Context: an optimization exercise on an open-source flow, tuned for a short achievable clock period, few clock cycles and low power. The choices shown serve that exercise and are no tape-out recipe.
At most, simulation tests tie the RTL to the original design; equivalence was not proved.
Some runs may be left out. An edit can pass the tests and still lose a function that they never use.
For runs 4 to 6, only the layout was checked, not whether the RTL still works.
No activity file was given, so power comes from the tool's default toggle rates.

File: flow/design.v
module rv32i_mc (
    input         clk,
    input         reset,        
    input  [31:0] mem_rdata,    
    output [31:0] mem_addr,     
    output [31:0] mem_wdata,    
    output        mem_we        
);
    reg        v;               
    reg [9:0]  ipc;             
    reg [31:0] a;               
    reg [31:0] b;               
    reg [11:0] imm;             
    reg [4:0]  rd;
    reg [2:0]  f3;
    reg        alt;             
    reg        wr;              
    reg        i_ld, i_st, i_br, i_jal, i_agu, i_link;
    reg [31:0] rf [1:31];
    wire [31:0] asum = a + {{20{imm[11]}}, imm};     
    wire [9:0]  seq  = ipc + 10'd1;
    wire [9:0]  tgt  = ipc + imm[11:2];                
    wire eq  = a == b;
    wire ltu = a < b;
    wire lt  = $signed(a) < $signed(b);
    wire cond = f3[2] ? ((f3[1] ? ltu : lt) ^ f3[0]) : (~f3[1] & (eq ^ f3[0]));
    wire dsel  = v & (i_ld | i_st);                    
    wire asel  = v & i_agu;
    wire taken = v & (i_jal | (i_br & cond));
    wire [9:0] nxt = taken ? tgt : seq;
    wire [9:0] fpc = asel ? asum[11:2] : nxt;
    assign mem_addr  = asel ? asum : {20'b0, nxt, 2'b00};
    assign mem_wdata = b;
    assign mem_we    = v & i_st;
    wire [31:0] sum = a + (alt ? ~b : b) + {31'b0, alt};
    wire        left = ~f3[2];
    wire [31:0] arev;
    genvar gi;
    generate
        for (gi = 0; gi < 32; gi = gi + 1) begin : g_rev
            assign arev[gi] = a[31 - gi];
        end
    endgenerate
    wire [31:0] shin = left ? arev : a;
    wire [32:0] shx  = {alt & a[31], shin};
    wire [32:0] shs  = $signed(shx) >>> b[4:0];
    wire [31:0] shr  = shs[31:0];
    wire [31:0] shl;
    generate
        for (gi = 0; gi < 32; gi = gi + 1) begin : g_rev2
            assign shl[gi] = shr[31 - gi];
        end
    endgenerate
    reg [31:0] alu;
    always @(*) begin
        case (f3)
            3'd0: alu = sum;
            3'd1: alu = shl;
            3'd2: alu = {31'b0, lt};
            3'd3: alu = {31'b0, ltu};
            3'd4: alu = a ^ b;
            3'd5: alu = shr;
            3'd6: alu = a | b;
            default: alu = a & b;
        endcase
    end
    wire [31:0] res   = i_link ? {20'b0, seq, 2'b00} : alu;
    wire [31:0] wdata = i_ld ? mem_rdata : res;
    wire        we    = v & wr;
    always @(posedge clk) begin
        if (we) rf[rd] <= wdata;
    end
    wire [31:0] ins = mem_rdata;
    wire [4:0]  rs1 = ins[19:15];
    wire [4:0]  rs2 = ins[24:20];
    wire d_br   = ins[6] & ~ins[2];
    wire d_jal  = ins[6] & ins[3];
    wire d_jalr = ins[6] & ins[2] & ~ins[3];
    wire d_ld   = ~ins[6] & ~ins[4] & ~ins[5];
    wire d_st   = ~ins[6] & ~ins[4] & ins[5];
    wire d_u    = ~ins[6] & ins[4] & ins[2];
    wire d_lui  = d_u & ins[5];
    wire d_aui  = d_u & ~ins[5];
    wire d_op   = ~ins[6] & ins[4] & ~ins[2] & ins[5];
    wire d_rs2  = d_op | d_br | d_st;
    wire [31:0] r1 = (rs1 == 5'd0) ? 32'd0 : rf[rs1];
    wire [31:0] r2 = (rs2 == 5'd0) ? 32'd0 : rf[rs2];
    wire [31:0] v1 = (we & (rd == rs1)) ? res : r1;
    wire [31:0] v2 = (we & (rd == rs2)) ? res : r2;
    wire [31:0] imm_iu = d_u ? {ins[31:12], 12'b0} : {{20{ins[31]}}, ins[31:20]};
    wire [11:0] imm_a  = d_st  ? {ins[31:25], ins[11:7]} :
                         d_br  ? {ins[7], ins[30:25], ins[11:8], 1'b0} :
                         d_jal ? {ins[20], ins[30:21], 1'b0} :
                                 ins[31:20];
    always @(posedge clk) begin
        a      <= d_lui ? 32'd0 : d_aui ? {20'b0, fpc, 2'b00} : v1;
        b      <= d_rs2 ? v2 : imm_iu;
        imm    <= imm_a;
        rd     <= ins[11:7];
        f3     <= d_u ? 3'd0 : ins[14:12];
        alt    <= ~d_u & ins[30] & (ins[5] | (ins[14:12] == 3'd5));
        wr     <= (ins[11:7] != 5'd0) & ~d_br & ~d_st;
        i_ld   <= d_ld;
        i_st   <= d_st;
        i_br   <= d_br;
        i_jal  <= d_jal;
        i_agu  <= d_ld | d_st | d_jalr;
        i_link <= d_jal | d_jalr;
    end
    always @(posedge clk) begin
        if (reset) begin
            v   <= 1'b0;
            ipc <= 10'h3ff;
        end else begin
            v <= ~dsel;
            if (~dsel) ipc <= fpc;
        end
    end
endmodule
File: flow/constraint.sdc
create_clock -name core_clock -period 11.0 [get_ports {clk}]
set_input_delay 2.2000 -clock core_clock [delete_from_list [all_inputs] [get_ports {clk}]]
set_output_delay 2.2000 -clock core_clock [all_outputs]
set_load 0.01 [all_outputs]
File: flow/run.sh
#!/bin/bash
# synth_recipe.tcl (not shown) runs the flow's synth.tcl, then flattens the netlist and writes it again
# the make line also repeats each setting of config.mk as NAME=value (left out here)
make -C /OpenROAD-flow-scripts/flow DESIGN_CONFIG=/design/flow/config.mk WORK_HOME=/design/flow/orfs CLKGATE_MAP_FILE= SYNTH_SCRIPT=/design/flow/synth_recipe.tcl finish
File: flow/config.mk
export PLATFORM = sky130hd
export DESIGN_NAME = rv32i_mc
export DESIGN_NICKNAME = rv32i_mc
export VERILOG_FILES = /design/flow/design.v
export SDC_FILE = /design/flow/constraint.sdc
export NUM_CORES = 4
export LEC_CHECK = 0
export CAP_MARGIN = 20
export CORE_MARGIN = 2
export CORE_UTILIZATION = 40
export SLEW_MARGIN = 20
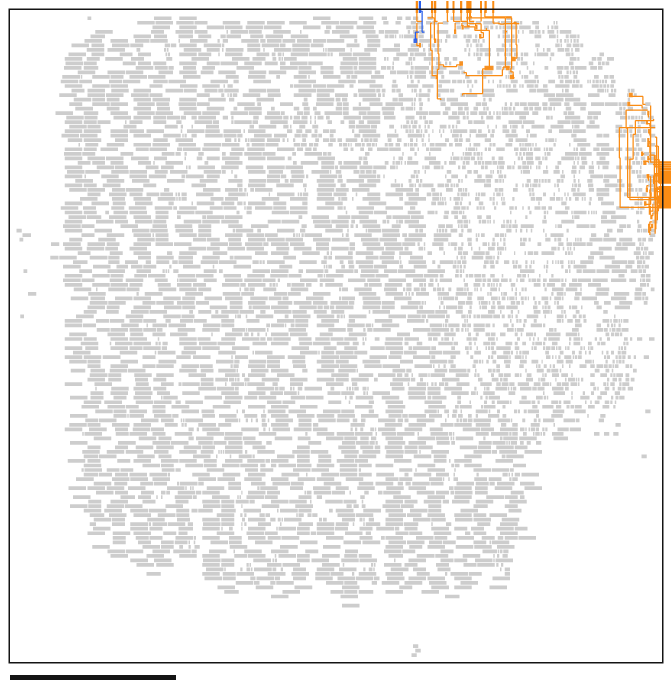
run_1/port_trees.png
The bar under the picture is 100 um long.
[`mem_addr`] orange | bits: 32 | direction: output | edge: 20 right, 12 top | end cells: 32 | buffers: 32 | wire: 1,200 um
[`mem_we`] blue | bits: 1 | direction: output | edge: top | end cells: 1 | buffers: 1 | wire: 23.4 um

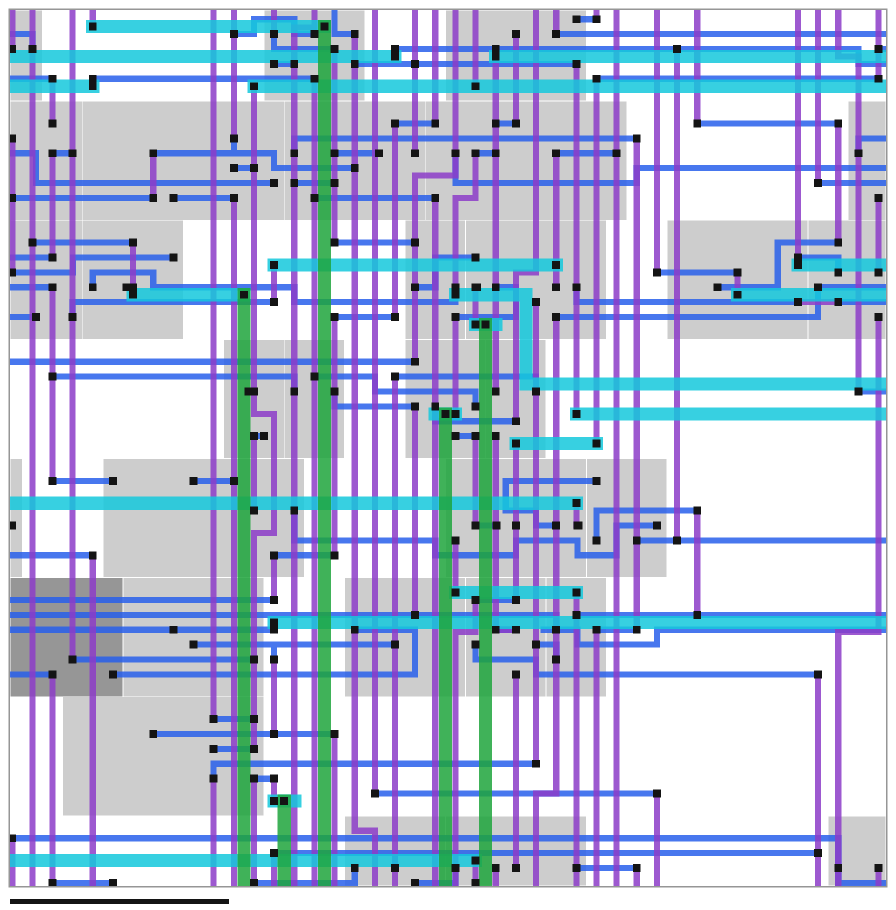
run_1/closeup.png
The bar under the picture is 5 um long. Window x 284 to 304, y 284 to 304 um. Cells in gray, sequential cells in the stronger gray; small squares are vias.
[M4] green
[M2] purple
[M1] blue
[M3] cyan
most frequent: nand2_1 (3), o21ai_0 (3), ha_1 (3)
sequential cells in the window: 0
cells with their middle in the window: 27

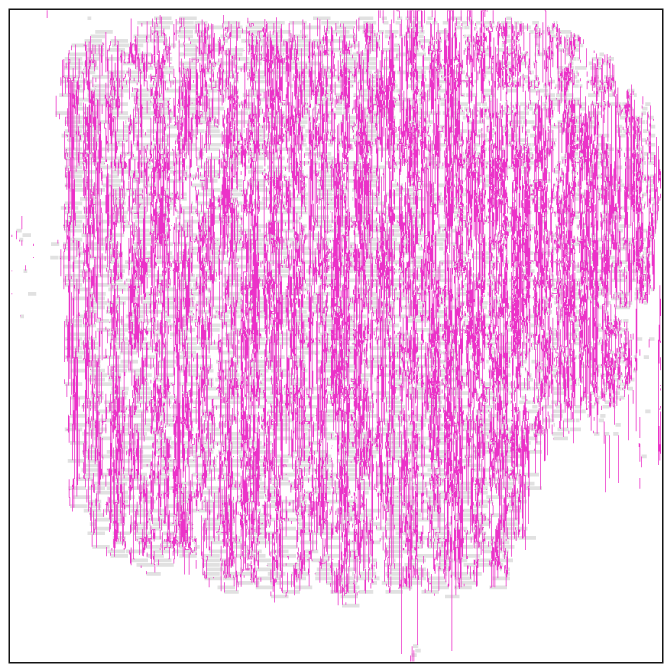
run_1/m2.png
Cells faint in the background.
main direction: vertical
share of all routed wire: 47%
longest straight run: 132 um
grt met2 use: 42.32%
wirelength, routed: 206,000 um
total vias in the final route: 40,343

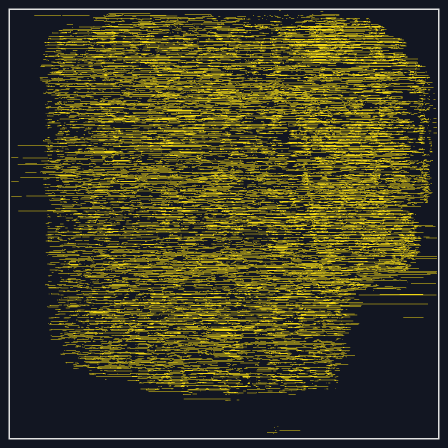
run_1/m1.png
longest straight run: 82.3 um
wire length on this layer: 80.9 mm
nets with wire on the layer: 4,039
main direction: horizontal
share of all routed wire: 39%

run 1: worst max-delay path: stages, from the launching register on:
cell and delay [ns]:
sky130_fd_sc_hd__dfxtp_2 0.32, sky130_fd_sc_hd__buf_4 0.56, sky130_fd_sc_hd__clkinv_1 0.69, sky130_fd_sc_hd__ha_1 0.55
sky130_fd_sc_hd__o21bai_1 0.09, sky130_fd_sc_hd__a21oi_1 0.19, sky130_fd_sc_hd__o21bai_1 0.09, sky130_fd_sc_hd__a221oi_1 0.28
sky130_fd_sc_hd__nor2_1 0.13, sky130_fd_sc_hd__o21ai_0 0.49, sky130_fd_sc_hd__a31oi_4 0.24, sky130_fd_sc_hd__o31a_2 0.42
sky130_fd_sc_hd__o21ai_0 0.53, sky130_fd_sc_hd__inv_1 0.08, sky130_fd_sc_hd__clkdlybuf4s50_1 0.50
run 1: cells by family after synthesis:
logic type / Yosys count / synth area share (%)
flip-flops: 1095 / 52.74
multiplexers: 828 / 26.12
AND/OR/NAND/NOR: 689 / 5.080
XOR/XNOR: 115 / 1.668
buffers and inverters: 401 / 2.830
adder cells (fa/ha/maj): 170 / 3.559
AO/OA/AOI/OAI: 746 / 7.999
==> implementation parameters, run 1 <==
Parameter                              Value

Clock network
  Clock latency reported for the late side of the worst-skew pair ... 0.76 ns
  CTS tree ... yes
  Cell at the root of the clock tree ... sky130_fd_sc_hd__clkbuf_16
  Clock transition at the register clock pins on the worst setup and hold paths after CTS ... 0.06 ns
  Number of buffers inserted during clock tree synthesis ... 116

Detailed routing
  Remaining design rule violation count ... 0
  Met2 wire len ... 97,190 um

Global route
  GR Layer Usage met1 ... 35.84%
  Number of antenna violations at the first check in global routing ... 11

Yosys
  Syn Inst Count ... between 4,000 and 5,000
  Synth cell count leaders ... sky130_fd_sc_hd__edfxtp_1 (992), sky130_fd_sc_hd__mux4_2 (575), sky130_fd_sc_hd__nor2_1 (267)
  Sequential area share after synthesis ... between 50 and 60%
  Number of synthesis warnings ... 1
  Synth area leader ... sky130_fd_sc_hd__edfxtp_1
  Library cells used by synthesis ... 86
  Top cell type's share of synthesized area ... 49.32%
  Cell area after synthesis ... 0.06039 mm2
  Number of flops mapped to enable cells by yosys ... just under 1,000
  Net Count, Synth ... 4,248

Setup path
  End of the worst register-to-register path ... rf[27][26]
  Startpoint class of the critical path ... flop

Status
  Status ... complete, no violations

STA
  Final critical-path required period ... 8.085 ns
  Hold violation total from the final report ... 0
  Final clock period utilization by the worst path ... 73.50%
  Peak clock frequency supported by timing ... between 100 and 150 MHz

Final layout
  Growth of design area from synthesis to finish ... 12.24%
  Top library cells by usage in the layout, fill and taps aside ... sky130_fd_sc_hd__edfxtp_1 (992), sky130_fd_sc_hd__mux4_2 (575), sky130_fd_sc_hd__nor2_1 (235), sky130_fd_sc_hd__nand2_1 (206), sky130_fd_sc_hd__a21oi_1 (205)
  Fin util ... 45.20%
  Total area of sequential cells ... 0.03187 mm2
  Most common library cell in the layout ignoring fill and taps ... sky130_fd_sc_hd__edfxtp_1
  Number of clock-tree buffers in the layout ... 146
  Proportion of cell area spent on the clock network ... 5.504%
  Fraction of area in multi-input gates ... 40.25%
  Count of inverters other than clock inverters in the layout ... 109
  Sequential portion of the cell area ... 47.01%
  Share of final layout cell area taken by non-clock buffers ... 2.907%

Power and ir drop
  Proportion of power drawn by flip-flops and latches ... 42.8%
  Post-layout power ... 11.60 mW
  Gate power share ... 23.6%

Placed design
  Hpwl dp ... approximately 130,000 um

Die
  Die ar. ... 0.1541 mm2
Testbench counts for the RTL of run 1, summed over its fixed seeds: cycles 45,721.
run_1/placed.png
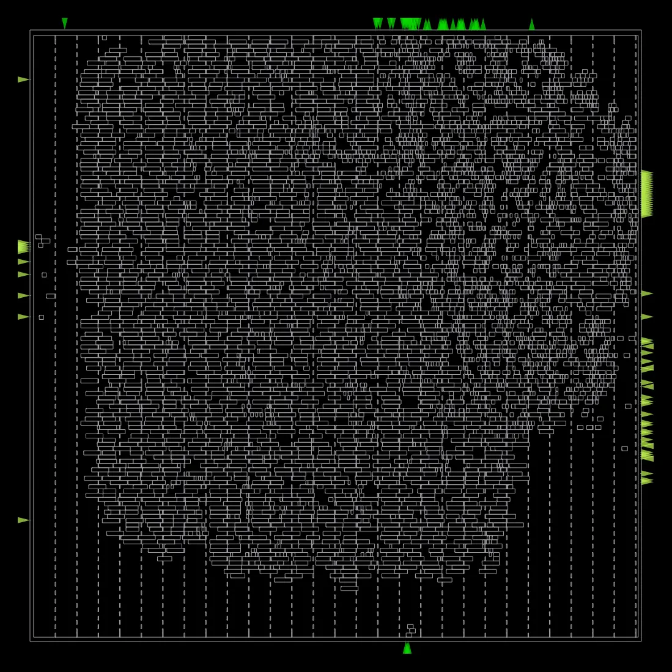

==> run 1 -> run 2 <==
--- a/flow/config.mk
+++ b/flow/config.mk
@@ -7,2 +7,3 @@
 export LEC_CHECK = 0
+export ABC_CLOCK_PERIOD_IN_PS = 3000
 export CAP_MARGIN = 20
@@ -10,2 +11,3 @@
 export CORE_UTILIZATION = 40
+export SETUP_SLACK_MARGIN = 5
 export SLEW_MARGIN = 20
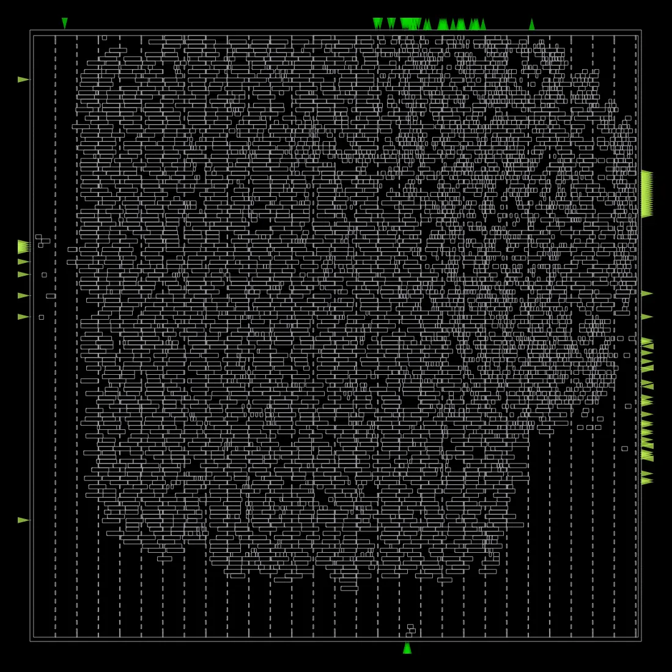
run_2/placed.png
sequential cell count: 1,095
final standard cell count with taps included and fillers excluded: 6,302

==> implementation parameters, run 2 <==
Parameter                              Value

Final layout
  Fraction of area in multi-input gates ... 40.24% (about the same)
  Most common library cell in the layout ignoring fill and taps ... sky130_fd_sc_hd__edfxtp_1
  Count of inverters other than clock inverters in the layout ... 112 (+2.8%)
  Share of final layout cell area taken by non-clock buffers ... 4.122% (+1.2 points)
  Top library cells by usage in the layout, fill and taps aside ... sky130_fd_sc_hd__edfxtp_1 (992), sky130_fd_sc_hd__mux4_2 (575), sky130_fd_sc_hd__nor2_1 (234), sky130_fd_sc_hd__nand2_1 (205)
  Area used by multi-input combinational logic ... 0.02802 mm2
  Proportion of cell area spent on the clock network ... 5.358% (-0.15 points)
  Growth of design area from synthesis to finish ... 15.31%
  Sequential portion of the cell area ... 45.98% (-1.0 points)

Placed design
  Hpwl dp ... 127,000 um (unchanged)

Yosys
  Number of synthesis warnings ... 1 (unchanged)
  Library cells used by synthesis ... 86 (unchanged)
  Number of flops mapped to enable cells by yosys ... 992 (unchanged)
  Sequential area share after synthesis ... 52.74% (unchanged)
  Synth cell count leaders ... sky130_fd_sc_hd__edfxtp_1 (992), sky130_fd_sc_hd__mux4_2 (575), sky130_fd_sc_hd__nor2_1 (267)
  Top cell type's share of synthesized area ... 49.32% (unchanged)
  Synth area leader ... sky130_fd_sc_hd__edfxtp_1
  Net Count, Synth ... 4,248 (unchanged)
  Syn Inst Count ... 4,044 (unchanged)
  Cell area after synthesis ... 0.06039 mm2 (unchanged)

Global route
  Number of antenna violations at the first check in global routing ... 12 (+1)
  Wire length of the first global-routing pass ... 296,100 um

Setup path
  Kind of cell adding the most delay to the critical path ... compound AO/OA/AOI/OAI gates
  End of the worst register-to-register path ... rf[3][24]
  Critical path's largest stage delay ... 0.58 ns (-0.11 ns)
  Cell Chain, Critical Path ... buf_6 -> inv_4 -> ha_4 -> inv_2 -> a21oi_2 -> o21bai_2 -> a2111oi_4 -> a21oi_4 -> or4_4 -> a31oi_4 -> buf_6 -> buf_6 -> o211ai_1 -> a21o_1 -> nand2_1 -> buf_2
  WP depth ... 16 (+2)
  Most frequent cell on the critical path ... sky130_fd_sc_hd__buf_6
  Type of destination of the critical path ... primary output
  Critical-path top delay cell ... sky130_fd_sc_hd__or4_4
  Startpoint class of the critical path ... flop

Clock network
  Cell at the root of the clock tree ... sky130_fd_sc_hd__clkbuf_16
  Clock transition at the register clock pins on the worst setup and hold paths after CTS ... 0.06 ns (about the same)
  Number of buffers inserted during clock tree synthesis ... 116 (unchanged)
  Clock latency reported for the late side of the worst-skew pair ... 0.76 ns (about the same)
  CTS tree ... yes

Detailed routing
  Wirelength, routed ... 210,300 um (+2.1%)
  Remaining design rule violation count ... 0 (unchanged)
  Total vias in the final route ... 40,897 (+1.4%)

STA
  Final critical-path required period ... 6.112 ns (-1.974 ns)
  Hold violation total from the final report ... 0 (unchanged)
  Final clock period utilization by the worst path ... 55.56% (-18 points)

Status
  Status ... complete, no violations

Die
  Die ar. ... 0.1541 mm2 (unchanged)
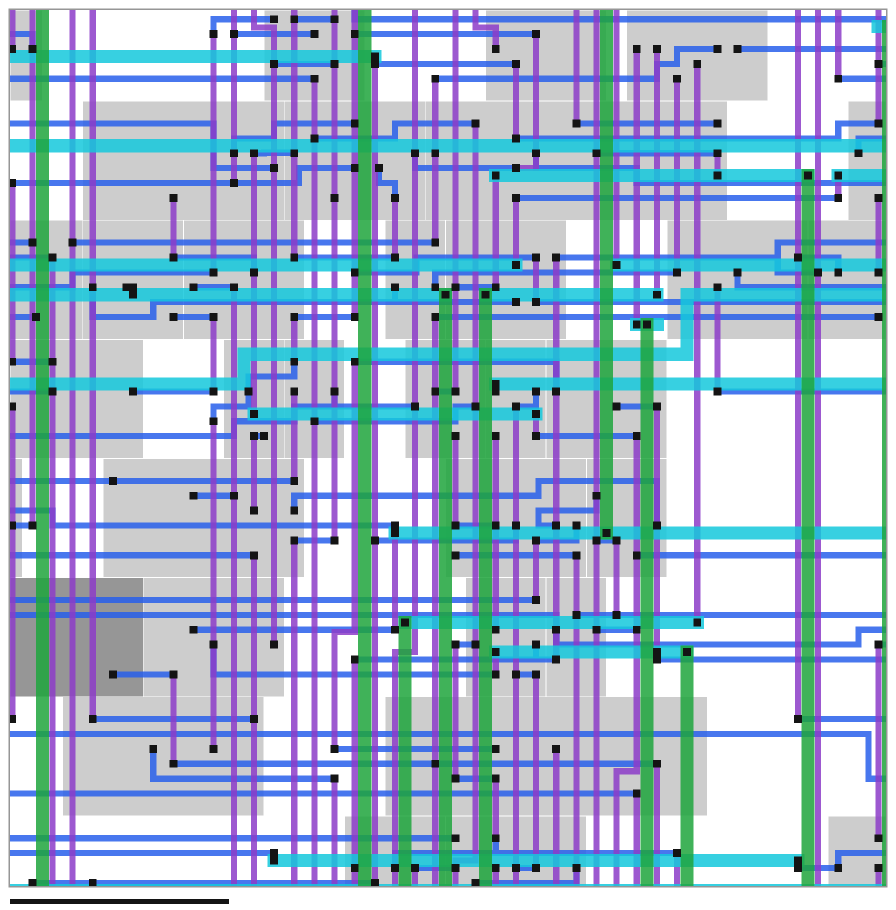
run_2/closeup.png
The bar under the picture is 5 um long. Window x 284 to 304, y 284 to 304 um. Cells in gray, sequential cells in the stronger gray; small squares are vias.
[M1] blue
[M4] green
[M3] cyan
[M2] purple
cells with their middle in the window: 30
sequential cells in the window: 0
most frequent: buf_4 (4)

## run 2: cell counts after synthesis
Identical to the previous run, type by type.
## run 2: layer usage
layer  track usage (%)  vias up  share of wire, %
met4             11.19       14               4.4
met5                 0        -             0.058
met3             5.500      477               9.8
met2             42.89     2388                47
li1                  -    16735                 -
met1             36.22    21283                39
## run 2: cells by family after synthesis
| family | share of synthesized area, % |
|---|---|
| compound gates | 7.999 |
| xor+xnor | 1.668 |
| fa+ha+maj | 3.559 |
| buf+inv | 2.830 |
| flops | 52.74 |
| mux | 26.12 |
| simple gates | 5.080 |
## run 2: where the power goes
group          switching [mW]  internal (mW)  leakage (nW)
logic                    1.86           1.19          12.0
clock network            1.67           2.23          1.82
registers               0.104           4.83          9.91
total                    3.64           8.24          23.8
## run 2: through the flow
stage               power, mW  cell area (um2)  setup WS [ns]  utilization, %  hold WS (ns)
global route            12.26            69630          4.761           46.44        0.6690
finish                  11.89            69640          4.888           46.44        0.6544
global placement        7.714            63960          3.838           42.65        0.6100
floorplan               6.717            60390          5.147               -        0.5396
detailed placement      7.723            64000          3.751           42.68        0.6326
CTS                     11.80            69320          4.825           46.22        0.6462
run_2/m2.png
Cells faint in the background.
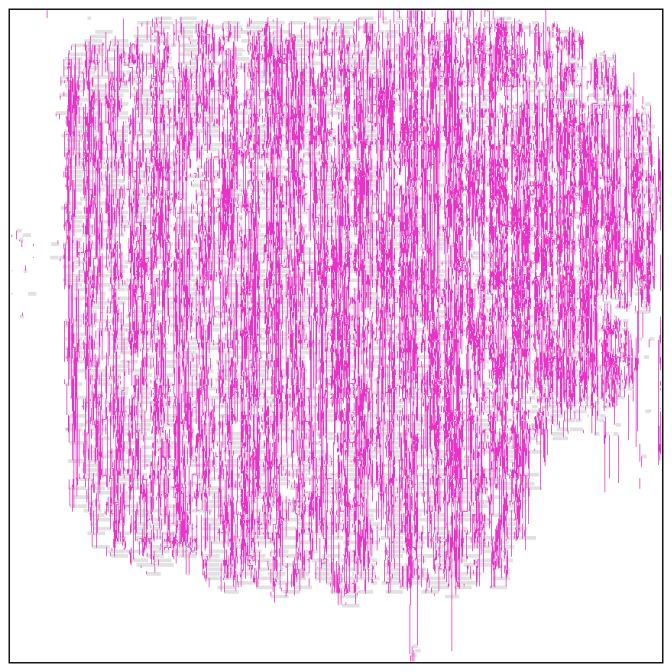

==> run 2 -> run 3 <==
--- a/flow/config.mk
+++ b/flow/config.mk
@@ -7,3 +7,2 @@
 export LEC_CHECK = 0
-export ABC_CLOCK_PERIOD_IN_PS = 3000
 export CAP_MARGIN = 20
@@ -11,3 +10,3 @@
 export CORE_UTILIZATION = 40
-export SETUP_SLACK_MARGIN = 5
+export CTS_BUF_LIST = sky130_fd_sc_hd__clkbuf_4
 export SLEW_MARGIN = 20
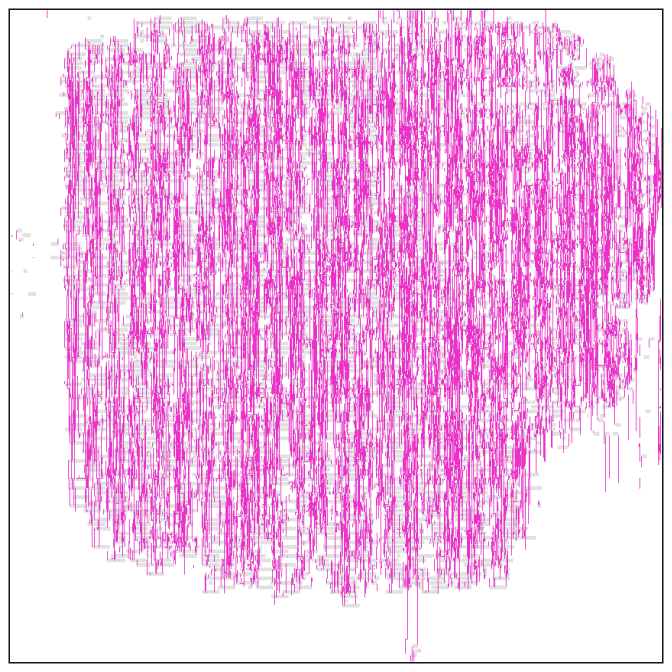
run_3/m2.png
Cells faint in the background.
longest straight run: 127 um
share of all routed wire: 47%
wire length on this layer: 98.2 mm

==> implementation parameters, run 3 <==
Parameter                              Value

Status
  Status ... complete, no violations

Power and ir drop
  Gate power share ... 24.4% (-1.3 points)
  Proportion of power drawn by flip-flops and latches ... 44.2% (+2.7 points)
  Switching fraction of total power ... 31.45% (+0.80 points)
  Reported net switching power ... 3.534 mW (-3.0%)
  Post-layout power ... 11.24 mW (-5.5%)

Global route
  GR Layer Usage met1 ... 35.81% (-0.42 points)
  Number of antenna violations at the first check in global routing ... 10 (-2)
  M3 GR Usage ... 6.220% (+0.72 points)
  Grt met2 use ... 42.52% (-0.37 points)

Yosys
  Post-Synth Adder-Cell Area ... 3.559% (unchanged)
  Area fraction in compound gates after synthesis ... 7.999% (unchanged)
  Library cells used by synthesis ... 86 (unchanged)
  Synth cell count leaders ... sky130_fd_sc_hd__edfxtp_1 (992), sky130_fd_sc_hd__mux4_2 (575), sky130_fd_sc_hd__nor2_1 (267)
  Sequential area share after synthesis ... 52.74% (unchanged)
  Simple-gate area share of the yosys netlist ... 5.080% (unchanged)
  Number of flops mapped to enable cells by yosys ... 992 (unchanged)

Clock network
  Cell at the root of the clock tree ... sky130_fd_sc_hd__clkbuf_4
  Clock latency reported for the late side of the worst-skew pair ... 1.25 ns (+0.49 ns)
  CTS tree ... yes

Detailed routing
  Remaining design rule violation count ... 0 (unchanged)

Final layout
  Most common library cell in the layout ignoring fill and taps ... sky130_fd_sc_hd__edfxtp_1
  Top library cells by usage in the layout, fill and taps aside ... sky130_fd_sc_hd__edfxtp_1 (992), sky130_fd_sc_hd__mux4_2 (575), sky130_fd_sc_hd__clkbuf_4 (416), sky130_fd_sc_hd__nor2_1 (235), sky130_fd_sc_hd__nand2_1 (206)
  Post-route cell area ... 0.06762 mm2 (-2.9%)
  Fin util ... 45.10% (-1.3 points)
  Area used by multi-input combinational logic ... 0.02728 mm2 (-2.7%)
  Growth of design area from synthesis to finish ... 11.97%

Placed design
  Post-detailed-placement cell area ... 0.06400 mm2 (unchanged)
  Hpwl dp ... 127,000 um (unchanged)
  Pre-CTS setup slack ... 3.751 ns (unchanged)

STA
  Fin Hold WS ... 0.6429 ns (-0.01149 ns)
  Hold violation total from the final report ... 0 (unchanged)
  Final clock period utilization by the worst path ... 77.83% (+22 points)
  Final worst slack ... 2.439 ns (-2.450 ns)

Setup path
  WP depth ... 14 (-2)
  Cell Chain, Critical Path ... buf_4 -> clkinv_1 -> ha_1 -> o21bai_1 -> a21oi_1 -> o21bai_1 -> a221oi_1 -> nor2_1 -> o21ai_0 -> a31oi_4 -> o31a_2 -> o21ai_0 -> inv_1 -> clkdlybuf4s50_1
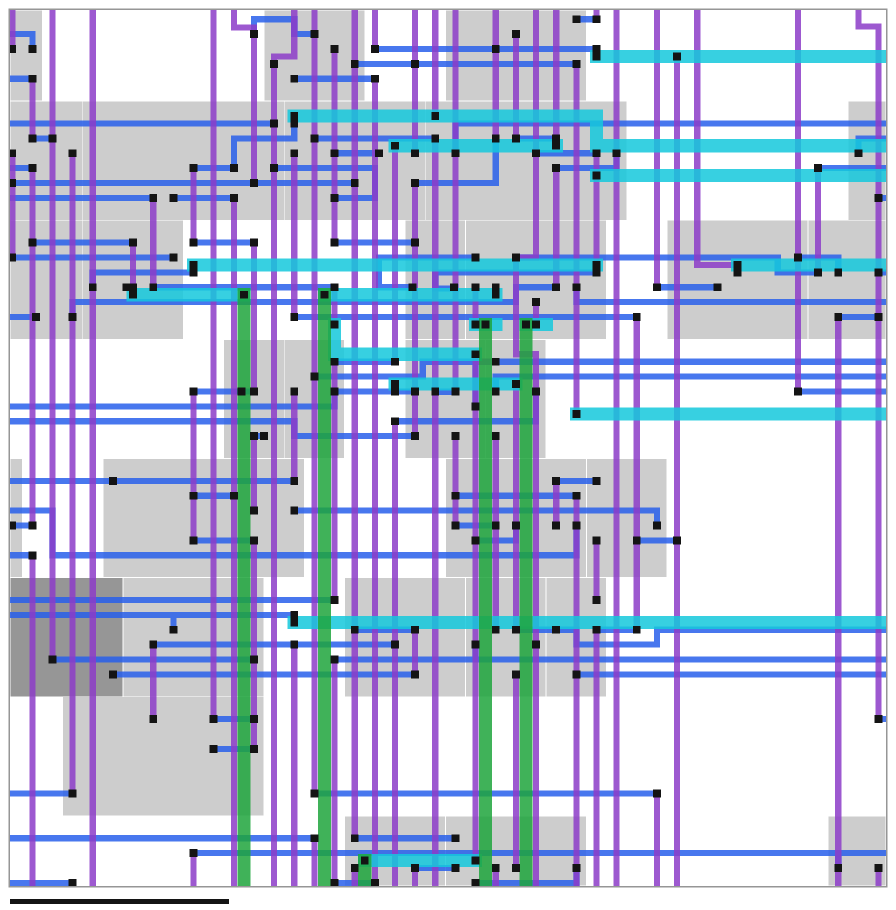
run_3/closeup.png
The bar under the picture is 5 um long. Window x 284 to 304, y 284 to 304 um. Cells in gray, sequential cells in the stronger gray; small squares are vias.

[run 3: area by class of cell]
type | instances | area share [%]
timing repair buffer | 220 | 2.914
tap | 2016 | 3.730
antenna | 6 | 0.02220
inverter | 109 | 0.6087
clock inverter | 77 | 0.6383
multi-input combinational | 2548 | 40.34
clock buffer | 416 | 4.618
sequential | 1095 | 47.13
[run 3: power by group through the flow]
stage	Combinational (mW)	Clock, mW	Sequential [mW]
final	2.74	3.54	4.96
after detailed placement	2.67	0	5.05
after global routing	2.91	3.84	4.97
after floorplan	1.71	0	5.01
after CTS	2.69	3.61	4.96
after global placement	2.67	0	5.04
[run 3: metal layers]
layer / part of all wire (%) / vias to the layer above / wire, um
li1: - / 17085 / -
met1: 39 / 21522 / 80960
met2: 47 / 2431 / 98230
met3: 10 / 396 / 20760
met4: 3.4 / 8 / 7060
met5: 0.027 / - / 55
[run 3: tightest hold or removal path, cell delays in order, from the launching register on]
cell                      delay, ns
sky130_fd_sc_hd__dfxtp_1       0.39
sky130_fd_sc_hd__nor3_1        0.08
sky130_fd_sc_hd__a31oi_1       0.13
run_3/port_trees.png
The bar under the picture is 100 um long.
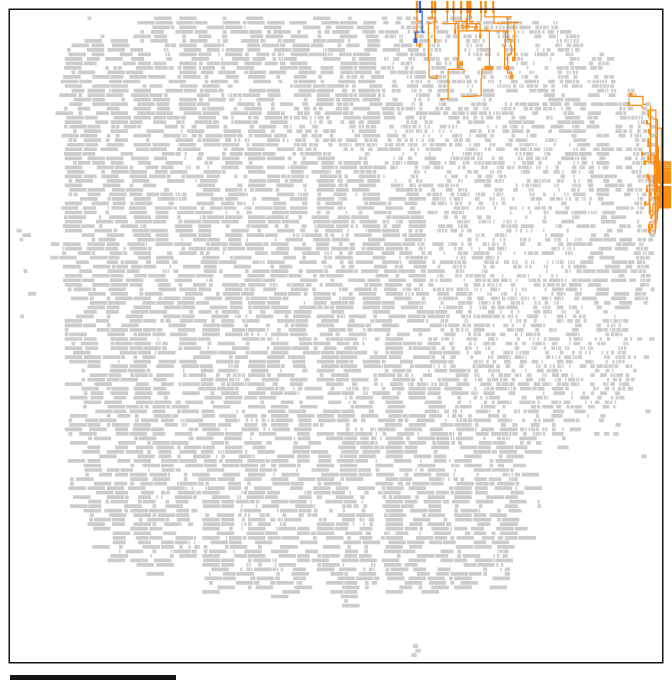

==> run 3 -> run 4 <==
--- a/flow/design.v
+++ b/flow/design.v
@@ -8,3 +8,2 @@
 );
-    reg        v;               
     reg [9:0]  ipc;             
@@ -26,10 +25,9 @@
     wire cond = f3[2] ? ((f3[1] ? ltu : lt) ^ f3[0]) : (~f3[1] & (eq ^ f3[0]));
-    wire dsel  = v & (i_ld | i_st);                    
-    wire asel  = v & i_agu;
-    wire taken = v & (i_jal | (i_br & cond));
+    wire dsel  = i_ld | i_st;                          
+    wire taken = i_jal | (i_br & cond);
     wire [9:0] nxt = taken ? tgt : seq;
-    wire [9:0] fpc = asel ? asum[11:2] : nxt;
-    assign mem_addr  = asel ? asum : {20'b0, nxt, 2'b00};
+    wire [9:0] fpc = i_agu ? asum[11:2] : nxt;
+    assign mem_addr  = i_agu ? asum : {20'b0, nxt, 2'b00};
     assign mem_wdata = b;
-    assign mem_we    = v & i_st;
+    assign mem_we    = i_st;
     wire [31:0] sum = a + (alt ? ~b : b) + {31'b0, alt};
@@ -68,3 +66,3 @@
     wire [31:0] wdata = i_ld ? mem_rdata : res;
-    wire        we    = v & wr;
+    wire        we    = wr;
     always @(posedge clk) begin
@@ -101,18 +99,18 @@
         alt    <= ~d_u & ins[30] & (ins[5] | (ins[14:12] == 3'd5));
-        wr     <= (ins[11:7] != 5'd0) & ~d_br & ~d_st;
-        i_ld   <= d_ld;
-        i_st   <= d_st;
-        i_br   <= d_br;
-        i_jal  <= d_jal;
-        i_agu  <= d_ld | d_st | d_jalr;
         i_link <= d_jal | d_jalr;
     end
+    wire go = ~reset & ~dsel;                          
     always @(posedge clk) begin
-        if (reset) begin
-            v   <= 1'b0;
+        wr     <= go & (ins[11:7] != 5'd0) & ~d_br & ~d_st;
+        i_ld   <= go & d_ld;
+        i_st   <= go & d_st;
+        i_br   <= go & d_br;
+        i_jal  <= go & d_jal;
+        i_agu  <= go & (d_ld | d_st | d_jalr);
+    end
+    always @(posedge clk) begin
+        if (reset)
             ipc <= 10'h3ff;
-        end else begin
-            v <= ~dsel;
-            if (~dsel) ipc <= fpc;
-        end
+        else if (~dsel)
+            ipc <= fpc;
     end
--- a/flow/config.mk
+++ b/flow/config.mk
@@ -10,3 +10,3 @@
 export CORE_UTILIZATION = 40
-export CTS_BUF_LIST = sky130_fd_sc_hd__clkbuf_4
+export SETUP_SLACK_MARGIN = 5
 export SLEW_MARGIN = 20
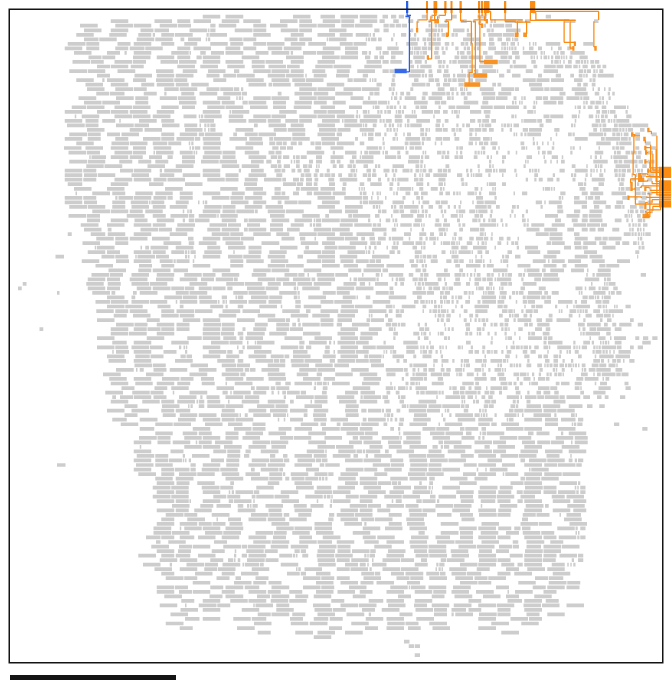
run_4/port_trees.png
The bar under the picture is 100 um long.
buffers added on ports: 98
number of top-level pins: 99

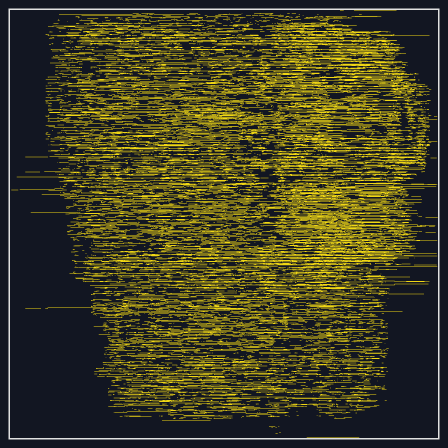
run_4/m1.png
GR Layer Usage met1: 36.68%
wirelength, routed: 210,800 um
total vias in the final route: 40,021

==> implementation parameters, run 4 <==
Parameter                              Value

Yosys
  Number of flops mapped to enable cells by yosys ... 992 (unchanged)
  Library cells used by synthesis ... 86 (unchanged)
  Post-Synth Adder-Cell Area ... 3.577% (+0.018 points)
  Simple-gate area share of the yosys netlist ... 4.774% (-0.31 points)
  Area fraction in compound gates after synthesis ... 7.633% (-0.37 points)
  Sequential area share after synthesis ... 52.97% (+0.23 points)
  Synth cell count leaders ... sky130_fd_sc_hd__edfxtp_1 (992), sky130_fd_sc_hd__mux4_2 (608), sky130_fd_sc_hd__nor2_1 (251)
  Main combinational cell family by area after synthesis ... multiplexers

Clock network
  CTS tree ... yes
  Number of buffers inserted during clock tree synthesis ... 115
  Clock latency reported for the late side of the worst-skew pair ... 0.78 ns (-0.47 ns)
  Setup repair bufs after CTS ... 52
  Cell at the root of the clock tree ... sky130_fd_sc_hd__clkbuf_16

Worst hold path
  Type of the worst min-delay path ... flop to flop

Die
  DIE WIDTH ... 391.6 um
  Initial core utilization ... slightly above 40%
  Area inside the core boundary ... roughly 0.15 mm2

Final layout
  Top library cells by usage in the layout, fill and taps aside ... sky130_fd_sc_hd__edfxtp_1 (992), sky130_fd_sc_hd__mux4_2 (608), sky130_fd_sc_hd__nor2_1 (219), sky130_fd_sc_hd__a21oi_1 (218), sky130_fd_sc_hd__nand2_1 (198)
  Post-route cell area ... 0.06878 mm2 (+1.7%)
  Most common library cell in the layout ignoring fill and taps ... sky130_fd_sc_hd__edfxtp_1
  Regs by FF count ... rf x992, a x32, b x32
  Growth of design area from synthesis to finish ... 14.45%
  Area used by multi-input combinational logic ... 0.02755 mm2 (+0.98%)
  Fin util ... 46.03% (+0.94 points)

STA
  Actual slew at the worst max-slew pin ... 1.174 ns
  Worst-case headroom to the max-slew limit ... 21.74%
  Hold violation total from the final report ... 0 (unchanged)
  Final worst slack ... 4.757 ns (+2.318 ns)
  Final clock period utilization by the worst path ... 56.75% (-21 points)
  Fin Hold WS ... 0.5864 ns (-0.05654 ns)
  Peak clock frequency supported by timing ... 160.2 MHz

Placed design
  Post-detailed-placement cell area ... 0.06364 mm2 (-0.56%)
  Pre-CTS setup slack ... 4.262 ns (+0.5112 ns)
  Hpwl dp ... 132,000 um (+4.0%)

Global route
  Grt met2 use ... 43.70% (+1.2 points)
  Pin count of the biggest net entering global routing ... roughly 140
  Number of antenna violations at the first check in global routing ... 2 (-8)
  M3 GR Usage ... 5.272% (-0.95 points)

Detailed routing
  Remaining design rule violation count ... 0 (unchanged)
  Detail Route met3 WL ... 20,140 um (-3.0%)
  Router iterations before antenna repair ... 8
  Highest metal layer with signal wires ... met5
  Met1 WL ... 81,240 um (+0.34%)
  First DRT Iteration DRCs ... approximately 5,500
  Met2 wire len ... 99,710 um (+1.5%)

Power and ir drop
  Biggest power consumer among the groups ... sequential cells
  Reported net switching power ... 3.717 mW (+5.2%)
  Power drawn by the sequential cells ... 4.96 mW (about the same)
  Gate power share ... 25.3% (+0.9 points)
  Switching fraction of total power ... 31.05% (-0.39 points)
  Proportion of power drawn by flip-flops and latches ... 41.5% (-2.7 points)
  Power per cell area ... ~170 mW/mm2
  Power Combinational ... 3.03 mW (+11%)
  Post-layout power ... 11.97 mW (+6.5%)
  Clock group total power ... 3.97 mW (+12%)
  Share of power burned in the clock network ... around a third

Status
  Status ... complete, no violations

Setup path
  Kind of critical path ... flop to primary output
==> run 4: layout make-up <==
class	count	area share, %
Multi-Input combinational cell	2474	40.05
Clock buffer	130	4.266
Inverter	124	0.6949
Antenna cell	2	0.007276
Tap cell	2016	3.667
Sequential cell	1094	46.52
Clock inverter	80	1.330
Timing Repair Buffer	272	3.464
==> run 4: critical path, stage by stage, from the launching register on <==
cell and delay [ns]:
sky130_fd_sc_hd__dfxtp_4 0.36, sky130_fd_sc_hd__inv_1 0.11, sky130_fd_sc_hd__ha_4 0.22, sky130_fd_sc_hd__or4_4 0.55, sky130_fd_sc_hd__or4_4 0.58, sky130_fd_sc_hd__nor3_2 0.20, sky130_fd_sc_hd__xnor2_1 0.15, sky130_fd_sc_hd__nor2_2 0.07
sky130_fd_sc_hd__a21oi_4 0.22, sky130_fd_sc_hd__buf_6 0.13, sky130_fd_sc_hd__o21ai_4 0.05, sky130_fd_sc_hd__buf_12 0.16, sky130_fd_sc_hd__mux2i_2 0.23, sky130_fd_sc_hd__mux2i_4 0.11, sky130_fd_sc_hd__buf_2 0.17
run_4/closeup.png
The bar under the picture is 5 um long. Window x 284 to 304, y 284 to 304 um. Cells in gray, sequential cells in the stronger gray; small squares are vias.
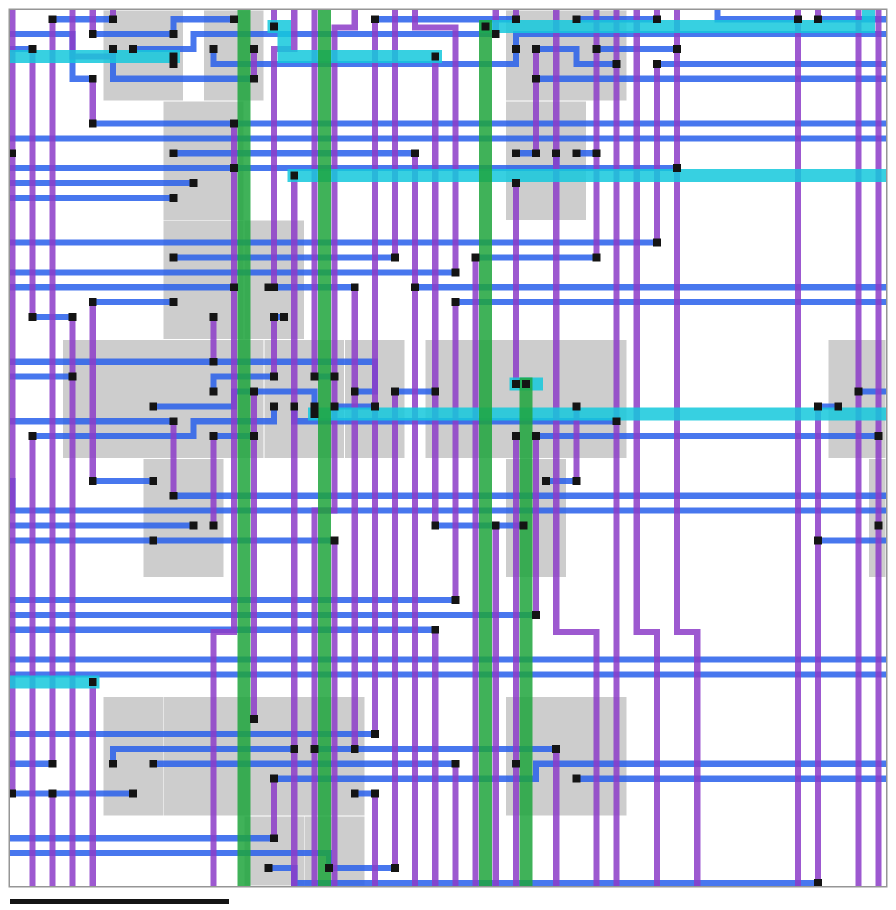

## Run 5: files that changed since run 4, shown whole
removed: flow/run.sh
==> flow/design.v <==
module rv32i_mc (
    input         clk,
    input         reset,        
    input  [31:0] mem_rdata,    
    output [31:0] mem_addr,     
    output [31:0] mem_wdata,    
    output        mem_we        
);
    reg [9:0]  ipc;             
    reg [31:0] a;               
    reg [31:0] b;               
    reg [11:0] imm;             
    reg [4:0]  rd;
    reg        wr;              
    reg        i_ld, i_st, i_jal, i_agu;
    reg        k_eq, k_lt, k_ltu, k_inv;    
    reg        sub, sra, left;  
    reg        s_add, s_sh, s_slt, s_sltu, s_xor, s_or, s_and, s_link;
    reg [31:0] rf [1:31];
    wire [12:0] alo  = {1'b0, a[11:0]} + {1'b0, imm};
    wire [19:0] ahi  = a[31:12];
    wire [19:0] ainc = ahi + 20'd1;
    wire [19:0] adec = ahi - 20'd1;
    wire [31:0] asum = {(alo[12] ^ imm[11]) ? (imm[11] ? adec : ainc) : ahi, alo[11:0]};
    wire [9:0]  seq  = ipc + 10'd1;
    wire [9:0]  tgt  = ipc + imm[11:2];                
    wire [31:0] cg = ~a & b;
    wire [31:0] ce = ~(a ^ b);
    wire [30:0] g0 = cg[30:0];
    wire [30:0] e0 = ce[30:0];
    function automatic [1:0] cmb(input [1:0] hi, input [1:0] lo);
        cmb = {hi[1] | (hi[0] & lo[1]), hi[0] & lo[0]};    
    endfunction
    wire [1:0] l1 [0:15];
    wire [1:0] l2 [0:7];
    wire [1:0] l3 [0:3];
    wire [1:0] l4 [0:1];
    genvar gi;
    generate
        for (gi = 0; gi < 15; gi = gi + 1) begin : g_c1
            assign l1[gi] = cmb({g0[2*gi+1], e0[2*gi+1]}, {g0[2*gi], e0[2*gi]});
        end
        assign l1[15] = {g0[30], e0[30]};
        for (gi = 0; gi < 8; gi = gi + 1) begin : g_c2
            assign l2[gi] = cmb(l1[2*gi+1], l1[2*gi]);
        end
        for (gi = 0; gi < 4; gi = gi + 1) begin : g_c3
            assign l3[gi] = cmb(l2[2*gi+1], l2[2*gi]);
        end
        for (gi = 0; gi < 2; gi = gi + 1) begin : g_c4
            assign l4[gi] = cmb(l3[2*gi+1], l3[2*gi]);
        end
    endgenerate
    wire [1:0] low31 = cmb(l4[1], l4[0]);
    wire ltu = cg[31] | (ce[31] & low31[1]);
    wire lt  = (a[31] & ~b[31]) | (ce[31] & low31[1]);
    wire eq  = ce[31] & low31[0];
    wire cond  = (k_eq & (eq ^ k_inv)) | (k_lt & (lt ^ k_inv)) | (k_ltu & (ltu ^ k_inv));
    wire dsel  = i_ld | i_st;                          
    wire taken = i_jal | cond;
    wire [9:0] nxt = taken ? tgt : seq;
    wire [9:0] fpc = i_agu ? asum[11:2] : nxt;
    assign mem_addr  = i_agu ? asum : {20'b0, nxt, 2'b00};
    assign mem_wdata = b;
    assign mem_we    = i_st;
    wire [31:0] sum = a + (sub ? ~b : b) + {31'b0, sub};
    wire [31:0] arev;
    generate
        for (gi = 0; gi < 32; gi = gi + 1) begin : g_rev
            assign arev[gi] = a[31 - gi];
        end
    endgenerate
    wire [31:0] shin = left ? arev : a;
    wire [32:0] shx  = {sra & a[31], shin};
    wire [32:0] shs  = $signed(shx) >>> b[4:0];
    wire [31:0] shr  = shs[31:0];
    wire [31:0] shl;
    generate
        for (gi = 0; gi < 32; gi = gi + 1) begin : g_rev2
            assign shl[gi] = shr[31 - gi];
        end
    endgenerate
    wire [31:0] sh = left ? shl : shr;
    wire [31:0] res = ({32{s_add}}  & sum)
                    | ({32{s_sh}}   & sh)
                    | {31'b0, s_slt & lt}
                    | {31'b0, s_sltu & ltu}
                    | ({32{s_xor}}  & (a ^ b))
                    | ({32{s_or}}   & (a | b))
                    | ({32{s_and}}  & (a & b))
                    | ({32{s_link}} & {20'b0, seq, 2'b00});
    wire [31:0] wdata = i_ld ? mem_rdata : res;
    wire        we    = wr;
    always @(posedge clk) begin
        if (we) rf[rd] <= wdata;
    end
    wire [31:0] ins = mem_rdata;
    wire [4:0]  rs1 = ins[19:15];
    wire [4:0]  rs2 = ins[24:20];
    wire [2:0]  fn3 = ins[14:12];
    wire d_br   = ins[6] & ~ins[2];
    wire d_jal  = ins[6] & ins[3];
    wire d_jalr = ins[6] & ins[2] & ~ins[3];
    wire d_ld   = ~ins[6] & ~ins[4] & ~ins[5];
    wire d_st   = ~ins[6] & ~ins[4] & ins[5];
    wire d_u    = ~ins[6] & ins[4] & ins[2];
    wire d_lui  = d_u & ins[5];
    wire d_aui  = d_u & ~ins[5];
    wire d_alu  = ~ins[6] & ins[4] & ~ins[2];         
    wire d_op   = d_alu & ins[5];
    wire d_rs2  = d_op | d_br | d_st;
    wire [31:0] r1 = (rs1 == 5'd0) ? 32'd0 : rf[rs1];
    wire [31:0] r2 = (rs2 == 5'd0) ? 32'd0 : rf[rs2];
    wire [31:0] v1 = (we & (rd == rs1)) ? res : r1;
    wire [31:0] v2 = (we & (rd == rs2)) ? res : r2;
    wire [31:0] imm_iu = d_u ? {ins[31:12], 12'b0} : {{20{ins[31]}}, ins[31:20]};
    wire [11:0] imm_a  = d_st  ? {ins[31:25], ins[11:7]} :
                         d_br  ? {ins[7], ins[30:25], ins[11:8], 1'b0} :
                         d_jal ? {ins[20], ins[30:21], 1'b0} :
                                 ins[31:20];
    always @(posedge clk) begin
        a      <= d_lui ? 32'd0 : d_aui ? {20'b0, fpc, 2'b00} : v1;
        b      <= d_rs2 ? v2 : imm_iu;
        imm    <= imm_a;
        rd     <= ins[11:7];
        sub    <= d_op & ins[30];
        sra    <= ins[30];
        left   <= ~fn3[2];
        s_add  <= d_u | (d_alu & (fn3 == 3'd0));
        s_sh   <= d_alu & (fn3[1:0] == 2'b01);
        s_slt  <= d_alu & (fn3 == 3'd2);
        s_sltu <= d_alu & (fn3 == 3'd3);
        s_xor  <= d_alu & (fn3 == 3'd4);
        s_or   <= d_alu & (fn3 == 3'd6);
        s_and  <= d_alu & (fn3 == 3'd7);
        s_link <= d_jal | d_jalr;
        k_inv  <= fn3[0];
    end
    wire go = ~reset & ~dsel;                          
    always @(posedge clk) begin
        wr     <= go & (ins[11:7] != 5'd0) & ~d_br & ~d_st;
        i_ld   <= go & d_ld;
        i_st   <= go & d_st;
        i_jal  <= go & d_jal;
        i_agu  <= go & (d_ld | d_st | d_jalr);
        k_eq   <= go & d_br & (fn3[2:1] == 2'b00);
        k_lt   <= go & d_br & (fn3[2:1] == 2'b10);
        k_ltu  <= go & d_br & (fn3[2:1] == 2'b11);
    end
    always @(posedge clk) begin
        if (reset)
            ipc <= 10'h3ff;
        else if (~dsel)
            ipc <= fpc;
    end
endmodule
==> flow/flow/run.sh <==
#!/bin/bash
set -euo pipefail
bash standard.sh SETUP_SLACK_MARGIN=6 finish > standard_flow.log 2>&1
==> flow/standard.sh <==
#!/bin/bash
# synth_recipe.tcl (not shown) runs the flow's synth.tcl, then flattens the netlist and writes it again
# the make line also repeats each setting of config.mk as NAME=value (left out here)
make -C /OpenROAD-flow-scripts/flow DESIGN_CONFIG=/design/flow/config.mk WORK_HOME=/design/flow/orfs CLKGATE_MAP_FILE= SYNTH_SCRIPT=/design/flow/synth_recipe.tcl "${@:-finish}"
==> flow/config.mk <==
export PLATFORM = sky130hd
export DESIGN_NAME = rv32i_mc
export DESIGN_NICKNAME = rv32i_mc
export VERILOG_FILES = /design/flow/design.v
export SDC_FILE = /design/flow/constraint.sdc
export NUM_CORES = 4
export LEC_CHECK = 0
export CAP_MARGIN = 20
export CORE_MARGIN = 2
export CORE_UTILIZATION = 40
export SLEW_MARGIN = 20
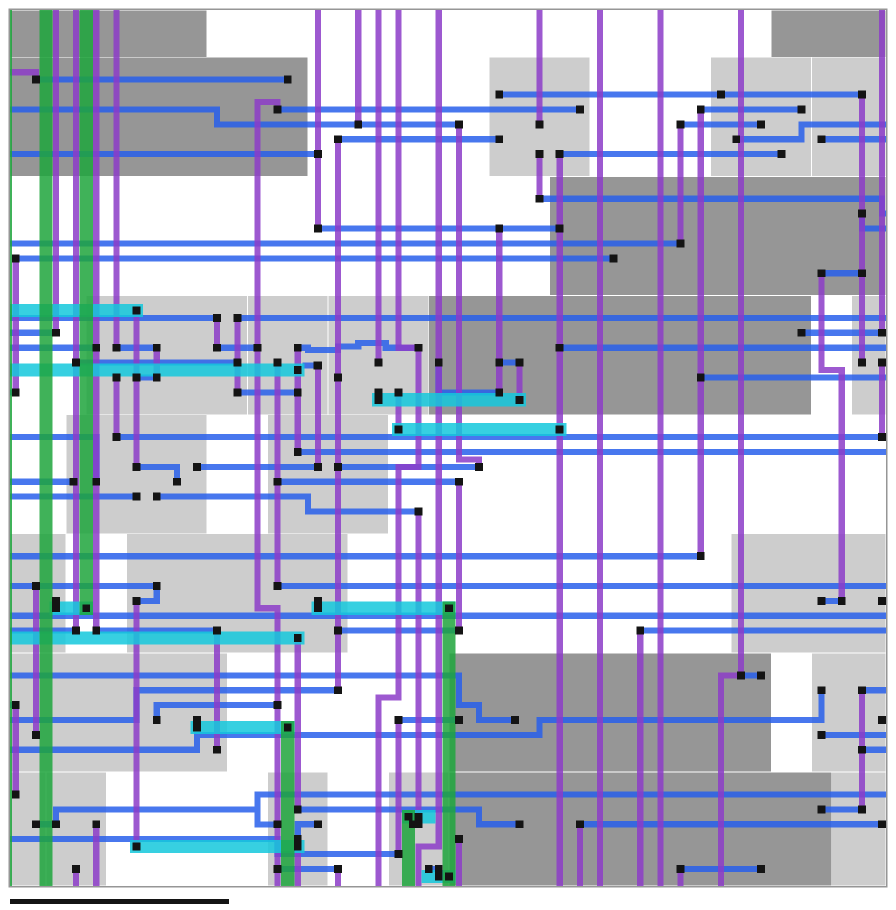
run_5/closeup.png
The bar under the picture is 5 um long. Window x 283 to 303, y 283 to 303 um. Cells in gray, sequential cells in the stronger gray; small squares are vias.

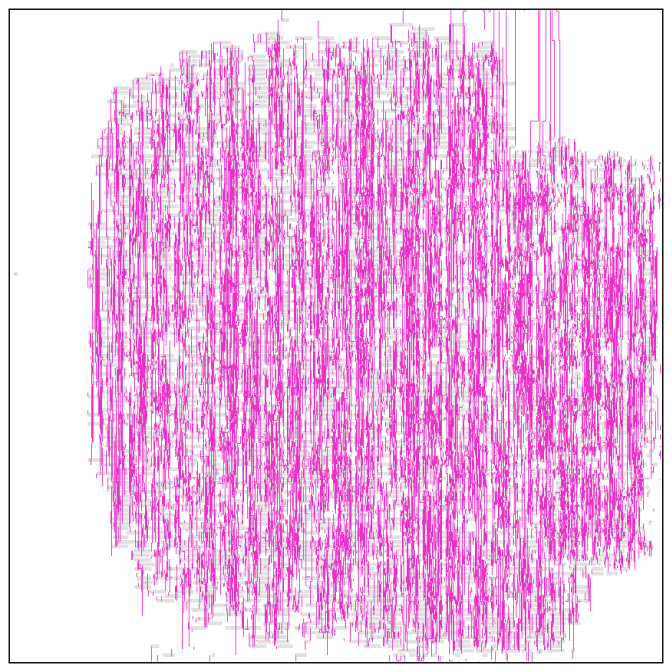
run_5/m2.png
Cells faint in the background.
total vias in the final route: 41,162
wirelength, routed: 210,900 um

==> implementation parameters, run 5 <==
Parameter                              Value

Status
  Status ... complete, no violations

Power and ir drop
  Switching fraction of total power ... 30.94% (-0.11 points)
  Biggest power consumer among the groups ... sequential cells
  Gate power share ... 26.1% (+0.8 points)
  Reported net switching power ... 3.755 mW (+1.0%)
  Power per cell area ... 175.2 mW/mm2 (+0.65%)

Placed design
  Pre-CTS setup slack ... 4.318 ns (+0.05547 ns)
  Post-detailed-placement cell area ... 0.06343 mm2 (-0.33%)

Final layout
  Sequential portion of the cell area ... 46.46% (-0.060 points)
  Count of inverters other than clock inverters in the layout ... 120 (-3.2%)
  Sequential cell count ... 1,102 (+0.73%)
  Growth of design area from synthesis to finish ... 15.70%
  Share of final layout cell area taken by non-clock buffers ... 4.140% (+0.68 points)
  Number of clock-tree buffers in the layout ... 134 (+3.1%)
  Most common library cell in the layout ignoring fill and taps ... sky130_fd_sc_hd__edfxtp_1

Die
  DIE WIDTH ... 390.9 um (-0.18%)
  Area inside the core boundary ... 0.1482 mm2 (-0.82%)
  Initial core utilization ... 40.40% (+0.18 points)
  Number of tap cells inserted ... 1,930 (-4.3%)
  Number of top-level pins ... 99 (unchanged)

Yosys
  Synth cell count leaders ... sky130_fd_sc_hd__edfxtp_1 (992), sky130_fd_sc_hd__mux4_2 (505), sky130_fd_sc_hd__mux2i_1 (306)
  Simple-gate area share of the yosys netlist ... 4.877% (+0.10 points)
  Area fraction in compound gates after synthesis ... 8.892% (+1.3 points)
  Sequential area share after synthesis ... 53.43% (+0.46 points)

Setup path
  Cell Chain, Critical Path ... inv_1 -> ha_1 -> or4_4 -> nor2_4 -> nor4bb_4 -> a21oi_1 -> a41o_1 -> and4bb_4 -> nor2_4 -> buf_6 -> mux2i_2 -> mux2i_1 -> buf_2
  Critical path's largest stage delay ... 0.52 ns (-0.06 ns)

Global route
  Number of antenna violations at the first check in global routing ... 7 (+5)

Clock network
  Cell at the root of the clock tree ... sky130_fd_sc_hd__clkbuf_16
  CTS tree ... yes
-- run 5: cell types whose count changed after synthesis, sizes merged, moves of 12 or more --
cell	delta
xor2	-12
a22oi	+47
o211ai	+15
a21oi	-15
mux4	-100
buf	-20
a221oi	+62
mux2i	+128
o21ai	-39
nand2	-18
clkbuf	+18
-- run 5: layer usage --
| layer | vias to the layer above | track usage (%) | wire (um) |
|---|---|---|---|
| li1 | 16885 | - | - |
| met1 | 21430 | 36.79 | 82120 |
| met2 | 2368 | 43.39 | 98290 |
| met3 | 473 | 4.674 | 20480 |
| met4 | 6 | 11.57 | 9999 |
| met5 | - | 0 | 34 |
-- run 5: what timing repair did --
item,in CTS,in global routing
setup buffers,73,16
setup endpoints to repair,208,210
pin swaps,33,32
cloned,10,2
gates resized for setup,341,72
endpoints found under the hold margin,0,0
-- run 5: cell families after synthesis --
family,count (synthesis)
AO/OA/AOI/OAI,793
XOR/XNOR,104
adder cells (fa/ha/maj),171
buffers and inverters,402
flip-flops,1102
multiplexers,850
AND/OR/NAND/NOR,649
run_5/placed.png
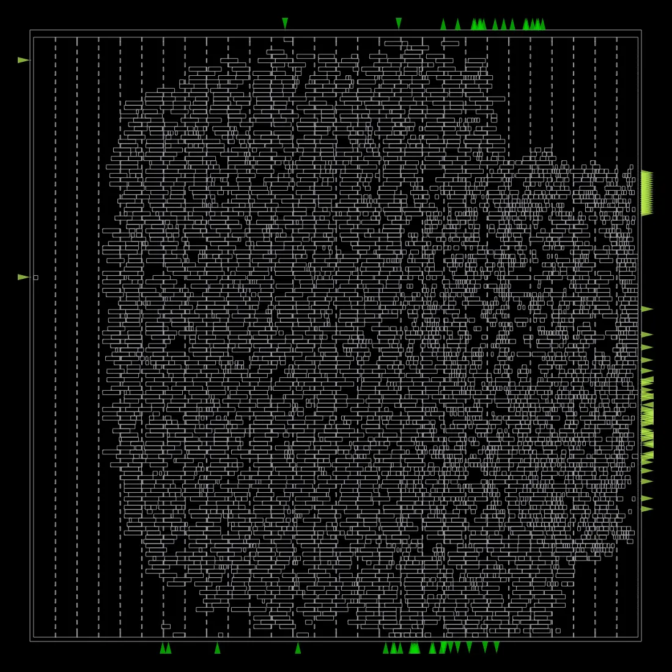

==> run 5 -> run 6 <==
--- a/flow/design.v
+++ b/flow/design.v
@@ -8,3 +8,5 @@
 );
+    reg [9:0]  pcf;             
     reg [9:0]  ipc;             
+    reg        pred;            
     reg [31:0] a;               
@@ -14,3 +16,3 @@
     reg        wr;              
-    reg        i_ld, i_st, i_jal, i_agu;
+    reg        i_ld, i_st, i_agu;
     reg        k_eq, k_lt, k_ltu, k_inv;    
@@ -58,7 +60,6 @@
     wire cond  = (k_eq & (eq ^ k_inv)) | (k_lt & (lt ^ k_inv)) | (k_ltu & (ltu ^ k_inv));
+    wire mis   = cond ^ pred;                          
     wire dsel  = i_ld | i_st;                          
-    wire taken = i_jal | cond;
-    wire [9:0] nxt = taken ? tgt : seq;
-    wire [9:0] fpc = i_agu ? asum[11:2] : nxt;
-    assign mem_addr  = i_agu ? asum : {20'b0, nxt, 2'b00};
+    wire [9:0] fpc = i_agu ? asum[11:2] : pcf;         
+    assign mem_addr  = i_agu ? asum : {20'b0, pcf, 2'b00};
     assign mem_wdata = b;
@@ -138,3 +139,6 @@
     end
-    wire go = ~reset & ~dsel;                          
+    wire [9:0] pimm = d_jal ? {ins[20], ins[30:22]} : {ins[7], ins[30:25], ins[11:9]};
+    wire       ptk  = d_jal | (d_br & ins[31]);
+    wire [9:0] pnx  = fpc + (ptk ? pimm : 10'd1);
+    wire go = ~reset & ~dsel & ~mis;                   
     always @(posedge clk) begin
@@ -143,3 +147,3 @@
         i_st   <= go & d_st;
-        i_jal  <= go & d_jal;
+        pred   <= go & d_br & ins[31];
         i_agu  <= go & (d_ld | d_st | d_jalr);
@@ -150,6 +154,9 @@
     always @(posedge clk) begin
+        if (~dsel) ipc <= fpc;
         if (reset)
-            ipc <= 10'h3ff;
+            pcf <= 10'd0;
+        else if (mis)
+            pcf <= pred ? seq : tgt;
         else if (~dsel)
-            ipc <= fpc;
+            pcf <= pnx;
     end
==> flow/run.sh (new file) <==
#!/bin/bash
# synth_recipe.tcl (not shown) runs the flow's synth.tcl, then flattens the netlist and writes it again
# the make line also repeats each setting of config.mk as NAME=value (left out here)
make -C /OpenROAD-flow-scripts/flow DESIGN_CONFIG=/design/flow/config.mk WORK_HOME=/design/flow/orfs CLKGATE_MAP_FILE= SYNTH_SCRIPT=/design/flow/synth_recipe.tcl finish
--- a/flow/config.mk
+++ b/flow/config.mk
@@ -9,3 +9,7 @@
 export CORE_MARGIN = 2
-export CORE_UTILIZATION = 40
+export CORE_UTILIZATION = 65
+export CTS_BUF_LIST = sky130_fd_sc_hd__clkbuf_8
+export CTS_CLUSTER_DIAMETER = 60
+export CTS_CLUSTER_SIZE = 14
+export SETUP_SLACK_MARGIN = 5
 export SLEW_MARGIN = 20
removed: flow/flow/run.sh
removed: flow/standard.sh
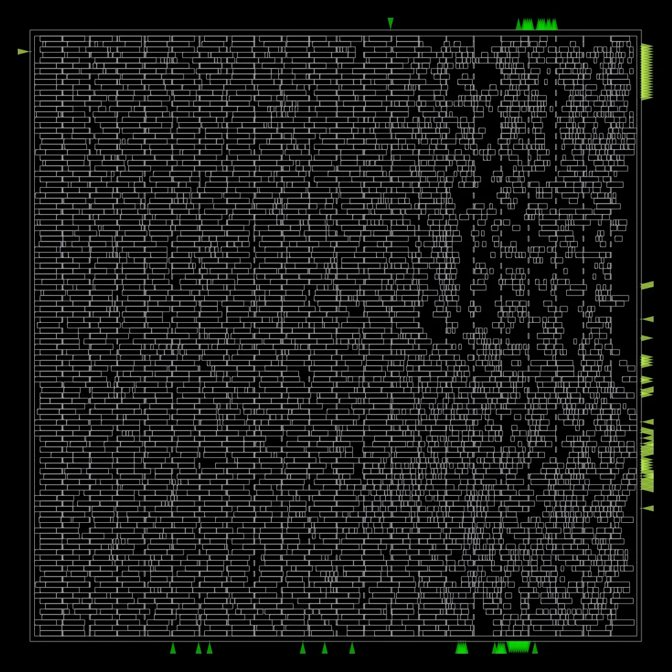
run_6/placed.png
number of placement rows: 111
sequential portion of the cell area: 49.90%
area inside the core boundary: 0.09152 mm2

==> implementation parameters, run 6 <==
Parameter                              Value

Yosys
  Simple-gate area share of the yosys netlist ... 4.645% (-0.23 points)
  Synth cell count leaders ... sky130_fd_sc_hd__edfxtp_1 (1,002), sky130_fd_sc_hd__mux4_2 (563), sky130_fd_sc_hd__nor2_1 (239)
  Largest cells by area after synthesis ... sky130_fd_sc_hd__edfxtp_1 (50%), sky130_fd_sc_hd__mux4_2 (21%), sky130_fd_sc_hd__dfxtp_1 (3.7%), sky130_fd_sc_hd__ha_1 (3.7%), sky130_fd_sc_hd__mux2i_1 (3.6%)
  Number of synthesis warnings ... 1
  Area fraction in compound gates after synthesis ... 7.571% (-1.3 points)
  Cell area after synthesis ... 0.05996 mm2
  Synthesized-area fraction occupied by xor and xnor cells ... 1.780%
  Count of state elements after synthesis ... 1,112
  Synth area leader ... sky130_fd_sc_hd__edfxtp_1
  Sequential area share after synthesis ... 53.86% (+0.43 points)

Power and ir drop
  Biggest power consumer among the groups ... sequential cells
  Proportion of power drawn by flip-flops and latches ... 50.9%
  Power per cell area ... 151.8 mW/mm2 (-13%)
  Switching fraction of total power ... 31.08% (+0.14 points)
  P_leak ... around 22 nW
  Reported net switching power ... 3.057 mW (-19%)
  Gate power share ... 25.4% (-0.7 points)

Global route
  Wire length of the first global-routing pass ... 279,500 um
  M3 GR Usage ... 12.48% (+7.8 points)
  Grt met2 use ... 63.67% (+20 points)
  Most utilized layer in the global route result ... met2
  Total routing usage reported by global routing ... 41.85%
  Gr ovfl total ... 0
  Number of antenna violations at the first check in global routing ... 5 (-2)

Detailed routing
  Met1 WL ... 65,640 um (-20%)
  Remaining design rule violation count ... 0
  Detail Route met3 WL ... 28,590 um (+40%)
  Met2 wire len ... 89,770 um (-8.7%)
  First DRT Iteration DRCs ... around 6,600
  Highest metal layer with signal wires ... met5

Setup path
  Peak fanout along the critical path ... 5
  Worst path bufs/invs ... 5
  Critical path data arrival time ... 3.76 ns
  Cell Chain, Critical Path ... inv_1 -> fa_2 -> nor2b_2 -> o21ai_2 -> a21oi_2 -> o211ai_1 -> a21oi_2 -> o31ai_2 -> buf_4 -> xnor2_4 -> buf_6 -> buf_16 -> mux2_4 -> nor2_2 -> buf_2
  Critical path's largest stage delay ... 0.36 ns (-0.16 ns)
  Critical-path top delay cell ... sky130_fd_sc_hd__dfxtp_4

Die
  Initial core utilization ... 65.51% (+25 points)
  Number of top-level pins ... 99 (unchanged)
  DIE WIDTH ... 307.7 um (-21%)

STA
  Peak clock frequency supported by timing ... 167.9 MHz
  Actual slew at the worst max-slew pin ... 1.100 ns
  Sum of negative setup slack ... 0 ns
  Final critical-path required period ... roughly 6 ns

Clock network
  Setup repair bufs after CTS ... 13 (-82%)
  H-Tree Level Count ... 3
  CTS tree ... yes
  Number of cells upsized or downsized after cts ... 74 (-78%)
  Cell at the root of the clock tree ... sky130_fd_sc_hd__clkbuf_8
  Number of buffers inserted during clock tree synthesis ... 95

Final layout
  Most common library cell in the layout ignoring fill and taps ... sky130_fd_sc_hd__edfxtp_1
  Area used by multi-input combinational logic ... ~0.027 mm2
  Largest register FFs ... 992
  Growth of design area from synthesis to finish ... 8.034%
  Fin util ... 70.77%

Status
  Status ... complete, no violations

Worst hold path
  Type of the worst min-delay path ... flop to flop

Placed design
  Post-Place Cells ... a little over 5,000
  Post-detailed-placement cell area ... 0.06254 mm2 (-1.4%)
  Pre-CTS setup slack ... 4.868 ns (+0.5500 ns)

Job
  Max-Cap Viols ... 0
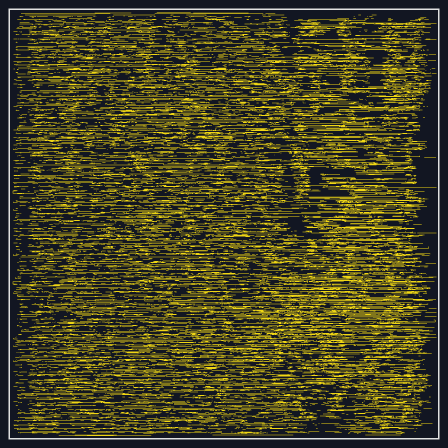
run_6/m1.png
share of all routed wire: 33%
longest straight run: 97.5 um
main direction: horizontal
nets with wire on the layer: 3,992
wire length on this layer: 65.6 mm
total vias in the final route: 40,614
GR Layer Usage met1: 55.13%
wirelength, routed: 196,100 um

==> run 6: changes by cell type in the layout (fill, tap and decap cells not counted), sizes merged, moves of 16 or more <==
cell | before | now
o211ai | 42 | 25
inv | 121 | 175
nor2 | 261 | 240
nand2 | 181 | 206
buf | 242 | 142
a221oi | 91 | 17
mux2i | 307 | 214
a221o | 8 | 27
a21oi | 208 | 238
clkinv | 65 | 5
a22oi | 54 | 5
clkbuf | 136 | 120
mux4 | 508 | 563
==> run 6: cell families (layout without fill, tap and decap cells) <==
logic type / count (synthesis) / count (layout)
adders and majority gates: 181 / 181
buffers and inverters: 400 / 519
AOI/OAI and AO/OA: 705 / 705
and+or+nand+nor: 630 / 630
xor gates and xnor gates: 121 / 121
muxes: 826 / 826
DFF: 1112 / 1112
other: 0 / 2
==> run 6: cell type report <==
cell class	instances	area share, %
multi-input combinational	2463	41.11
inverter	127	0.7437
clock buffer	100	2.125
clock inverter	58	0.5872
tap	1186	2.291
antenna	2	0.007727
sequential	1112	49.90
timing repair buffer	234	3.232
run_6/closeup.png
The bar under the picture is 5 um long. Window x 221 to 241, y 221 to 241 um. Cells in gray, sequential cells in the stronger gray; small squares are vias.
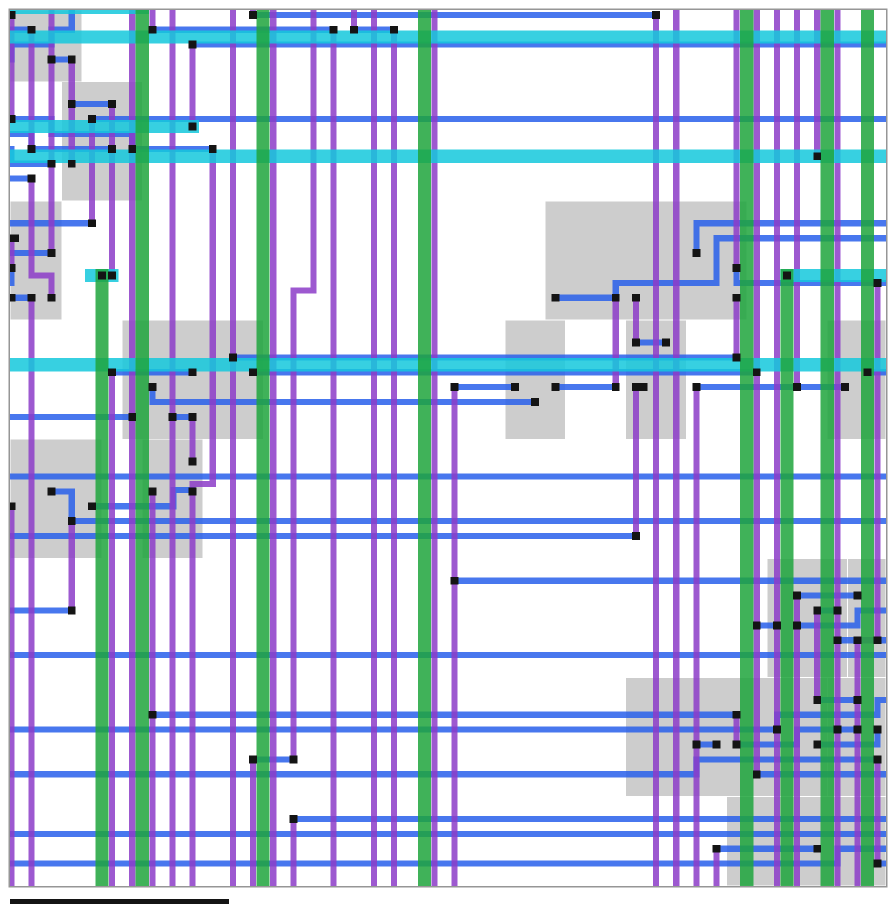

==> run 7: a larger rewrite; changed files in full <==
removed: flow/run.sh
==> flow/design.v <==
module rv32i_mc (
    input         clk,
    input         reset,        
    input  [31:0] mem_rdata,    
    output [31:0] mem_addr,     
    output [31:0] mem_wdata,    
    output        mem_we        
);
    reg [9:0]  pcf;             
    reg [9:0]  ipc;             
    reg [31:0] a;               
    reg [31:0] b;               
    reg [11:0] imm;             
    reg [4:0]  rd;
    reg        r_wr, r_ld, r_st, r_jalr, r_pred, r_eq, r_lt, r_ltu;
    reg        sq;              
    reg        k_inv;           
    reg        sub, sra, left;  
    reg        s_add, s_sh, s_slt, s_sltu, s_xor, s_or, s_and, s_link;
    reg        d_ld, d_st;      
    reg        d_lw;            
    reg [31:0] maddr;           
    reg [31:0] wd;              
    reg [4:0]  lrd;             
    reg        fw1, fw2;        
    reg [31:0] rf [1:31];
    wire dcyc = d_ld | d_st;
    wire wr     = r_wr   & ~sq;     
    wire i_ld   = r_ld   & ~sq;
    wire i_st   = r_st   & ~sq;
    wire i_jalr = r_jalr & ~sq;
    wire pred   = r_pred & ~sq;     
    wire k_eq   = r_eq   & ~sq;     
    wire k_lt   = r_lt   & ~sq;
    wire k_ltu  = r_ltu  & ~sq;
    assign mem_addr  = maddr;
    assign mem_wdata = wd;
    assign mem_we    = d_st;
    wire [31:0] asum = a + {{20{imm[11]}}, imm};
    wire [9:0]  seq  = ipc + 10'd1;
    wire [9:0]  tgt  = ipc + imm[11:2];                
    wire [31:0] cg = ~a & b;
    wire [31:0] ce = ~(a ^ b);
    function automatic [1:0] cmb(input [1:0] hi, input [1:0] lo);
        cmb = {hi[1] | (hi[0] & lo[1]), hi[0] & lo[0]};    
    endfunction
    wire [1:0] l1 [0:15];
    wire [1:0] l2 [0:7];
    wire [1:0] l3 [0:3];
    wire [1:0] l4 [0:1];
    genvar gi;
    generate
        for (gi = 0; gi < 15; gi = gi + 1) begin : g_c1
            assign l1[gi] = cmb({cg[2*gi+1], ce[2*gi+1]}, {cg[2*gi], ce[2*gi]});
        end
        assign l1[15] = {cg[30], ce[30]};
        for (gi = 0; gi < 8; gi = gi + 1) begin : g_c2
            assign l2[gi] = cmb(l1[2*gi+1], l1[2*gi]);
        end
        for (gi = 0; gi < 4; gi = gi + 1) begin : g_c3
            assign l3[gi] = cmb(l2[2*gi+1], l2[2*gi]);
        end
        for (gi = 0; gi < 2; gi = gi + 1) begin : g_c4
            assign l4[gi] = cmb(l3[2*gi+1], l3[2*gi]);
        end
    endgenerate
    wire [1:0] low31 = cmb(l4[1], l4[0]);
    wire ltu = cg[31] | (ce[31] & low31[1]);
    wire lt  = (a[31] & ~b[31]) | (ce[31] & low31[1]);
    wire eq  = ce[31] & low31[0];
    wire cond  = (k_eq & (eq ^ k_inv)) | (k_lt & (lt ^ k_inv)) | (k_ltu & (ltu ^ k_inv));
    wire mis   = ~dcyc & (cond ^ pred);                
    wire jump  = ~dcyc & i_jalr;
    wire redir = mis | jump;                           
    wire [31:0] sum = a + (sub ? ~b : b) + {31'b0, sub};
    wire [31:0] arev;
    generate
        for (gi = 0; gi < 32; gi = gi + 1) begin : g_rev
            assign arev[gi] = a[31 - gi];
        end
    endgenerate
    wire [31:0] shin = left ? arev : a;
    wire [32:0] shx  = {sra & a[31], shin};
    wire [32:0] shs  = $signed(shx) >>> b[4:0];
    wire [31:0] shr  = shs[31:0];
    wire [31:0] shl;
    generate
        for (gi = 0; gi < 32; gi = gi + 1) begin : g_rev2
            assign shl[gi] = shr[31 - gi];
        end
    endgenerate
    wire [31:0] sh = left ? shl : shr;
    wire [31:0] res = ({32{s_add}}  & sum)
                    | ({32{s_sh}}   & sh)
                    | {31'b0, s_slt & lt}
                    | {31'b0, s_sltu & ltu}
                    | ({32{s_xor}}  & (a ^ b))
                    | ({32{s_or}}   & (a | b))
                    | ({32{s_and}}  & (a & b))
                    | ({32{s_link}} & {20'b0, seq, 2'b00});
    wire        we    = dcyc ? d_lw : wr;
    wire [4:0]  wa    = dcyc ? lrd : rd;
    wire [31:0] wdata = dcyc ? mem_rdata : res;
    always @(posedge clk) begin
        if (we) rf[wa] <= wdata;
    end
    wire [31:0] ins = mem_rdata;
    wire [4:0]  rs1 = ins[19:15];
    wire [4:0]  rs2 = ins[24:20];
    wire [2:0]  fn3 = ins[14:12];
    wire d_br   = ins[6] & ~ins[2];
    wire d_jal  = ins[6] & ins[3];
    wire d_jalr = ins[6] & ins[2] & ~ins[3];
    wire d_lo   = ~ins[6] & ~ins[4] & ~ins[5];
    wire d_so   = ~ins[6] & ~ins[4] & ins[5];
    wire d_u    = ~ins[6] & ins[4] & ins[2];
    wire d_lui  = d_u & ins[5];
    wire d_aui  = d_u & ~ins[5];
    wire d_alu  = ~ins[6] & ins[4] & ~ins[2];         
    wire d_op   = d_alu & ins[5];
    wire d_rs2  = d_op | d_br | d_so;
    wire [31:0] r1 = (rs1 == 5'd0) ? 32'd0 : rf[rs1];
    wire [31:0] r2 = (rs2 == 5'd0) ? 32'd0 : rf[rs2];
    wire f1x = ~dcyc & wr & (rd == rs1);
    wire f2x = ~dcyc & wr & (rd == rs2);
    wire f1  = f1x | (dcyc & fw1);
    wire f2  = f2x | (dcyc & fw2);
    wire [31:0] v1 = f1 ? (dcyc ? mem_rdata : res) : r1;
    wire [31:0] v2 = f2 ? (dcyc ? mem_rdata : res) : r2;
    wire [31:0] imm_iu = d_u ? {ins[31:12], 12'b0} : {{20{ins[31]}}, ins[31:20]};
    wire [11:0] imm_a  = d_so  ? {ins[31:25], ins[11:7]} :
                         d_br  ? {ins[7], ins[30:25], ins[11:8], 1'b0} :
                                 ins[31:20];
    wire [9:0] pnj  = pcf + {ins[20], ins[30:22]};
    wire [9:0] pnb  = pcf + {ins[7], ins[30:25], ins[11:9]};
    wire [9:0] pn1  = pcf + 10'd1;
    wire [9:0] pnx  = d_jal ? pnj : (d_br & ins[31]) ? pnb : pn1;
    always @(posedge clk) begin
        if (dcyc) begin
            if (fw1) a <= v1;
            if (fw2) b <= v2;
        end else begin
            a      <= d_lui ? 32'd0 : d_aui ? {20'b0, pcf, 2'b00} : v1;
            b      <= d_rs2 ? v2 : imm_iu;
            imm    <= imm_a;
            rd     <= ins[11:7];
            sub    <= d_op & ins[30];
            sra    <= ins[30];
            left   <= ~fn3[2];
            s_add  <= d_u | (d_alu & (fn3 == 3'd0));
            s_sh   <= d_alu & (fn3[1:0] == 2'b01);
            s_slt  <= d_alu & (fn3 == 3'd2);
            s_sltu <= d_alu & (fn3 == 3'd3);
            s_xor  <= d_alu & (fn3 == 3'd4);
            s_or   <= d_alu & (fn3 == 3'd6);
            s_and  <= d_alu & (fn3 == 3'd7);
            s_link <= d_jal | d_jalr;
            k_inv  <= fn3[0];
            ipc    <= pcf;
            fw1    <= i_ld & (rd != 5'd0) & (rd == rs1) & ~d_u;
            fw2    <= i_ld & (rd != 5'd0) & (rd == rs2) & d_rs2;
        end
    end
    always @(posedge clk) begin
        if (reset) begin
            r_wr <= 1'b0; r_ld <= 1'b0; r_st <= 1'b0; r_jalr <= 1'b0;
            r_pred <= 1'b0; r_eq <= 1'b0; r_lt <= 1'b0; r_ltu <= 1'b0;
            sq <= 1'b0;
        end else if (~dcyc) begin
            r_wr   <= (ins[11:7] != 5'd0) & ~d_br & ~d_so & ~d_lo;
            r_ld   <= d_lo;
            r_st   <= d_so;
            r_jalr <= d_jalr;
            r_pred <= d_br & ins[31];
            r_eq   <= d_br & (fn3[2:1] == 2'b00);
            r_lt   <= d_br & (fn3[2:1] == 2'b10);
            r_ltu  <= d_br & (fn3[2:1] == 2'b11);
            sq     <= redir;
        end
    end
    always @(posedge clk) begin
        if (reset) begin
            d_ld <= 1'b0;
            d_st <= 1'b0;
            d_lw <= 1'b0;
        end else begin
            d_ld <= ~dcyc & i_ld;
            d_st <= ~dcyc & i_st;
            d_lw <= ~dcyc & i_ld & (rd != 5'd0);
        end
        wd  <= b;
        lrd <= rd;
    end
    wire [9:0] pcn = mis ? (pred ? seq : tgt) : jump ? asum[11:2] : pnx;
    always @(posedge clk) begin
        if (reset) begin
            pcf   <= 10'd0;
            maddr <= 32'd0;
        end else if (dcyc) begin
            maddr <= {20'b0, pcf, 2'b00};
        end else begin
            pcf   <= pcn;
            maddr <= (i_ld | i_st) ? asum : {20'b0, pcn, 2'b00};
        end
    end
endmodule
==> flow/flow/run.sh <==
#!/bin/bash
set -euo pipefail
bash standard.sh SETUP_SLACK_MARGIN=7 finish > standard_flow.log 2>&1
==> flow/standard.sh <==
#!/bin/bash
# synth_recipe.tcl (not shown) runs the flow's synth.tcl, then flattens the netlist and writes it again
# the make line also repeats each setting of config.mk as NAME=value (left out here)
make -C /OpenROAD-flow-scripts/flow DESIGN_CONFIG=/design/flow/config.mk WORK_HOME=/design/flow/orfs CLKGATE_MAP_FILE= SYNTH_SCRIPT=/design/flow/synth_recipe.tcl "${@:-finish}"
==> flow/config.mk <==
export PLATFORM = sky130hd
export DESIGN_NAME = rv32i_mc
export DESIGN_NICKNAME = rv32i_mc
export VERILOG_FILES = /design/flow/design.v
export SDC_FILE = /design/flow/constraint.sdc
export NUM_CORES = 4
export LEC_CHECK = 0
export CAP_MARGIN = 20
export CORE_MARGIN = 2
export CORE_UTILIZATION = 65
export CTS_BUF_LIST = sky130_fd_sc_hd__clkbuf_8
export CTS_CLUSTER_DIAMETER = 60
export CTS_CLUSTER_SIZE = 14
export SLEW_MARGIN = 20
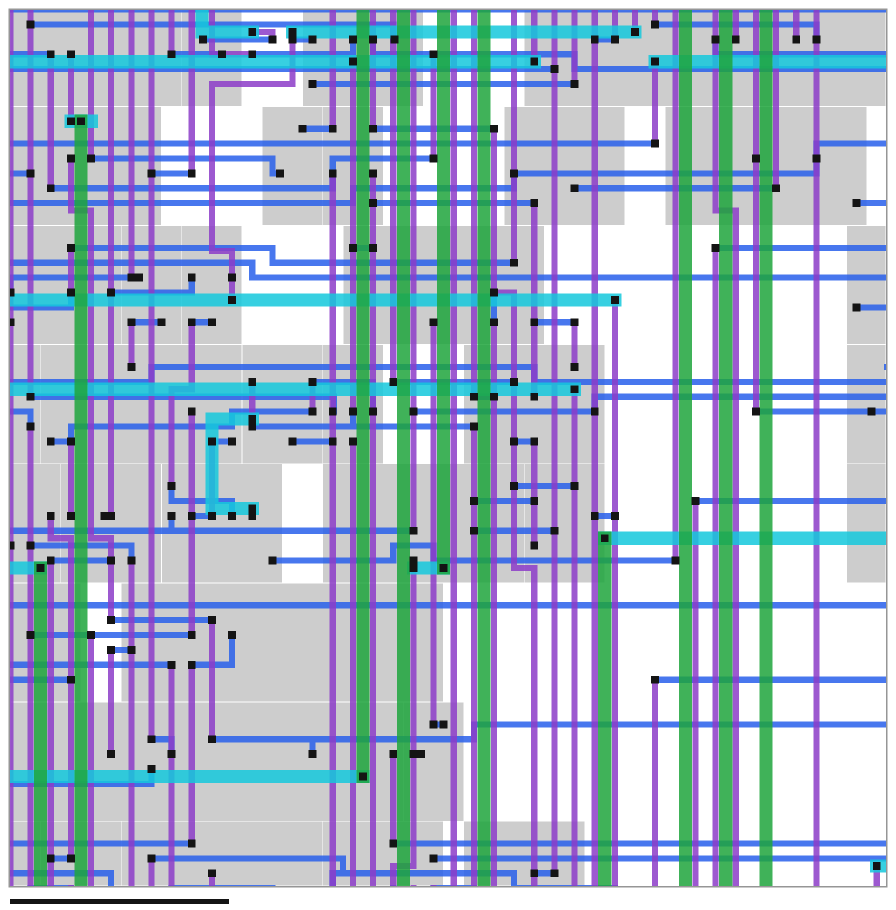
run_7/closeup.png
The bar under the picture is 5 um long. Window x 227 to 247, y 227 to 247 um. Cells in gray, sequential cells in the stronger gray; small squares are vias.

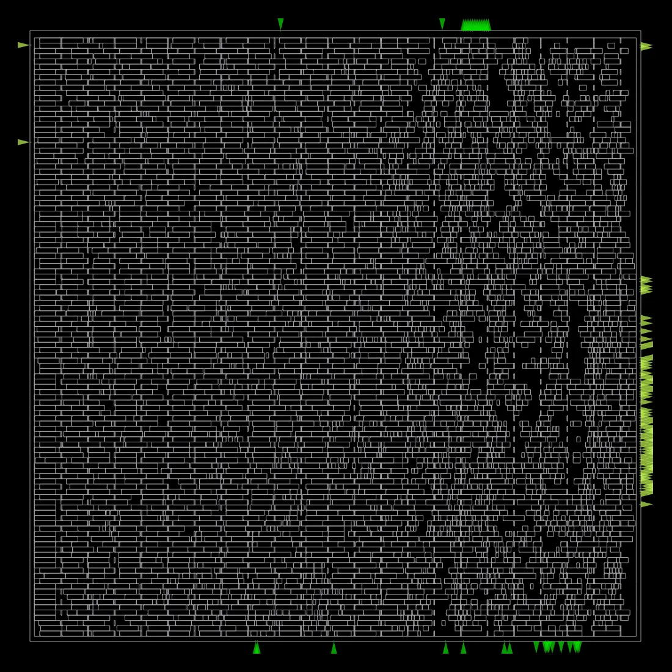
run_7/placed.png
number of fill cells in the layout: 5,544
number of tap cells inserted: 1,276

==> implementation parameters, run 7 <==
Parameter                              Value

Yosys
  Largest cells by area after synthesis ... sky130_fd_sc_hd__edfxtp_1 (52%), sky130_fd_sc_hd__mux4_2 (21%), sky130_fd_sc_hd__ha_1 (3.5%), sky130_fd_sc_hd__mux2i_1 (3.1%), sky130_fd_sc_hd__dfxtp_1 (2.9%)
  Sequential area share after synthesis ... 54.68% (+0.83 points)
  Count of state elements after synthesis ... 1,187 (+6.7%)
  Synth cell count leaders ... sky130_fd_sc_hd__edfxtp_1 (1,096), sky130_fd_sc_hd__mux4_2 (581), sky130_fd_sc_hd__nor2_1 (289)
  Cell area after synthesis ... 0.06352 mm2 (+5.9%)

Global route
  Number of antenna violations at the first check in global routing ... 10 (+5)
  Total routing usage reported by global routing ... 45.53% (+3.7 points)
  Grt met2 use ... 69.07% (+5.4 points)
  Most utilized layer in the global route result ... met2
  Gr ovfl total ... 0 (unchanged)
  GR Layer Usage met1 ... 55.34% (+0.21 points)

Power and ir drop
  Proportion of power drawn by flip-flops and latches ... 48.2% (-2.7 points)
  Reported net switching power ... 3.830 mW (+25%)
  Switching fraction of total power ... 33.37% (+2.3 points)
  P_leak ... 24.93 nW (+11%)
  Gate power share ... 30.4% (+5.0 points)

STA
  Actual slew at the worst max-slew pin ... 1.249 ns (+0.1488 ns)
  Final critical-path required period ... 4.264 ns (-1.692 ns)
  Peak clock frequency supported by timing ... 234.5 MHz (+40%)
  Sum of negative setup slack ... 0 ns (unchanged)

Setup path
  Worst path bufs/invs ... 2 (-3)
  Cell Chain, Critical Path ... buf_2 -> buf_4 -> nand2b_1 -> a211oi_1 -> a21oi_2 -> nand2_1 -> o211a_1
  Critical-path top delay cell ... sky130_fd_sc_hd__buf_4
  Critical path data arrival time ... 4.85 ns (+1.09 ns)

Clock network
  CTS tree ... yes
  Number of buffers inserted during clock tree synthesis ... 102 (+7.4%)
  Setup repair bufs after CTS ... 106 (+93)

Final layout
  Antenna Diode Count ... 6 (+4)
  Area used by multi-input combinational logic ... 0.02890 mm2 (+8.5%)
  Number of clock-tree buffers in the layout ... 103 (+3.0%)
  Fin util ... 74.58% (+3.8 points)
  Fraction of area in multi-input gates ... 40.06% (-1.0 points)
  Growth of design area from synthesis to finish ... 13.55%
  Proportion of cell area spent on the clock network ... 2.410% (-0.30 points)
  Most common library cell in the layout ignoring fill and taps ... sky130_fd_sc_hd__edfxtp_1
  Sequential cell count ... 1,187 (+6.7%)
  Repair and plain buffers ... 383 (+64%)

Die
  Number of top-level pins ... 99 (unchanged)
  Initial core utilization ... 65.68% (+0.17 points)
  Number of placement rows ... 114 (+2.7%)
  Area inside the core boundary ... 0.09671 mm2 (+5.7%)

Detailed routing
  First DRT Iteration DRCs ... 8,094 (+22%)
  Wirelength, routed ... 237,000 um (+21%)
  Total vias in the final route ... 45,745 (+13%)

Placed design
  Pre-CTS setup slack ... 4.802 ns (-0.06546 ns)
  Post-Place Cells ... 5,360 (+5.2%)
  Post-detailed-placement cell area ... 0.06619 mm2 (+5.8%)

Worst hold path
  Type of the worst min-delay path ... flop to flop

Job
  Max-Cap Viols ... 0 (unchanged)

Status
  Status ... complete, no violations
Testbench counts for the RTL of run 7, summed over its fixed seeds: cycles 48,162.
run 7: cell types whose count changed in the layout (fill, tap and decap cells not counted), sizes merged, moves of 21 or more:
| cell | change |
|---|---|
| inv | -29 |
| nand2 | -23 |
| o221ai | -25 |
| nor2 | +61 |
| edfxtp | +94 |
| buf | +132 |
| o22ai | -21 |
| a21oi | +35 |
| mux4 | +25 |
run 7: cell families (layout without fill, tap and decap cells):
family | count (synthesis) | in the layout | share of synthesized area [%]
muxes | 833 | 833 | 24.88
xor gates and xnor gates | 118 | 118 | 1.639
buffers and inverters | 401 | 654 | 2.661
and+or+nand+nor | 690 | 701 | 4.913
adders and majority gates | 181 | 181 | 3.613
other | 0 | 6 | 0
DFF | 1187 | 1187 | 54.68
AOI/OAI and AO/OA | 750 | 754 | 7.616
run 7: power groups by stage:
stage	Sequential, mW	Clock [mW]	Combinational, mW
2_1_floorplan	5.58	0	1.83
3_3_place_gp	5.69	0	2.61
3_5_place_dp	5.70	0	2.67
4_1_cts	5.53	2.41	3.13
5_1_grt	5.54	2.57	3.64
6_report	5.54	2.45	3.49
run 7: routing by layer:
layer  vias up  routed length, um
met4        10              23750
met5         -                115
met3      1348              36280
li1      17281                  -
met2      4813             106700
met1     22293              70070
==> run 7 -> run 8 <==
--- a/flow/config.mk
+++ b/flow/config.mk
@@ -9,3 +9,3 @@
 export CORE_MARGIN = 2
-export CORE_UTILIZATION = 65
+export CORE_UTILIZATION = 75
 export CTS_BUF_LIST = sky130_fd_sc_hd__clkbuf_8
==> implementation parameters, run 8 <==
Parameter                              Value

Yosys
  Syn Inst Count ... 4,160
  Largest cells by area after synthesis ... sky130_fd_sc_hd__edfxtp_1 (52%), sky130_fd_sc_hd__mux4_2 (21%), sky130_fd_sc_hd__ha_1 (3.5%), sky130_fd_sc_hd__mux2i_1 (3.1%), sky130_fd_sc_hd__dfxtp_1 (2.9%)
  Top cell type's share of synthesized area ... 51.82%
  Count of state elements after synthesis ... 1,187 (unchanged)
  Number of synthesis warnings ... 1
  Mean instance size in the synthesized netlist ... 15.27 um2
  Synth area leader ... sky130_fd_sc_hd__edfxtp_1
  Prevailing post-synth register cell ... sky130_fd_sc_hd__edfxtp_1
  Number of flops mapped to enable cells by yosys ... ~1,100
  Library cell with the highest instance count after synthesis ... sky130_fd_sc_hd__edfxtp_1
  Sequential area share after synthesis ... 54.68% (unchanged)
  Fraction of synthesis flops using an asynchronous set or reset pin ... 0%
  Library cells used by synthesis ... 107
  Net Count, Synth ... ~4,400
  Cell area after synthesis ... 0.06352 mm2 (unchanged)
  Synth cell count leaders ... sky130_fd_sc_hd__edfxtp_1 (1,096), sky130_fd_sc_hd__mux4_2 (581), sky130_fd_sc_hd__nor2_1 (289)

Die
  DIE WIDTH ... 295.0 um
  Number of top-level pins ... 99 (unchanged)
  Number of placement rows ... 106 (-7.0%)
  Y dimension of the die ... just under 300 um
  Initial core utilization ... 75.90% (+10 points)

Global route
  Pin count of the biggest net entering global routing ... 61
  Number of global-route vias before repair ... about 60,000
  Gr ovfl total ... 168
  Total routing usage reported by global routing ... 81.59%
  Wire length of the first global-routing pass ... ~480,000 um

Placed design
  Hpwl dp ... ~150,000 um
  Buffers added on ports ... slightly below 100
  Placer Congestion ... 1.025

Clock network
  Sinks on Clock Net ... 1,187
  H-Tree Level Count ... 3
  Cell at the root of the clock tree ... sky130_fd_sc_hd__clkbuf_8
  Number of hold-repair buffers added at the cts stage ... 0
  Number of buffers inserted during clock tree synthesis ... 102 (unchanged)
  Number of buffers on the longest clock path ... 3

Status
  Fail Step ... 5_1_grt
  First error in the log ... [ERROR GRT-0116] Global routing finished with congestion. Check the congestion regions in the DRC Viewer.
  Status ... aborted with a tool error
[run 8: metrics by stage]
step	hold WS, ns	cell area, um2	std cells	power (mW)	setup WS, ns
CTS	0.4708	71560	5535	11.52	6.705
detailed placement	0.4588	65940	5207	8.448	4.693
global placement	0.4531	65910	5207	8.259	4.899
floorplan	0.3462	64790	4160	7.411	6.175
[run 8: routing by layer]
layer / global-route usage, % / GRT overflow
met4: 75.70 / 79
met2: 92.20 / 61
met3: 73.30 / 11
met5: 61.86 / 3
met1: 82.09 / 14
[run 8: how the worst max path moves through the flow]
stage	start	endpoint	slack (ns)	depth (start not counted)
global placement	mem_rdata[20]	b[21]	4.90	10
detailed placement	mem_rdata[20]	b[17]	4.69	8
CTS	mem_rdata[31]	maddr[10]	6.70	16
floorplan	mem_rdata[22]	maddr[10]	6.17	17
[run 8: timing repair]
item / CTS
cloned: 53
endpoints found under the setup margin: 1079
setup buffers: 123
pin swaps: 59
resized for setup: 356
[run 8: cells by family after synthesis]
| group | share of synthesized area, % |
|---|---|
| buf+inv | 2.661 |
| flops | 54.68 |
| compound gates | 7.616 |
| mux | 24.88 |
| fa+ha+maj | 3.613 |
| xor+xnor | 1.639 |
| simple gates | 4.913 |
==> run 8 -> run 9 <==
--- a/flow/config.mk
+++ b/flow/config.mk
@@ -9,3 +9,3 @@
 export CORE_MARGIN = 2
-export CORE_UTILIZATION = 75
+export CORE_UTILIZATION = 60
 export CTS_BUF_LIST = sky130_fd_sc_hd__clkbuf_8
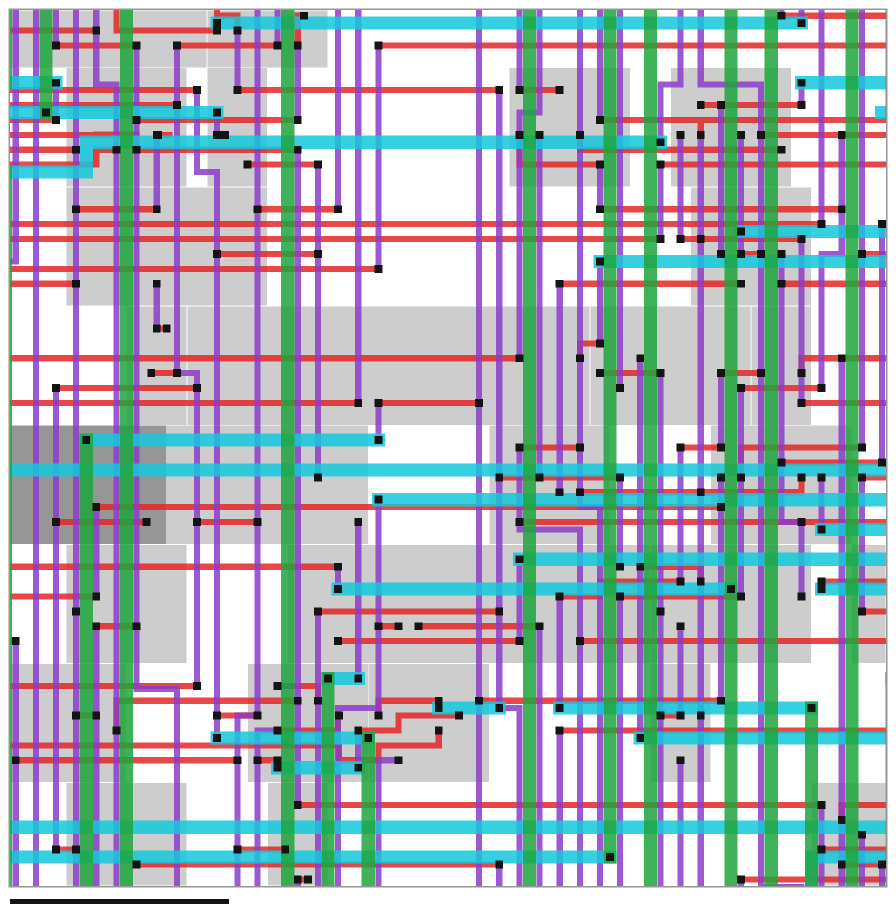
run_9/closeup.png
The bar under the picture is 5 um long. Window x 237 to 257, y 237 to 257 um. Cells in gray, sequential cells in the stronger gray; small squares are vias.
[M4] green
[M1] red
[M3] cyan
[M2] purple
most frequent: o211ai_1 (5), inv_1 (3), ha_1 (3)
sequential cells in the window: 0
cells with their middle in the window: 22

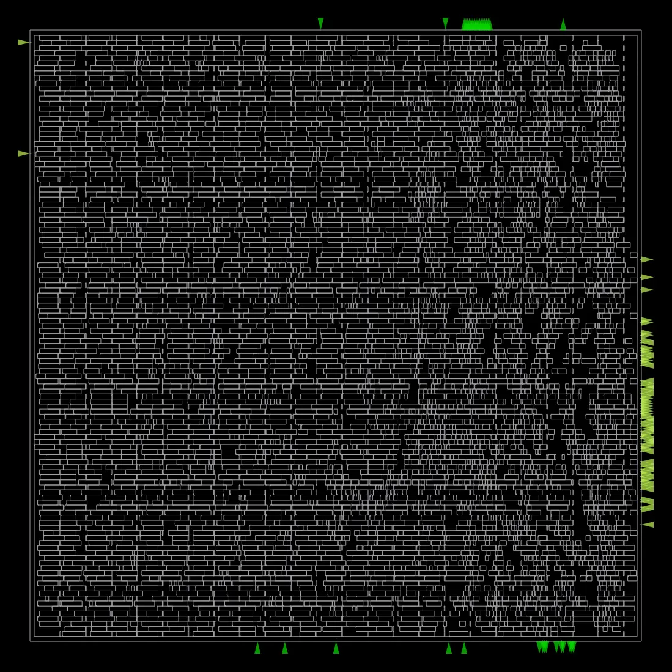
run_9/placed.png
sequential cell count: 1,187
number of placement rows: 119
sequential portion of the cell area: 48.14%

==> implementation parameters, run 9 <==
Parameter                              Value

Detailed routing
  Highest metal layer with signal wires ... met4
  Detail Route met3 WL ... 29,110 um
  Remaining design rule violation count ... 0
  Antenna-violating nets left ... 0

Yosys
  Top cell type's share of synthesized area ... 51.82% (unchanged)
  Synth cell count leaders ... sky130_fd_sc_hd__edfxtp_1 (1,096), sky130_fd_sc_hd__mux4_2 (581), sky130_fd_sc_hd__nor2_1 (289)
  Number of flops mapped to enable cells by yosys ... 1,096 (unchanged)
  Largest cells by area after synthesis ... sky130_fd_sc_hd__edfxtp_1 (52%), sky130_fd_sc_hd__mux4_2 (21%), sky130_fd_sc_hd__ha_1 (3.5%), sky130_fd_sc_hd__mux2i_1 (3.1%), sky130_fd_sc_hd__dfxtp_1 (2.9%)
  Library cells used by synthesis ... 107 (unchanged)
  Number of synthesis warnings ... 1 (unchanged)
  Net Count, Synth ... 4,375 (unchanged)
  Syn Inst Count ... 4,160 (unchanged)
  Count of state elements after synthesis ... 1,187 (unchanged)
  Synth area leader ... sky130_fd_sc_hd__edfxtp_1
  Prevailing post-synth register cell ... sky130_fd_sc_hd__edfxtp_1
  Cell area after synthesis ... 0.06352 mm2 (unchanged)
  Fraction of synthesis flops using an asynchronous set or reset pin ... 0% (unchanged)
  Library cell with the highest instance count after synthesis ... sky130_fd_sc_hd__edfxtp_1
  Sequential area share after synthesis ... 54.68% (unchanged)
  Mean instance size in the synthesized netlist ... 15.27 um2 (unchanged)

Clock network
  H-Tree Level Count ... 3 (unchanged)
  Number of hold-repair buffers added at the cts stage ... 0 (unchanged)
  Cell at the root of the clock tree ... sky130_fd_sc_hd__clkbuf_8
  Number of buffers inserted during clock tree synthesis ... 105 (+2.9%)
  Number of cells upsized or downsized after cts ... 230 (-35%)
  Sinks on Clock Net ... 1,187 (unchanged)
  Number of buffers on the longest clock path ... 3 (unchanged)
  Setup repair bufs after CTS ... 112 (-8.9%)

Setup path
  Critical path data arrival time ... 4.69 ns
  Critical-path top delay cell ... sky130_fd_sc_hd__a221o_2
  Capturing instance or port of the critical path ... rf[2][25]

Placed design
  Placer Congestion ... 0.9911 (-3.3%)
  Buffers added on ports ... 98 (unchanged)
  Pre-CTS setup slack ... 5.066 ns (+0.3737 ns)
  Hpwl dp ... 127,800 um (-17%)

Global route
  Pin count of the biggest net entering global routing ... 75
  Number of global-route vias before repair ... 42,539
  Wire length of the first global-routing pass ... 306,300 um
  Most utilized layer in the global route result ... met2
  Total routing usage reported by global routing ... 40.53%
  M3 GR Usage ... between 10% and 20%
  Grt met2 use ... 61.81%
  GR Layer Usage met1 ... 52.43%
  Gr ovfl total ... 0

Final layout
  Antenna Diode Count ... 6
  Largest register FFs ... 992
  Area used by multi-input combinational logic ... 0.02869 mm2

Die
  Y dimension of the die ... 329.4 um (+12%)
  Number of top-level pins ... 99 (unchanged)
  Initial core utilization ... 60.42% (-15 points)
  Area inside the core boundary ... about 0.11 mm2
  DIE WIDTH ... 329.4 um (+12%)

STA
  Peak clock frequency supported by timing ... 243.6 MHz
  Final worst slack ... 6.894 ns
  Sum of negative setup slack ... 0 ns
  Final clock period utilization by the worst path ... 37.33%

Worst hold path
  Type of the worst min-delay path ... flop to flop

Status
  Status ... complete, no violations
-- run 9: power breakdown --
group	total, mW	switching [mW]	internal [mW]	leakage [nW]
logic	3.47	2.11	1.36	13.0
clock network	2.55	1.56	0.993	1.04
registers	5.52	0.155	5.37	10.9
-- run 9: per-stage QoR --
stage | hold WS [ns] | total power, mW | cell area, um2 | utilization, % | instances
2_1_floorplan | 0.3462 | 7.411 | 64790 | - | 4160
3_3_place_gp | 0.4538 | 8.336 | 66300 | 63.07 | 5471
3_5_place_dp | 0.4604 | 8.403 | 66370 | 63.14 | 5474
4_1_cts | 0.4747 | 11.26 | 70920 | 67.47 | 5775
5_1_grt | 0.5133 | 11.88 | 72140 | 68.63 | 5845
6_report | 0.4859 | 11.54 | 72150 | 68.64 | 5849
-- run 9: worst min-delay path, cell delays in order (launching register included) --
cell                      delay [ns]
sky130_fd_sc_hd__dfxtp_1        0.34
sky130_fd_sc_hd__nand2_1        0.06
sky130_fd_sc_hd__a21oi_1        0.05
-- run 9: cells by family after synthesis --
family	synth area share, %
AND/OR/NAND/NOR	4.913
buffers and inverters	2.661
adder cells (fa/ha/maj)	3.613
multiplexers	24.88
flip-flops	54.68
XOR/XNOR	1.639
AO/OA/AOI/OAI	7.616
run_9/m1.png
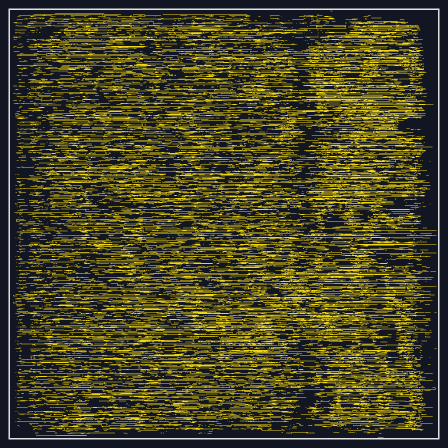

==> run 9 -> run 10 <==
--- a/flow/config.mk
+++ b/flow/config.mk
@@ -9,6 +9,6 @@
 export CORE_MARGIN = 2
-export CORE_UTILIZATION = 60
+export CORE_UTILIZATION = 65
 export CTS_BUF_LIST = sky130_fd_sc_hd__clkbuf_8
-export CTS_CLUSTER_DIAMETER = 60
-export CTS_CLUSTER_SIZE = 14
+export CTS_CLUSTER_DIAMETER = 70
+export CTS_CLUSTER_SIZE = 16
 export SLEW_MARGIN = 20
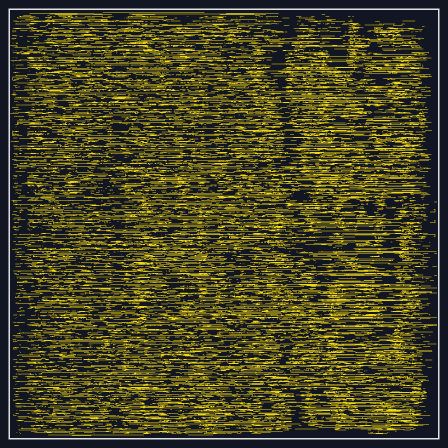
run_10/m1.png
GR Layer Usage met1: 55.50%
total vias in the final route: 46,017

==> implementation parameters, run 10 <==
Parameter                              Value

Yosys
  Fraction of synthesized area in multiplexers ... 24.88% (unchanged)
  Main combinational cell family by area after synthesis ... multiplexers
  Simple-gate area share of the yosys netlist ... 4.913% (unchanged)
  Sequential area share after synthesis ... 54.68% (unchanged)
  Top cell type's share of synthesized area ... 51.82% (unchanged)
  Largest cells by area after synthesis ... sky130_fd_sc_hd__edfxtp_1 (52%), sky130_fd_sc_hd__mux4_2 (21%), sky130_fd_sc_hd__ha_1 (3.5%), sky130_fd_sc_hd__mux2i_1 (3.1%), sky130_fd_sc_hd__dfxtp_1 (2.9%)
  Prevailing post-synth register cell ... sky130_fd_sc_hd__edfxtp_1
  Area fraction in compound gates after synthesis ... 7.615% (unchanged)
  Post-Synth Adder-Cell Area ... 3.613% (unchanged)
  Syn Inst Count ... 4,160 (unchanged)
  Fraction of synthesis flops using an asynchronous set or reset pin ... 0% (unchanged)
  Library cells used by synthesis ... 107 (unchanged)
  Net Count, Synth ... 4,375 (unchanged)

Clock network
  Cell at the root of the clock tree ... sky130_fd_sc_hd__clkbuf_8
  Sinks on Clock Net ... 1,187 (unchanged)
  H-Tree Level Count ... 3 (unchanged)
  Number of buffers on the longest clock path ... 3 (unchanged)

Placed design
  Post-Place Cells ... 5,360 (-2.1%)
  Hpwl dp ... 133,300 um (+4.3%)

Setup path
  Critical-path top delay cell ... sky130_fd_sc_hd__buf_4
  Critical path data arrival time ... 4.93 ns (+0.24 ns)

Global route
  Pin count of the biggest net entering global routing ... 69 (-8.0%)
  Most utilized layer in the global route result ... met2
  Wire length of the first global-routing pass ... 316,300 um (+3.3%)
  Total routing usage reported by global routing ... 45.42% (+4.9 points)
  Number of global-route vias before repair ... 44,039 (+3.5%)
  Gr ovfl total ... 0 (unchanged)
  M3 GR Usage ... 14.01% (+3.6 points)

Detailed routing
  Remaining design rule violation count ... 0 (unchanged)
  Antenna-violating nets left ... 0 (unchanged)

Status
  Status ... complete, no violations

Power and ir drop
  Reported net switching power ... 3.793 mW (-0.85%)
  Proportion of power drawn by flip-flops and latches ... 48.5% (+0.7 points)
  Share of power burned in the clock network ... 20.9% (-1.2 points)
  Switching fraction of total power ... 33.29% (+0.15 points)
  Gate power share ... 30.6% (+0.6 points)
  Int Power ... 7.602 mW (-1.5%)
  Post-layout power ... 11.40 mW (-1.3%)

Final layout
  Fin util ... 74.37% (+5.7 points)
  Final standard cell count with taps included and fillers excluded ... 5,694 (-2.7%)
  Post-route cell area ... 0.07192 mm2 (-0.32%)

Die
  Area inside the core boundary ... 0.09671 mm2 (-8.0%)
  Number of placement rows ... 114 (-4.2%)
  Number of top-level pins ... 99 (unchanged)

Worst hold path
  Type of the worst min-delay path ... flop to flop

STA
  Sum of negative setup slack ... 0 ns (unchanged)
  Final clock period utilization by the worst path ... 39.48% (+2.2 points)
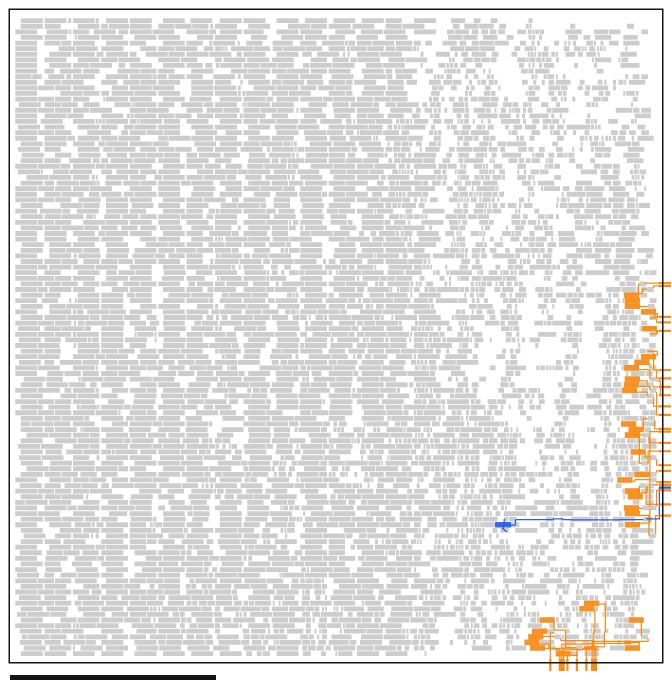
run_10/port_trees.png
The bar under the picture is 100 um long.

-- run 10: changes by cell type in the layout (fill, tap and decap cells not counted), sizes merged, moves of 4 or more --
cell and change:
bufbuf -4, clkdlybuf4s50 +4, inv -9, buf -16
clkbuf -6, clkinvlp -5
-- run 10: area by class of cell --
type	count	area, um2
tap	1276	1597
inverter	121	470.5
sequential	1187	34730
clock buffer	95	1308
timing repair buffer	385	4718
fill	5536	24790
clock inverter	35	289.0
multi-input combinational	2588	28770
antenna	5	12.51
timing repair inverter	2	15.01
-- run 10: what timing repair did --
item                                     CTS  global route
gates cloned                              33            15
endpoints found under the setup margin  1330           548
hold buffers                               0             0
gates resized for setup                  268           114
pin swaps                                 54            46
buffers inserted                         112            39
-- run 10: power groups by stage --
stage,clock (mW),combinational (mW),sequential [mW]
finish,2.38,3.48,5.53
global route,2.49,3.63,5.54
CTS,2.34,3.15,5.52
detailed placement,0,2.67,5.70
global placement,0,2.61,5.69
floorplan,0,1.83,5.58
-- run 10: tightest hold or removal path, delay by kind of cell, from the launching register on --
family             cells  cell delay [ns]
DFF                    1             0.33
and+or+nand+nor        1             0.05
AOI/OAI and AO/OA      1             0.05
run_10/placed.png
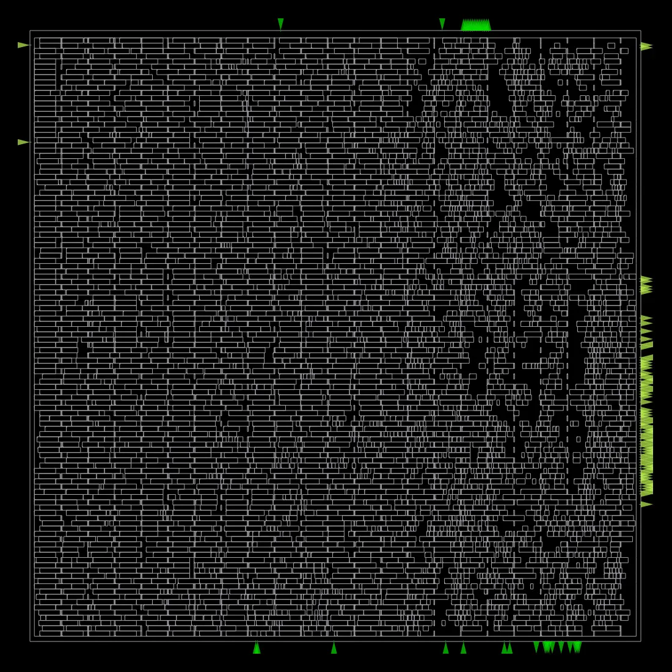

==> run 10 -> run 11 <==
==> flow/flow/run.sh (replaced) <==
#!/bin/bash
set -euo pipefail
bash standard.sh SETUP_SLACK_MARGIN=7.5 finish > standard_flow.log 2>&1
--- a/flow/config.mk
+++ b/flow/config.mk
@@ -11,4 +11,4 @@
 export CTS_BUF_LIST = sky130_fd_sc_hd__clkbuf_8
-export CTS_CLUSTER_DIAMETER = 70
-export CTS_CLUSTER_SIZE = 16
+export CTS_CLUSTER_DIAMETER = 60
+export CTS_CLUSTER_SIZE = 14
 export SLEW_MARGIN = 20
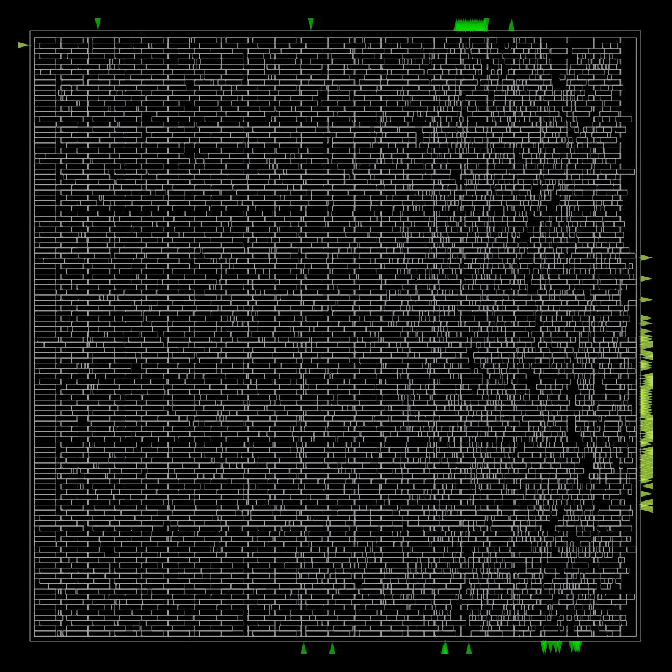
run_11/placed.png
number of placement rows: 114
final standard cell count with taps included and fillers excluded: 6,109

==> implementation parameters, run 11 <==
Parameter                              Value

Status
  Status ... complete, no violations

Clock network
  Sinks on Clock Net ... 1,187 (unchanged)
  H-Tree Level Count ... 3 (unchanged)
  Setup repair bufs after CTS ... 339 (+200%)
  Number of buffers on the longest clock path ... 3 (unchanged)
  Cell at the root of the clock tree ... sky130_fd_sc_hd__clkbuf_8
  Number of hold-repair buffers added at the cts stage ... 0 (unchanged)

Setup path
  Critical path data arrival time ... 4.78 ns (-0.15 ns)
  End of the worst register-to-register path ... b[31]
  Kind of cell adding the most delay to the critical path ... compound AO/OA/AOI/OAI gates
  Critical-path top delay cell ... sky130_fd_sc_hd__fa_2
  Kind of critical path ... primary input to flop

Yosys
  Top cell type's share of synthesized area ... 51.82% (unchanged)
  Sequential area share after synthesis ... 54.68% (unchanged)
  Net Count, Synth ... 4,375 (unchanged)
  Library cells used by synthesis ... 107 (unchanged)
  Post-Synth Adder-Cell Area ... 3.613% (unchanged)
  Main combinational cell family by area after synthesis ... multiplexers
  Simple-gate area share of the yosys netlist ... 4.913% (unchanged)
  Largest cells by area after synthesis ... sky130_fd_sc_hd__edfxtp_1 (52%), sky130_fd_sc_hd__mux4_2 (21%), sky130_fd_sc_hd__ha_1 (3.5%), sky130_fd_sc_hd__mux2i_1 (3.1%), sky130_fd_sc_hd__dfxtp_1 (2.9%)
  Prevailing post-synth register cell ... sky130_fd_sc_hd__edfxtp_1

Final layout
  Fin util ... 83.31% (+8.9 points)
  Number of fill cells in the layout ... 4,135 (-25%)
  Area used by multi-input combinational logic ... 0.03111 mm2 (+8.1%)

Detailed routing
  Remaining design rule violation count ... 0 (unchanged)
  Antenna-violating nets left ... 0 (unchanged)

Global route
  Total routing usage reported by global routing ... 53.26% (+7.8 points)
  Wire length of the first global-routing pass ... 366,900 um (+16%)
  Pin count of the biggest net entering global routing ... 71 (+2.9%)
  Number of global-route vias before repair ... 49,277 (+12%)
  Gr ovfl total ... 0 (unchanged)

Power and ir drop
  Int Power ... 8.655 mW (+14%)
  Clock group total power ... 2.63 mW (+11%)
  Power Combinational ... 5.18 mW (+49%)
  Share of power burned in the clock network ... 19.7% (-1.2 points)
  Reported net switching power ... 4.678 mW (+23%)
  Biggest power consumer among the groups ... sequential cells
  Gate power share ... 38.9% (+8.3 points)
  Power drawn by the sequential cells ... 5.52 mW (about the same)

Placed design
  Post-Place Cells ... 5,352 (-0.15%)
  Hpwl dp ... 126,800 um (-4.9%)

Worst hold path
  Type of the worst min-delay path ... flop to flop

Die
  Number of top-level pins ... 99 (unchanged)
  Area inside the core boundary ... 0.09671 mm2 (unchanged)

STA
  Final clock period utilization by the worst path ... 37.27% (-2.2 points)
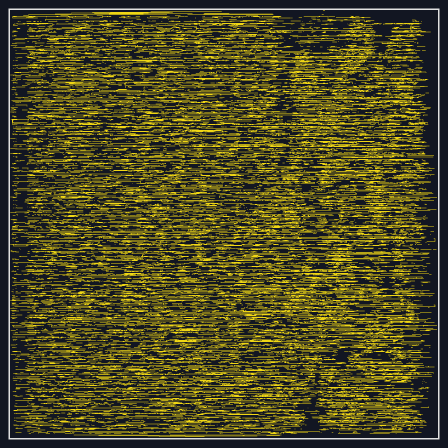
run_11/m1.png
longest straight run: 81.6 um
share of all routed wire: 27%
total vias in the final route: 52,829
GR Layer Usage met1: 60.45%
wirelength, routed: 287,000 um

==> run 11: cell counts after synthesis <==
Identical to the previous run, type by type.
==> run 11: metal layers <==
metal / up-vias / track usage [%]
met5: - / 0.1894
met4: 30 / 43.17
met3: 2629 / 25.81
met2: 7035 / 76.77
met1: 24969 / 60.45
li1: 18166 / -
==> run 11: final cells by class <==
type | instances | share of cell area (%)
timing repair buffer | 765 | 13.31
inverter | 121 | 0.6554
timing repair inverter | 4 | 0.03882
antenna | 14 | 0.04348
clock buffer | 103 | 1.760
multi-input combinational | 2599 | 38.62
clock inverter | 40 | 0.4550
sequential | 1187 | 43.14
tap | 1276 | 1.982
==> run 11: worst min-delay path by stage <==
stage          start  endpoint  slack (ns)  cells past startpoint
3_5_place_dp   r_ltu     r_ltu        0.45                      2
3_3_place_gp   r_ltu     r_ltu        0.46                      2
6_report       r_ltu     r_ltu        0.47                      2
2_1_floorplan  rd[2]    lrd[2]        0.35                      0
5_1_grt        r_ltu     r_ltu        0.48                      2
4_1_cts        r_ltu     r_ltu        0.46                      2
==> run 11: kinds of logic after synthesis <==
family | after synthesis
compound gates | 750
xor+xnor | 118
fa+ha+maj | 181
buf+inv | 401
flops | 1187
mux | 833
simple gates | 690

==> gallery <==
Signal wires on met1.
image #1
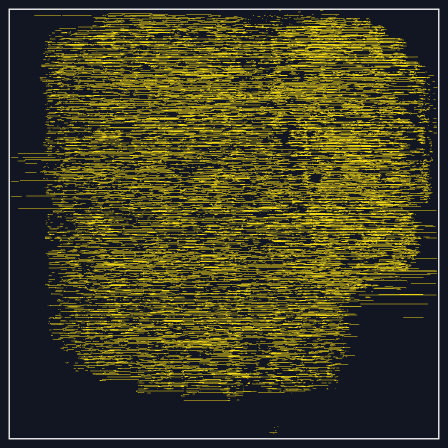
image #2
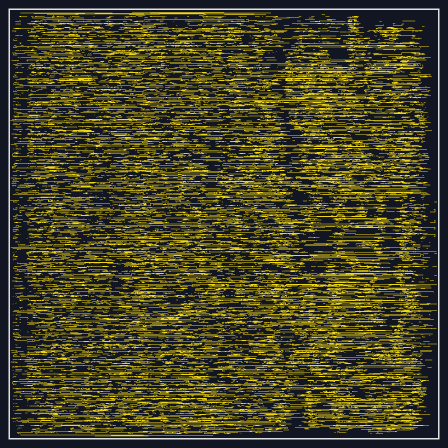
image #3
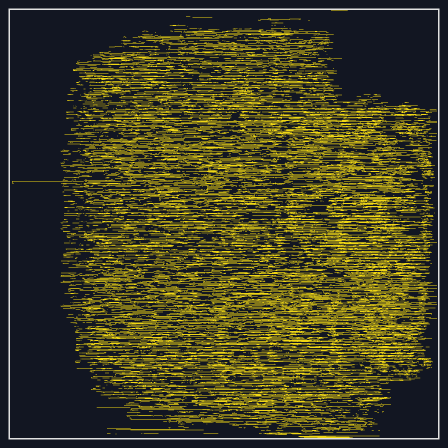
Run 5 is image #3.
Run 7 is image #2.
Run 3 is image #1.


==> screenshots <==
Met2 routing.
Cells faint in the background.
picture 1
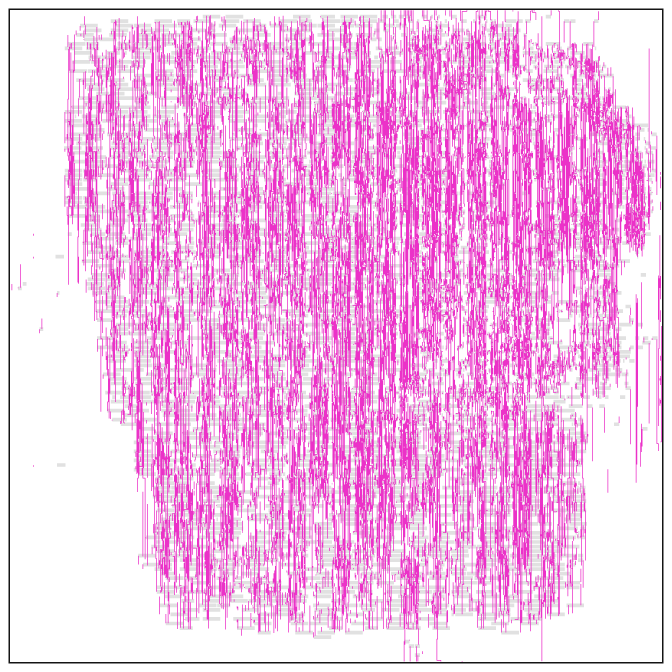
picture 2
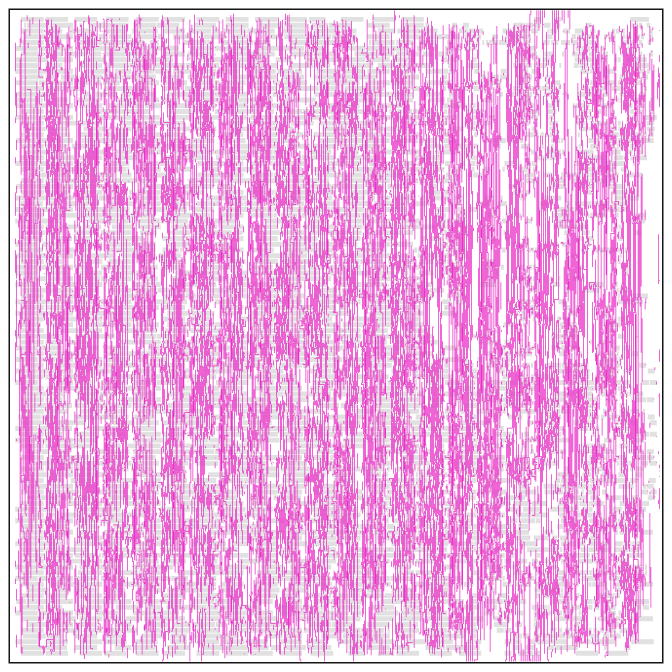
picture 3
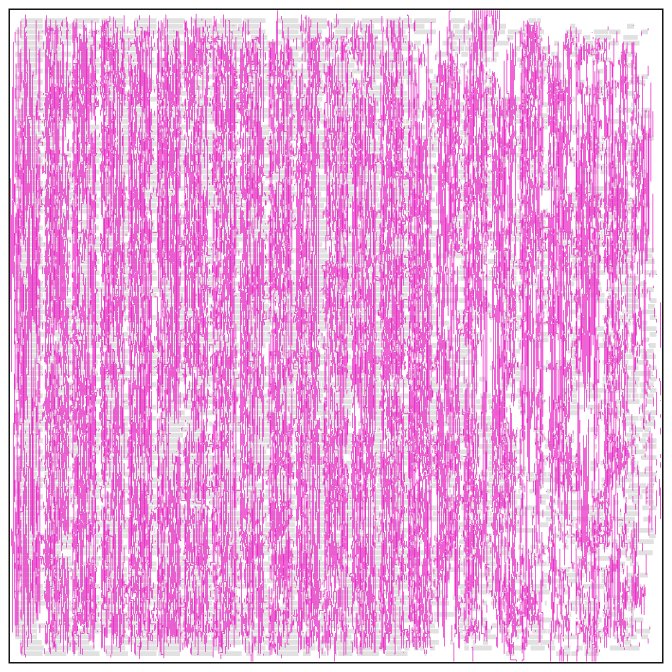
picture 4
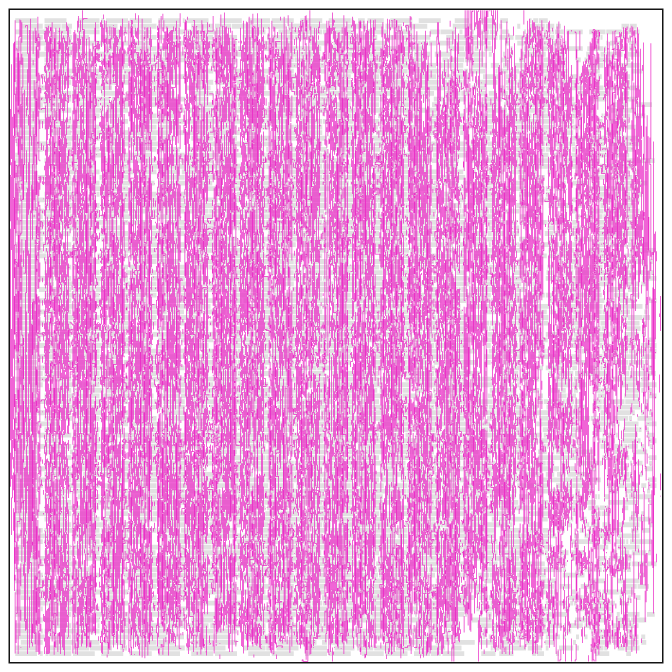
picture 5
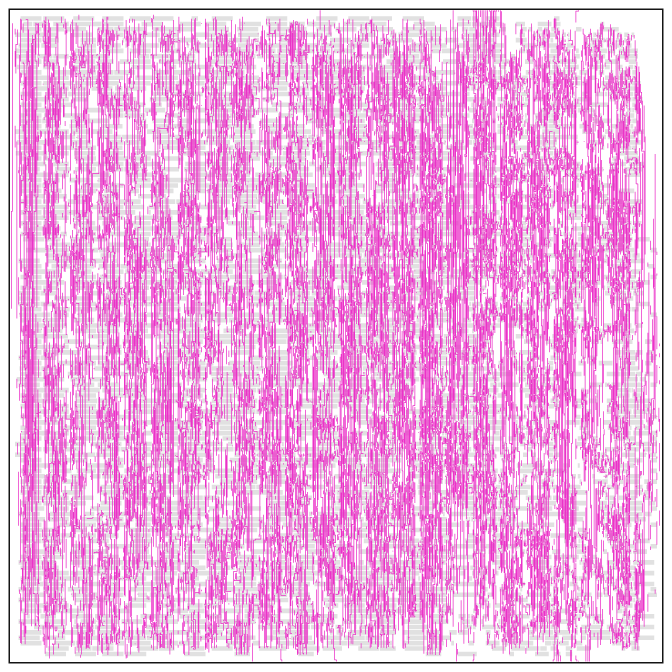
- run 4 = picture 1
- run 9 = picture 5
- run 7 = picture 3
- run 11 = picture 4
- run 6 = picture 2

-- separate check: timing with driven ports --
In the flow no input, the clock included, has a driving cell. The finished layouts below were timed again as built, in two steps. Step 1 assumes that a clkbuf_16 drives the clock port and a buf_2 every other input. Step 2 times the ports against the registers' clock, not the clock port: input delays grow and output delays shrink by t, the midpoint of the rising clock arrivals with the driver on. a / b / c = ideal / step 1 / step 2; a / b = the first two.
run	t, ns	setup WS [ns]	pins driven straight from the clock port
run 1	0.813	2.915 / 2.837 / 3.650	1
run 2	0.814	4.888 / 4.811 / 4.683	1
run 3	1.266	2.439 / 2.371 / 3.638	1
run 4	0.836	4.757 / 4.672 / 4.601	1
run 5	0.827	4.841 / 4.757 / 5.261	1
run 6	0.838	5.045 / 4.978 / 4.792	1
run 7	0.908	6.736 / 6.615 / 5.707	1
run 9	0.905	6.894 / 6.716 / 5.810	1
run 10	0.883	6.657 / 6.612 / 5.728	1
run 11	0.925	6.901 / 6.518 / 5.593	1
After both steps setup and hold are still met in every run listed. The setup slack of run 11, which loses most, moves by -0.383 ns with the drivers and by -1.308 ns with both steps.
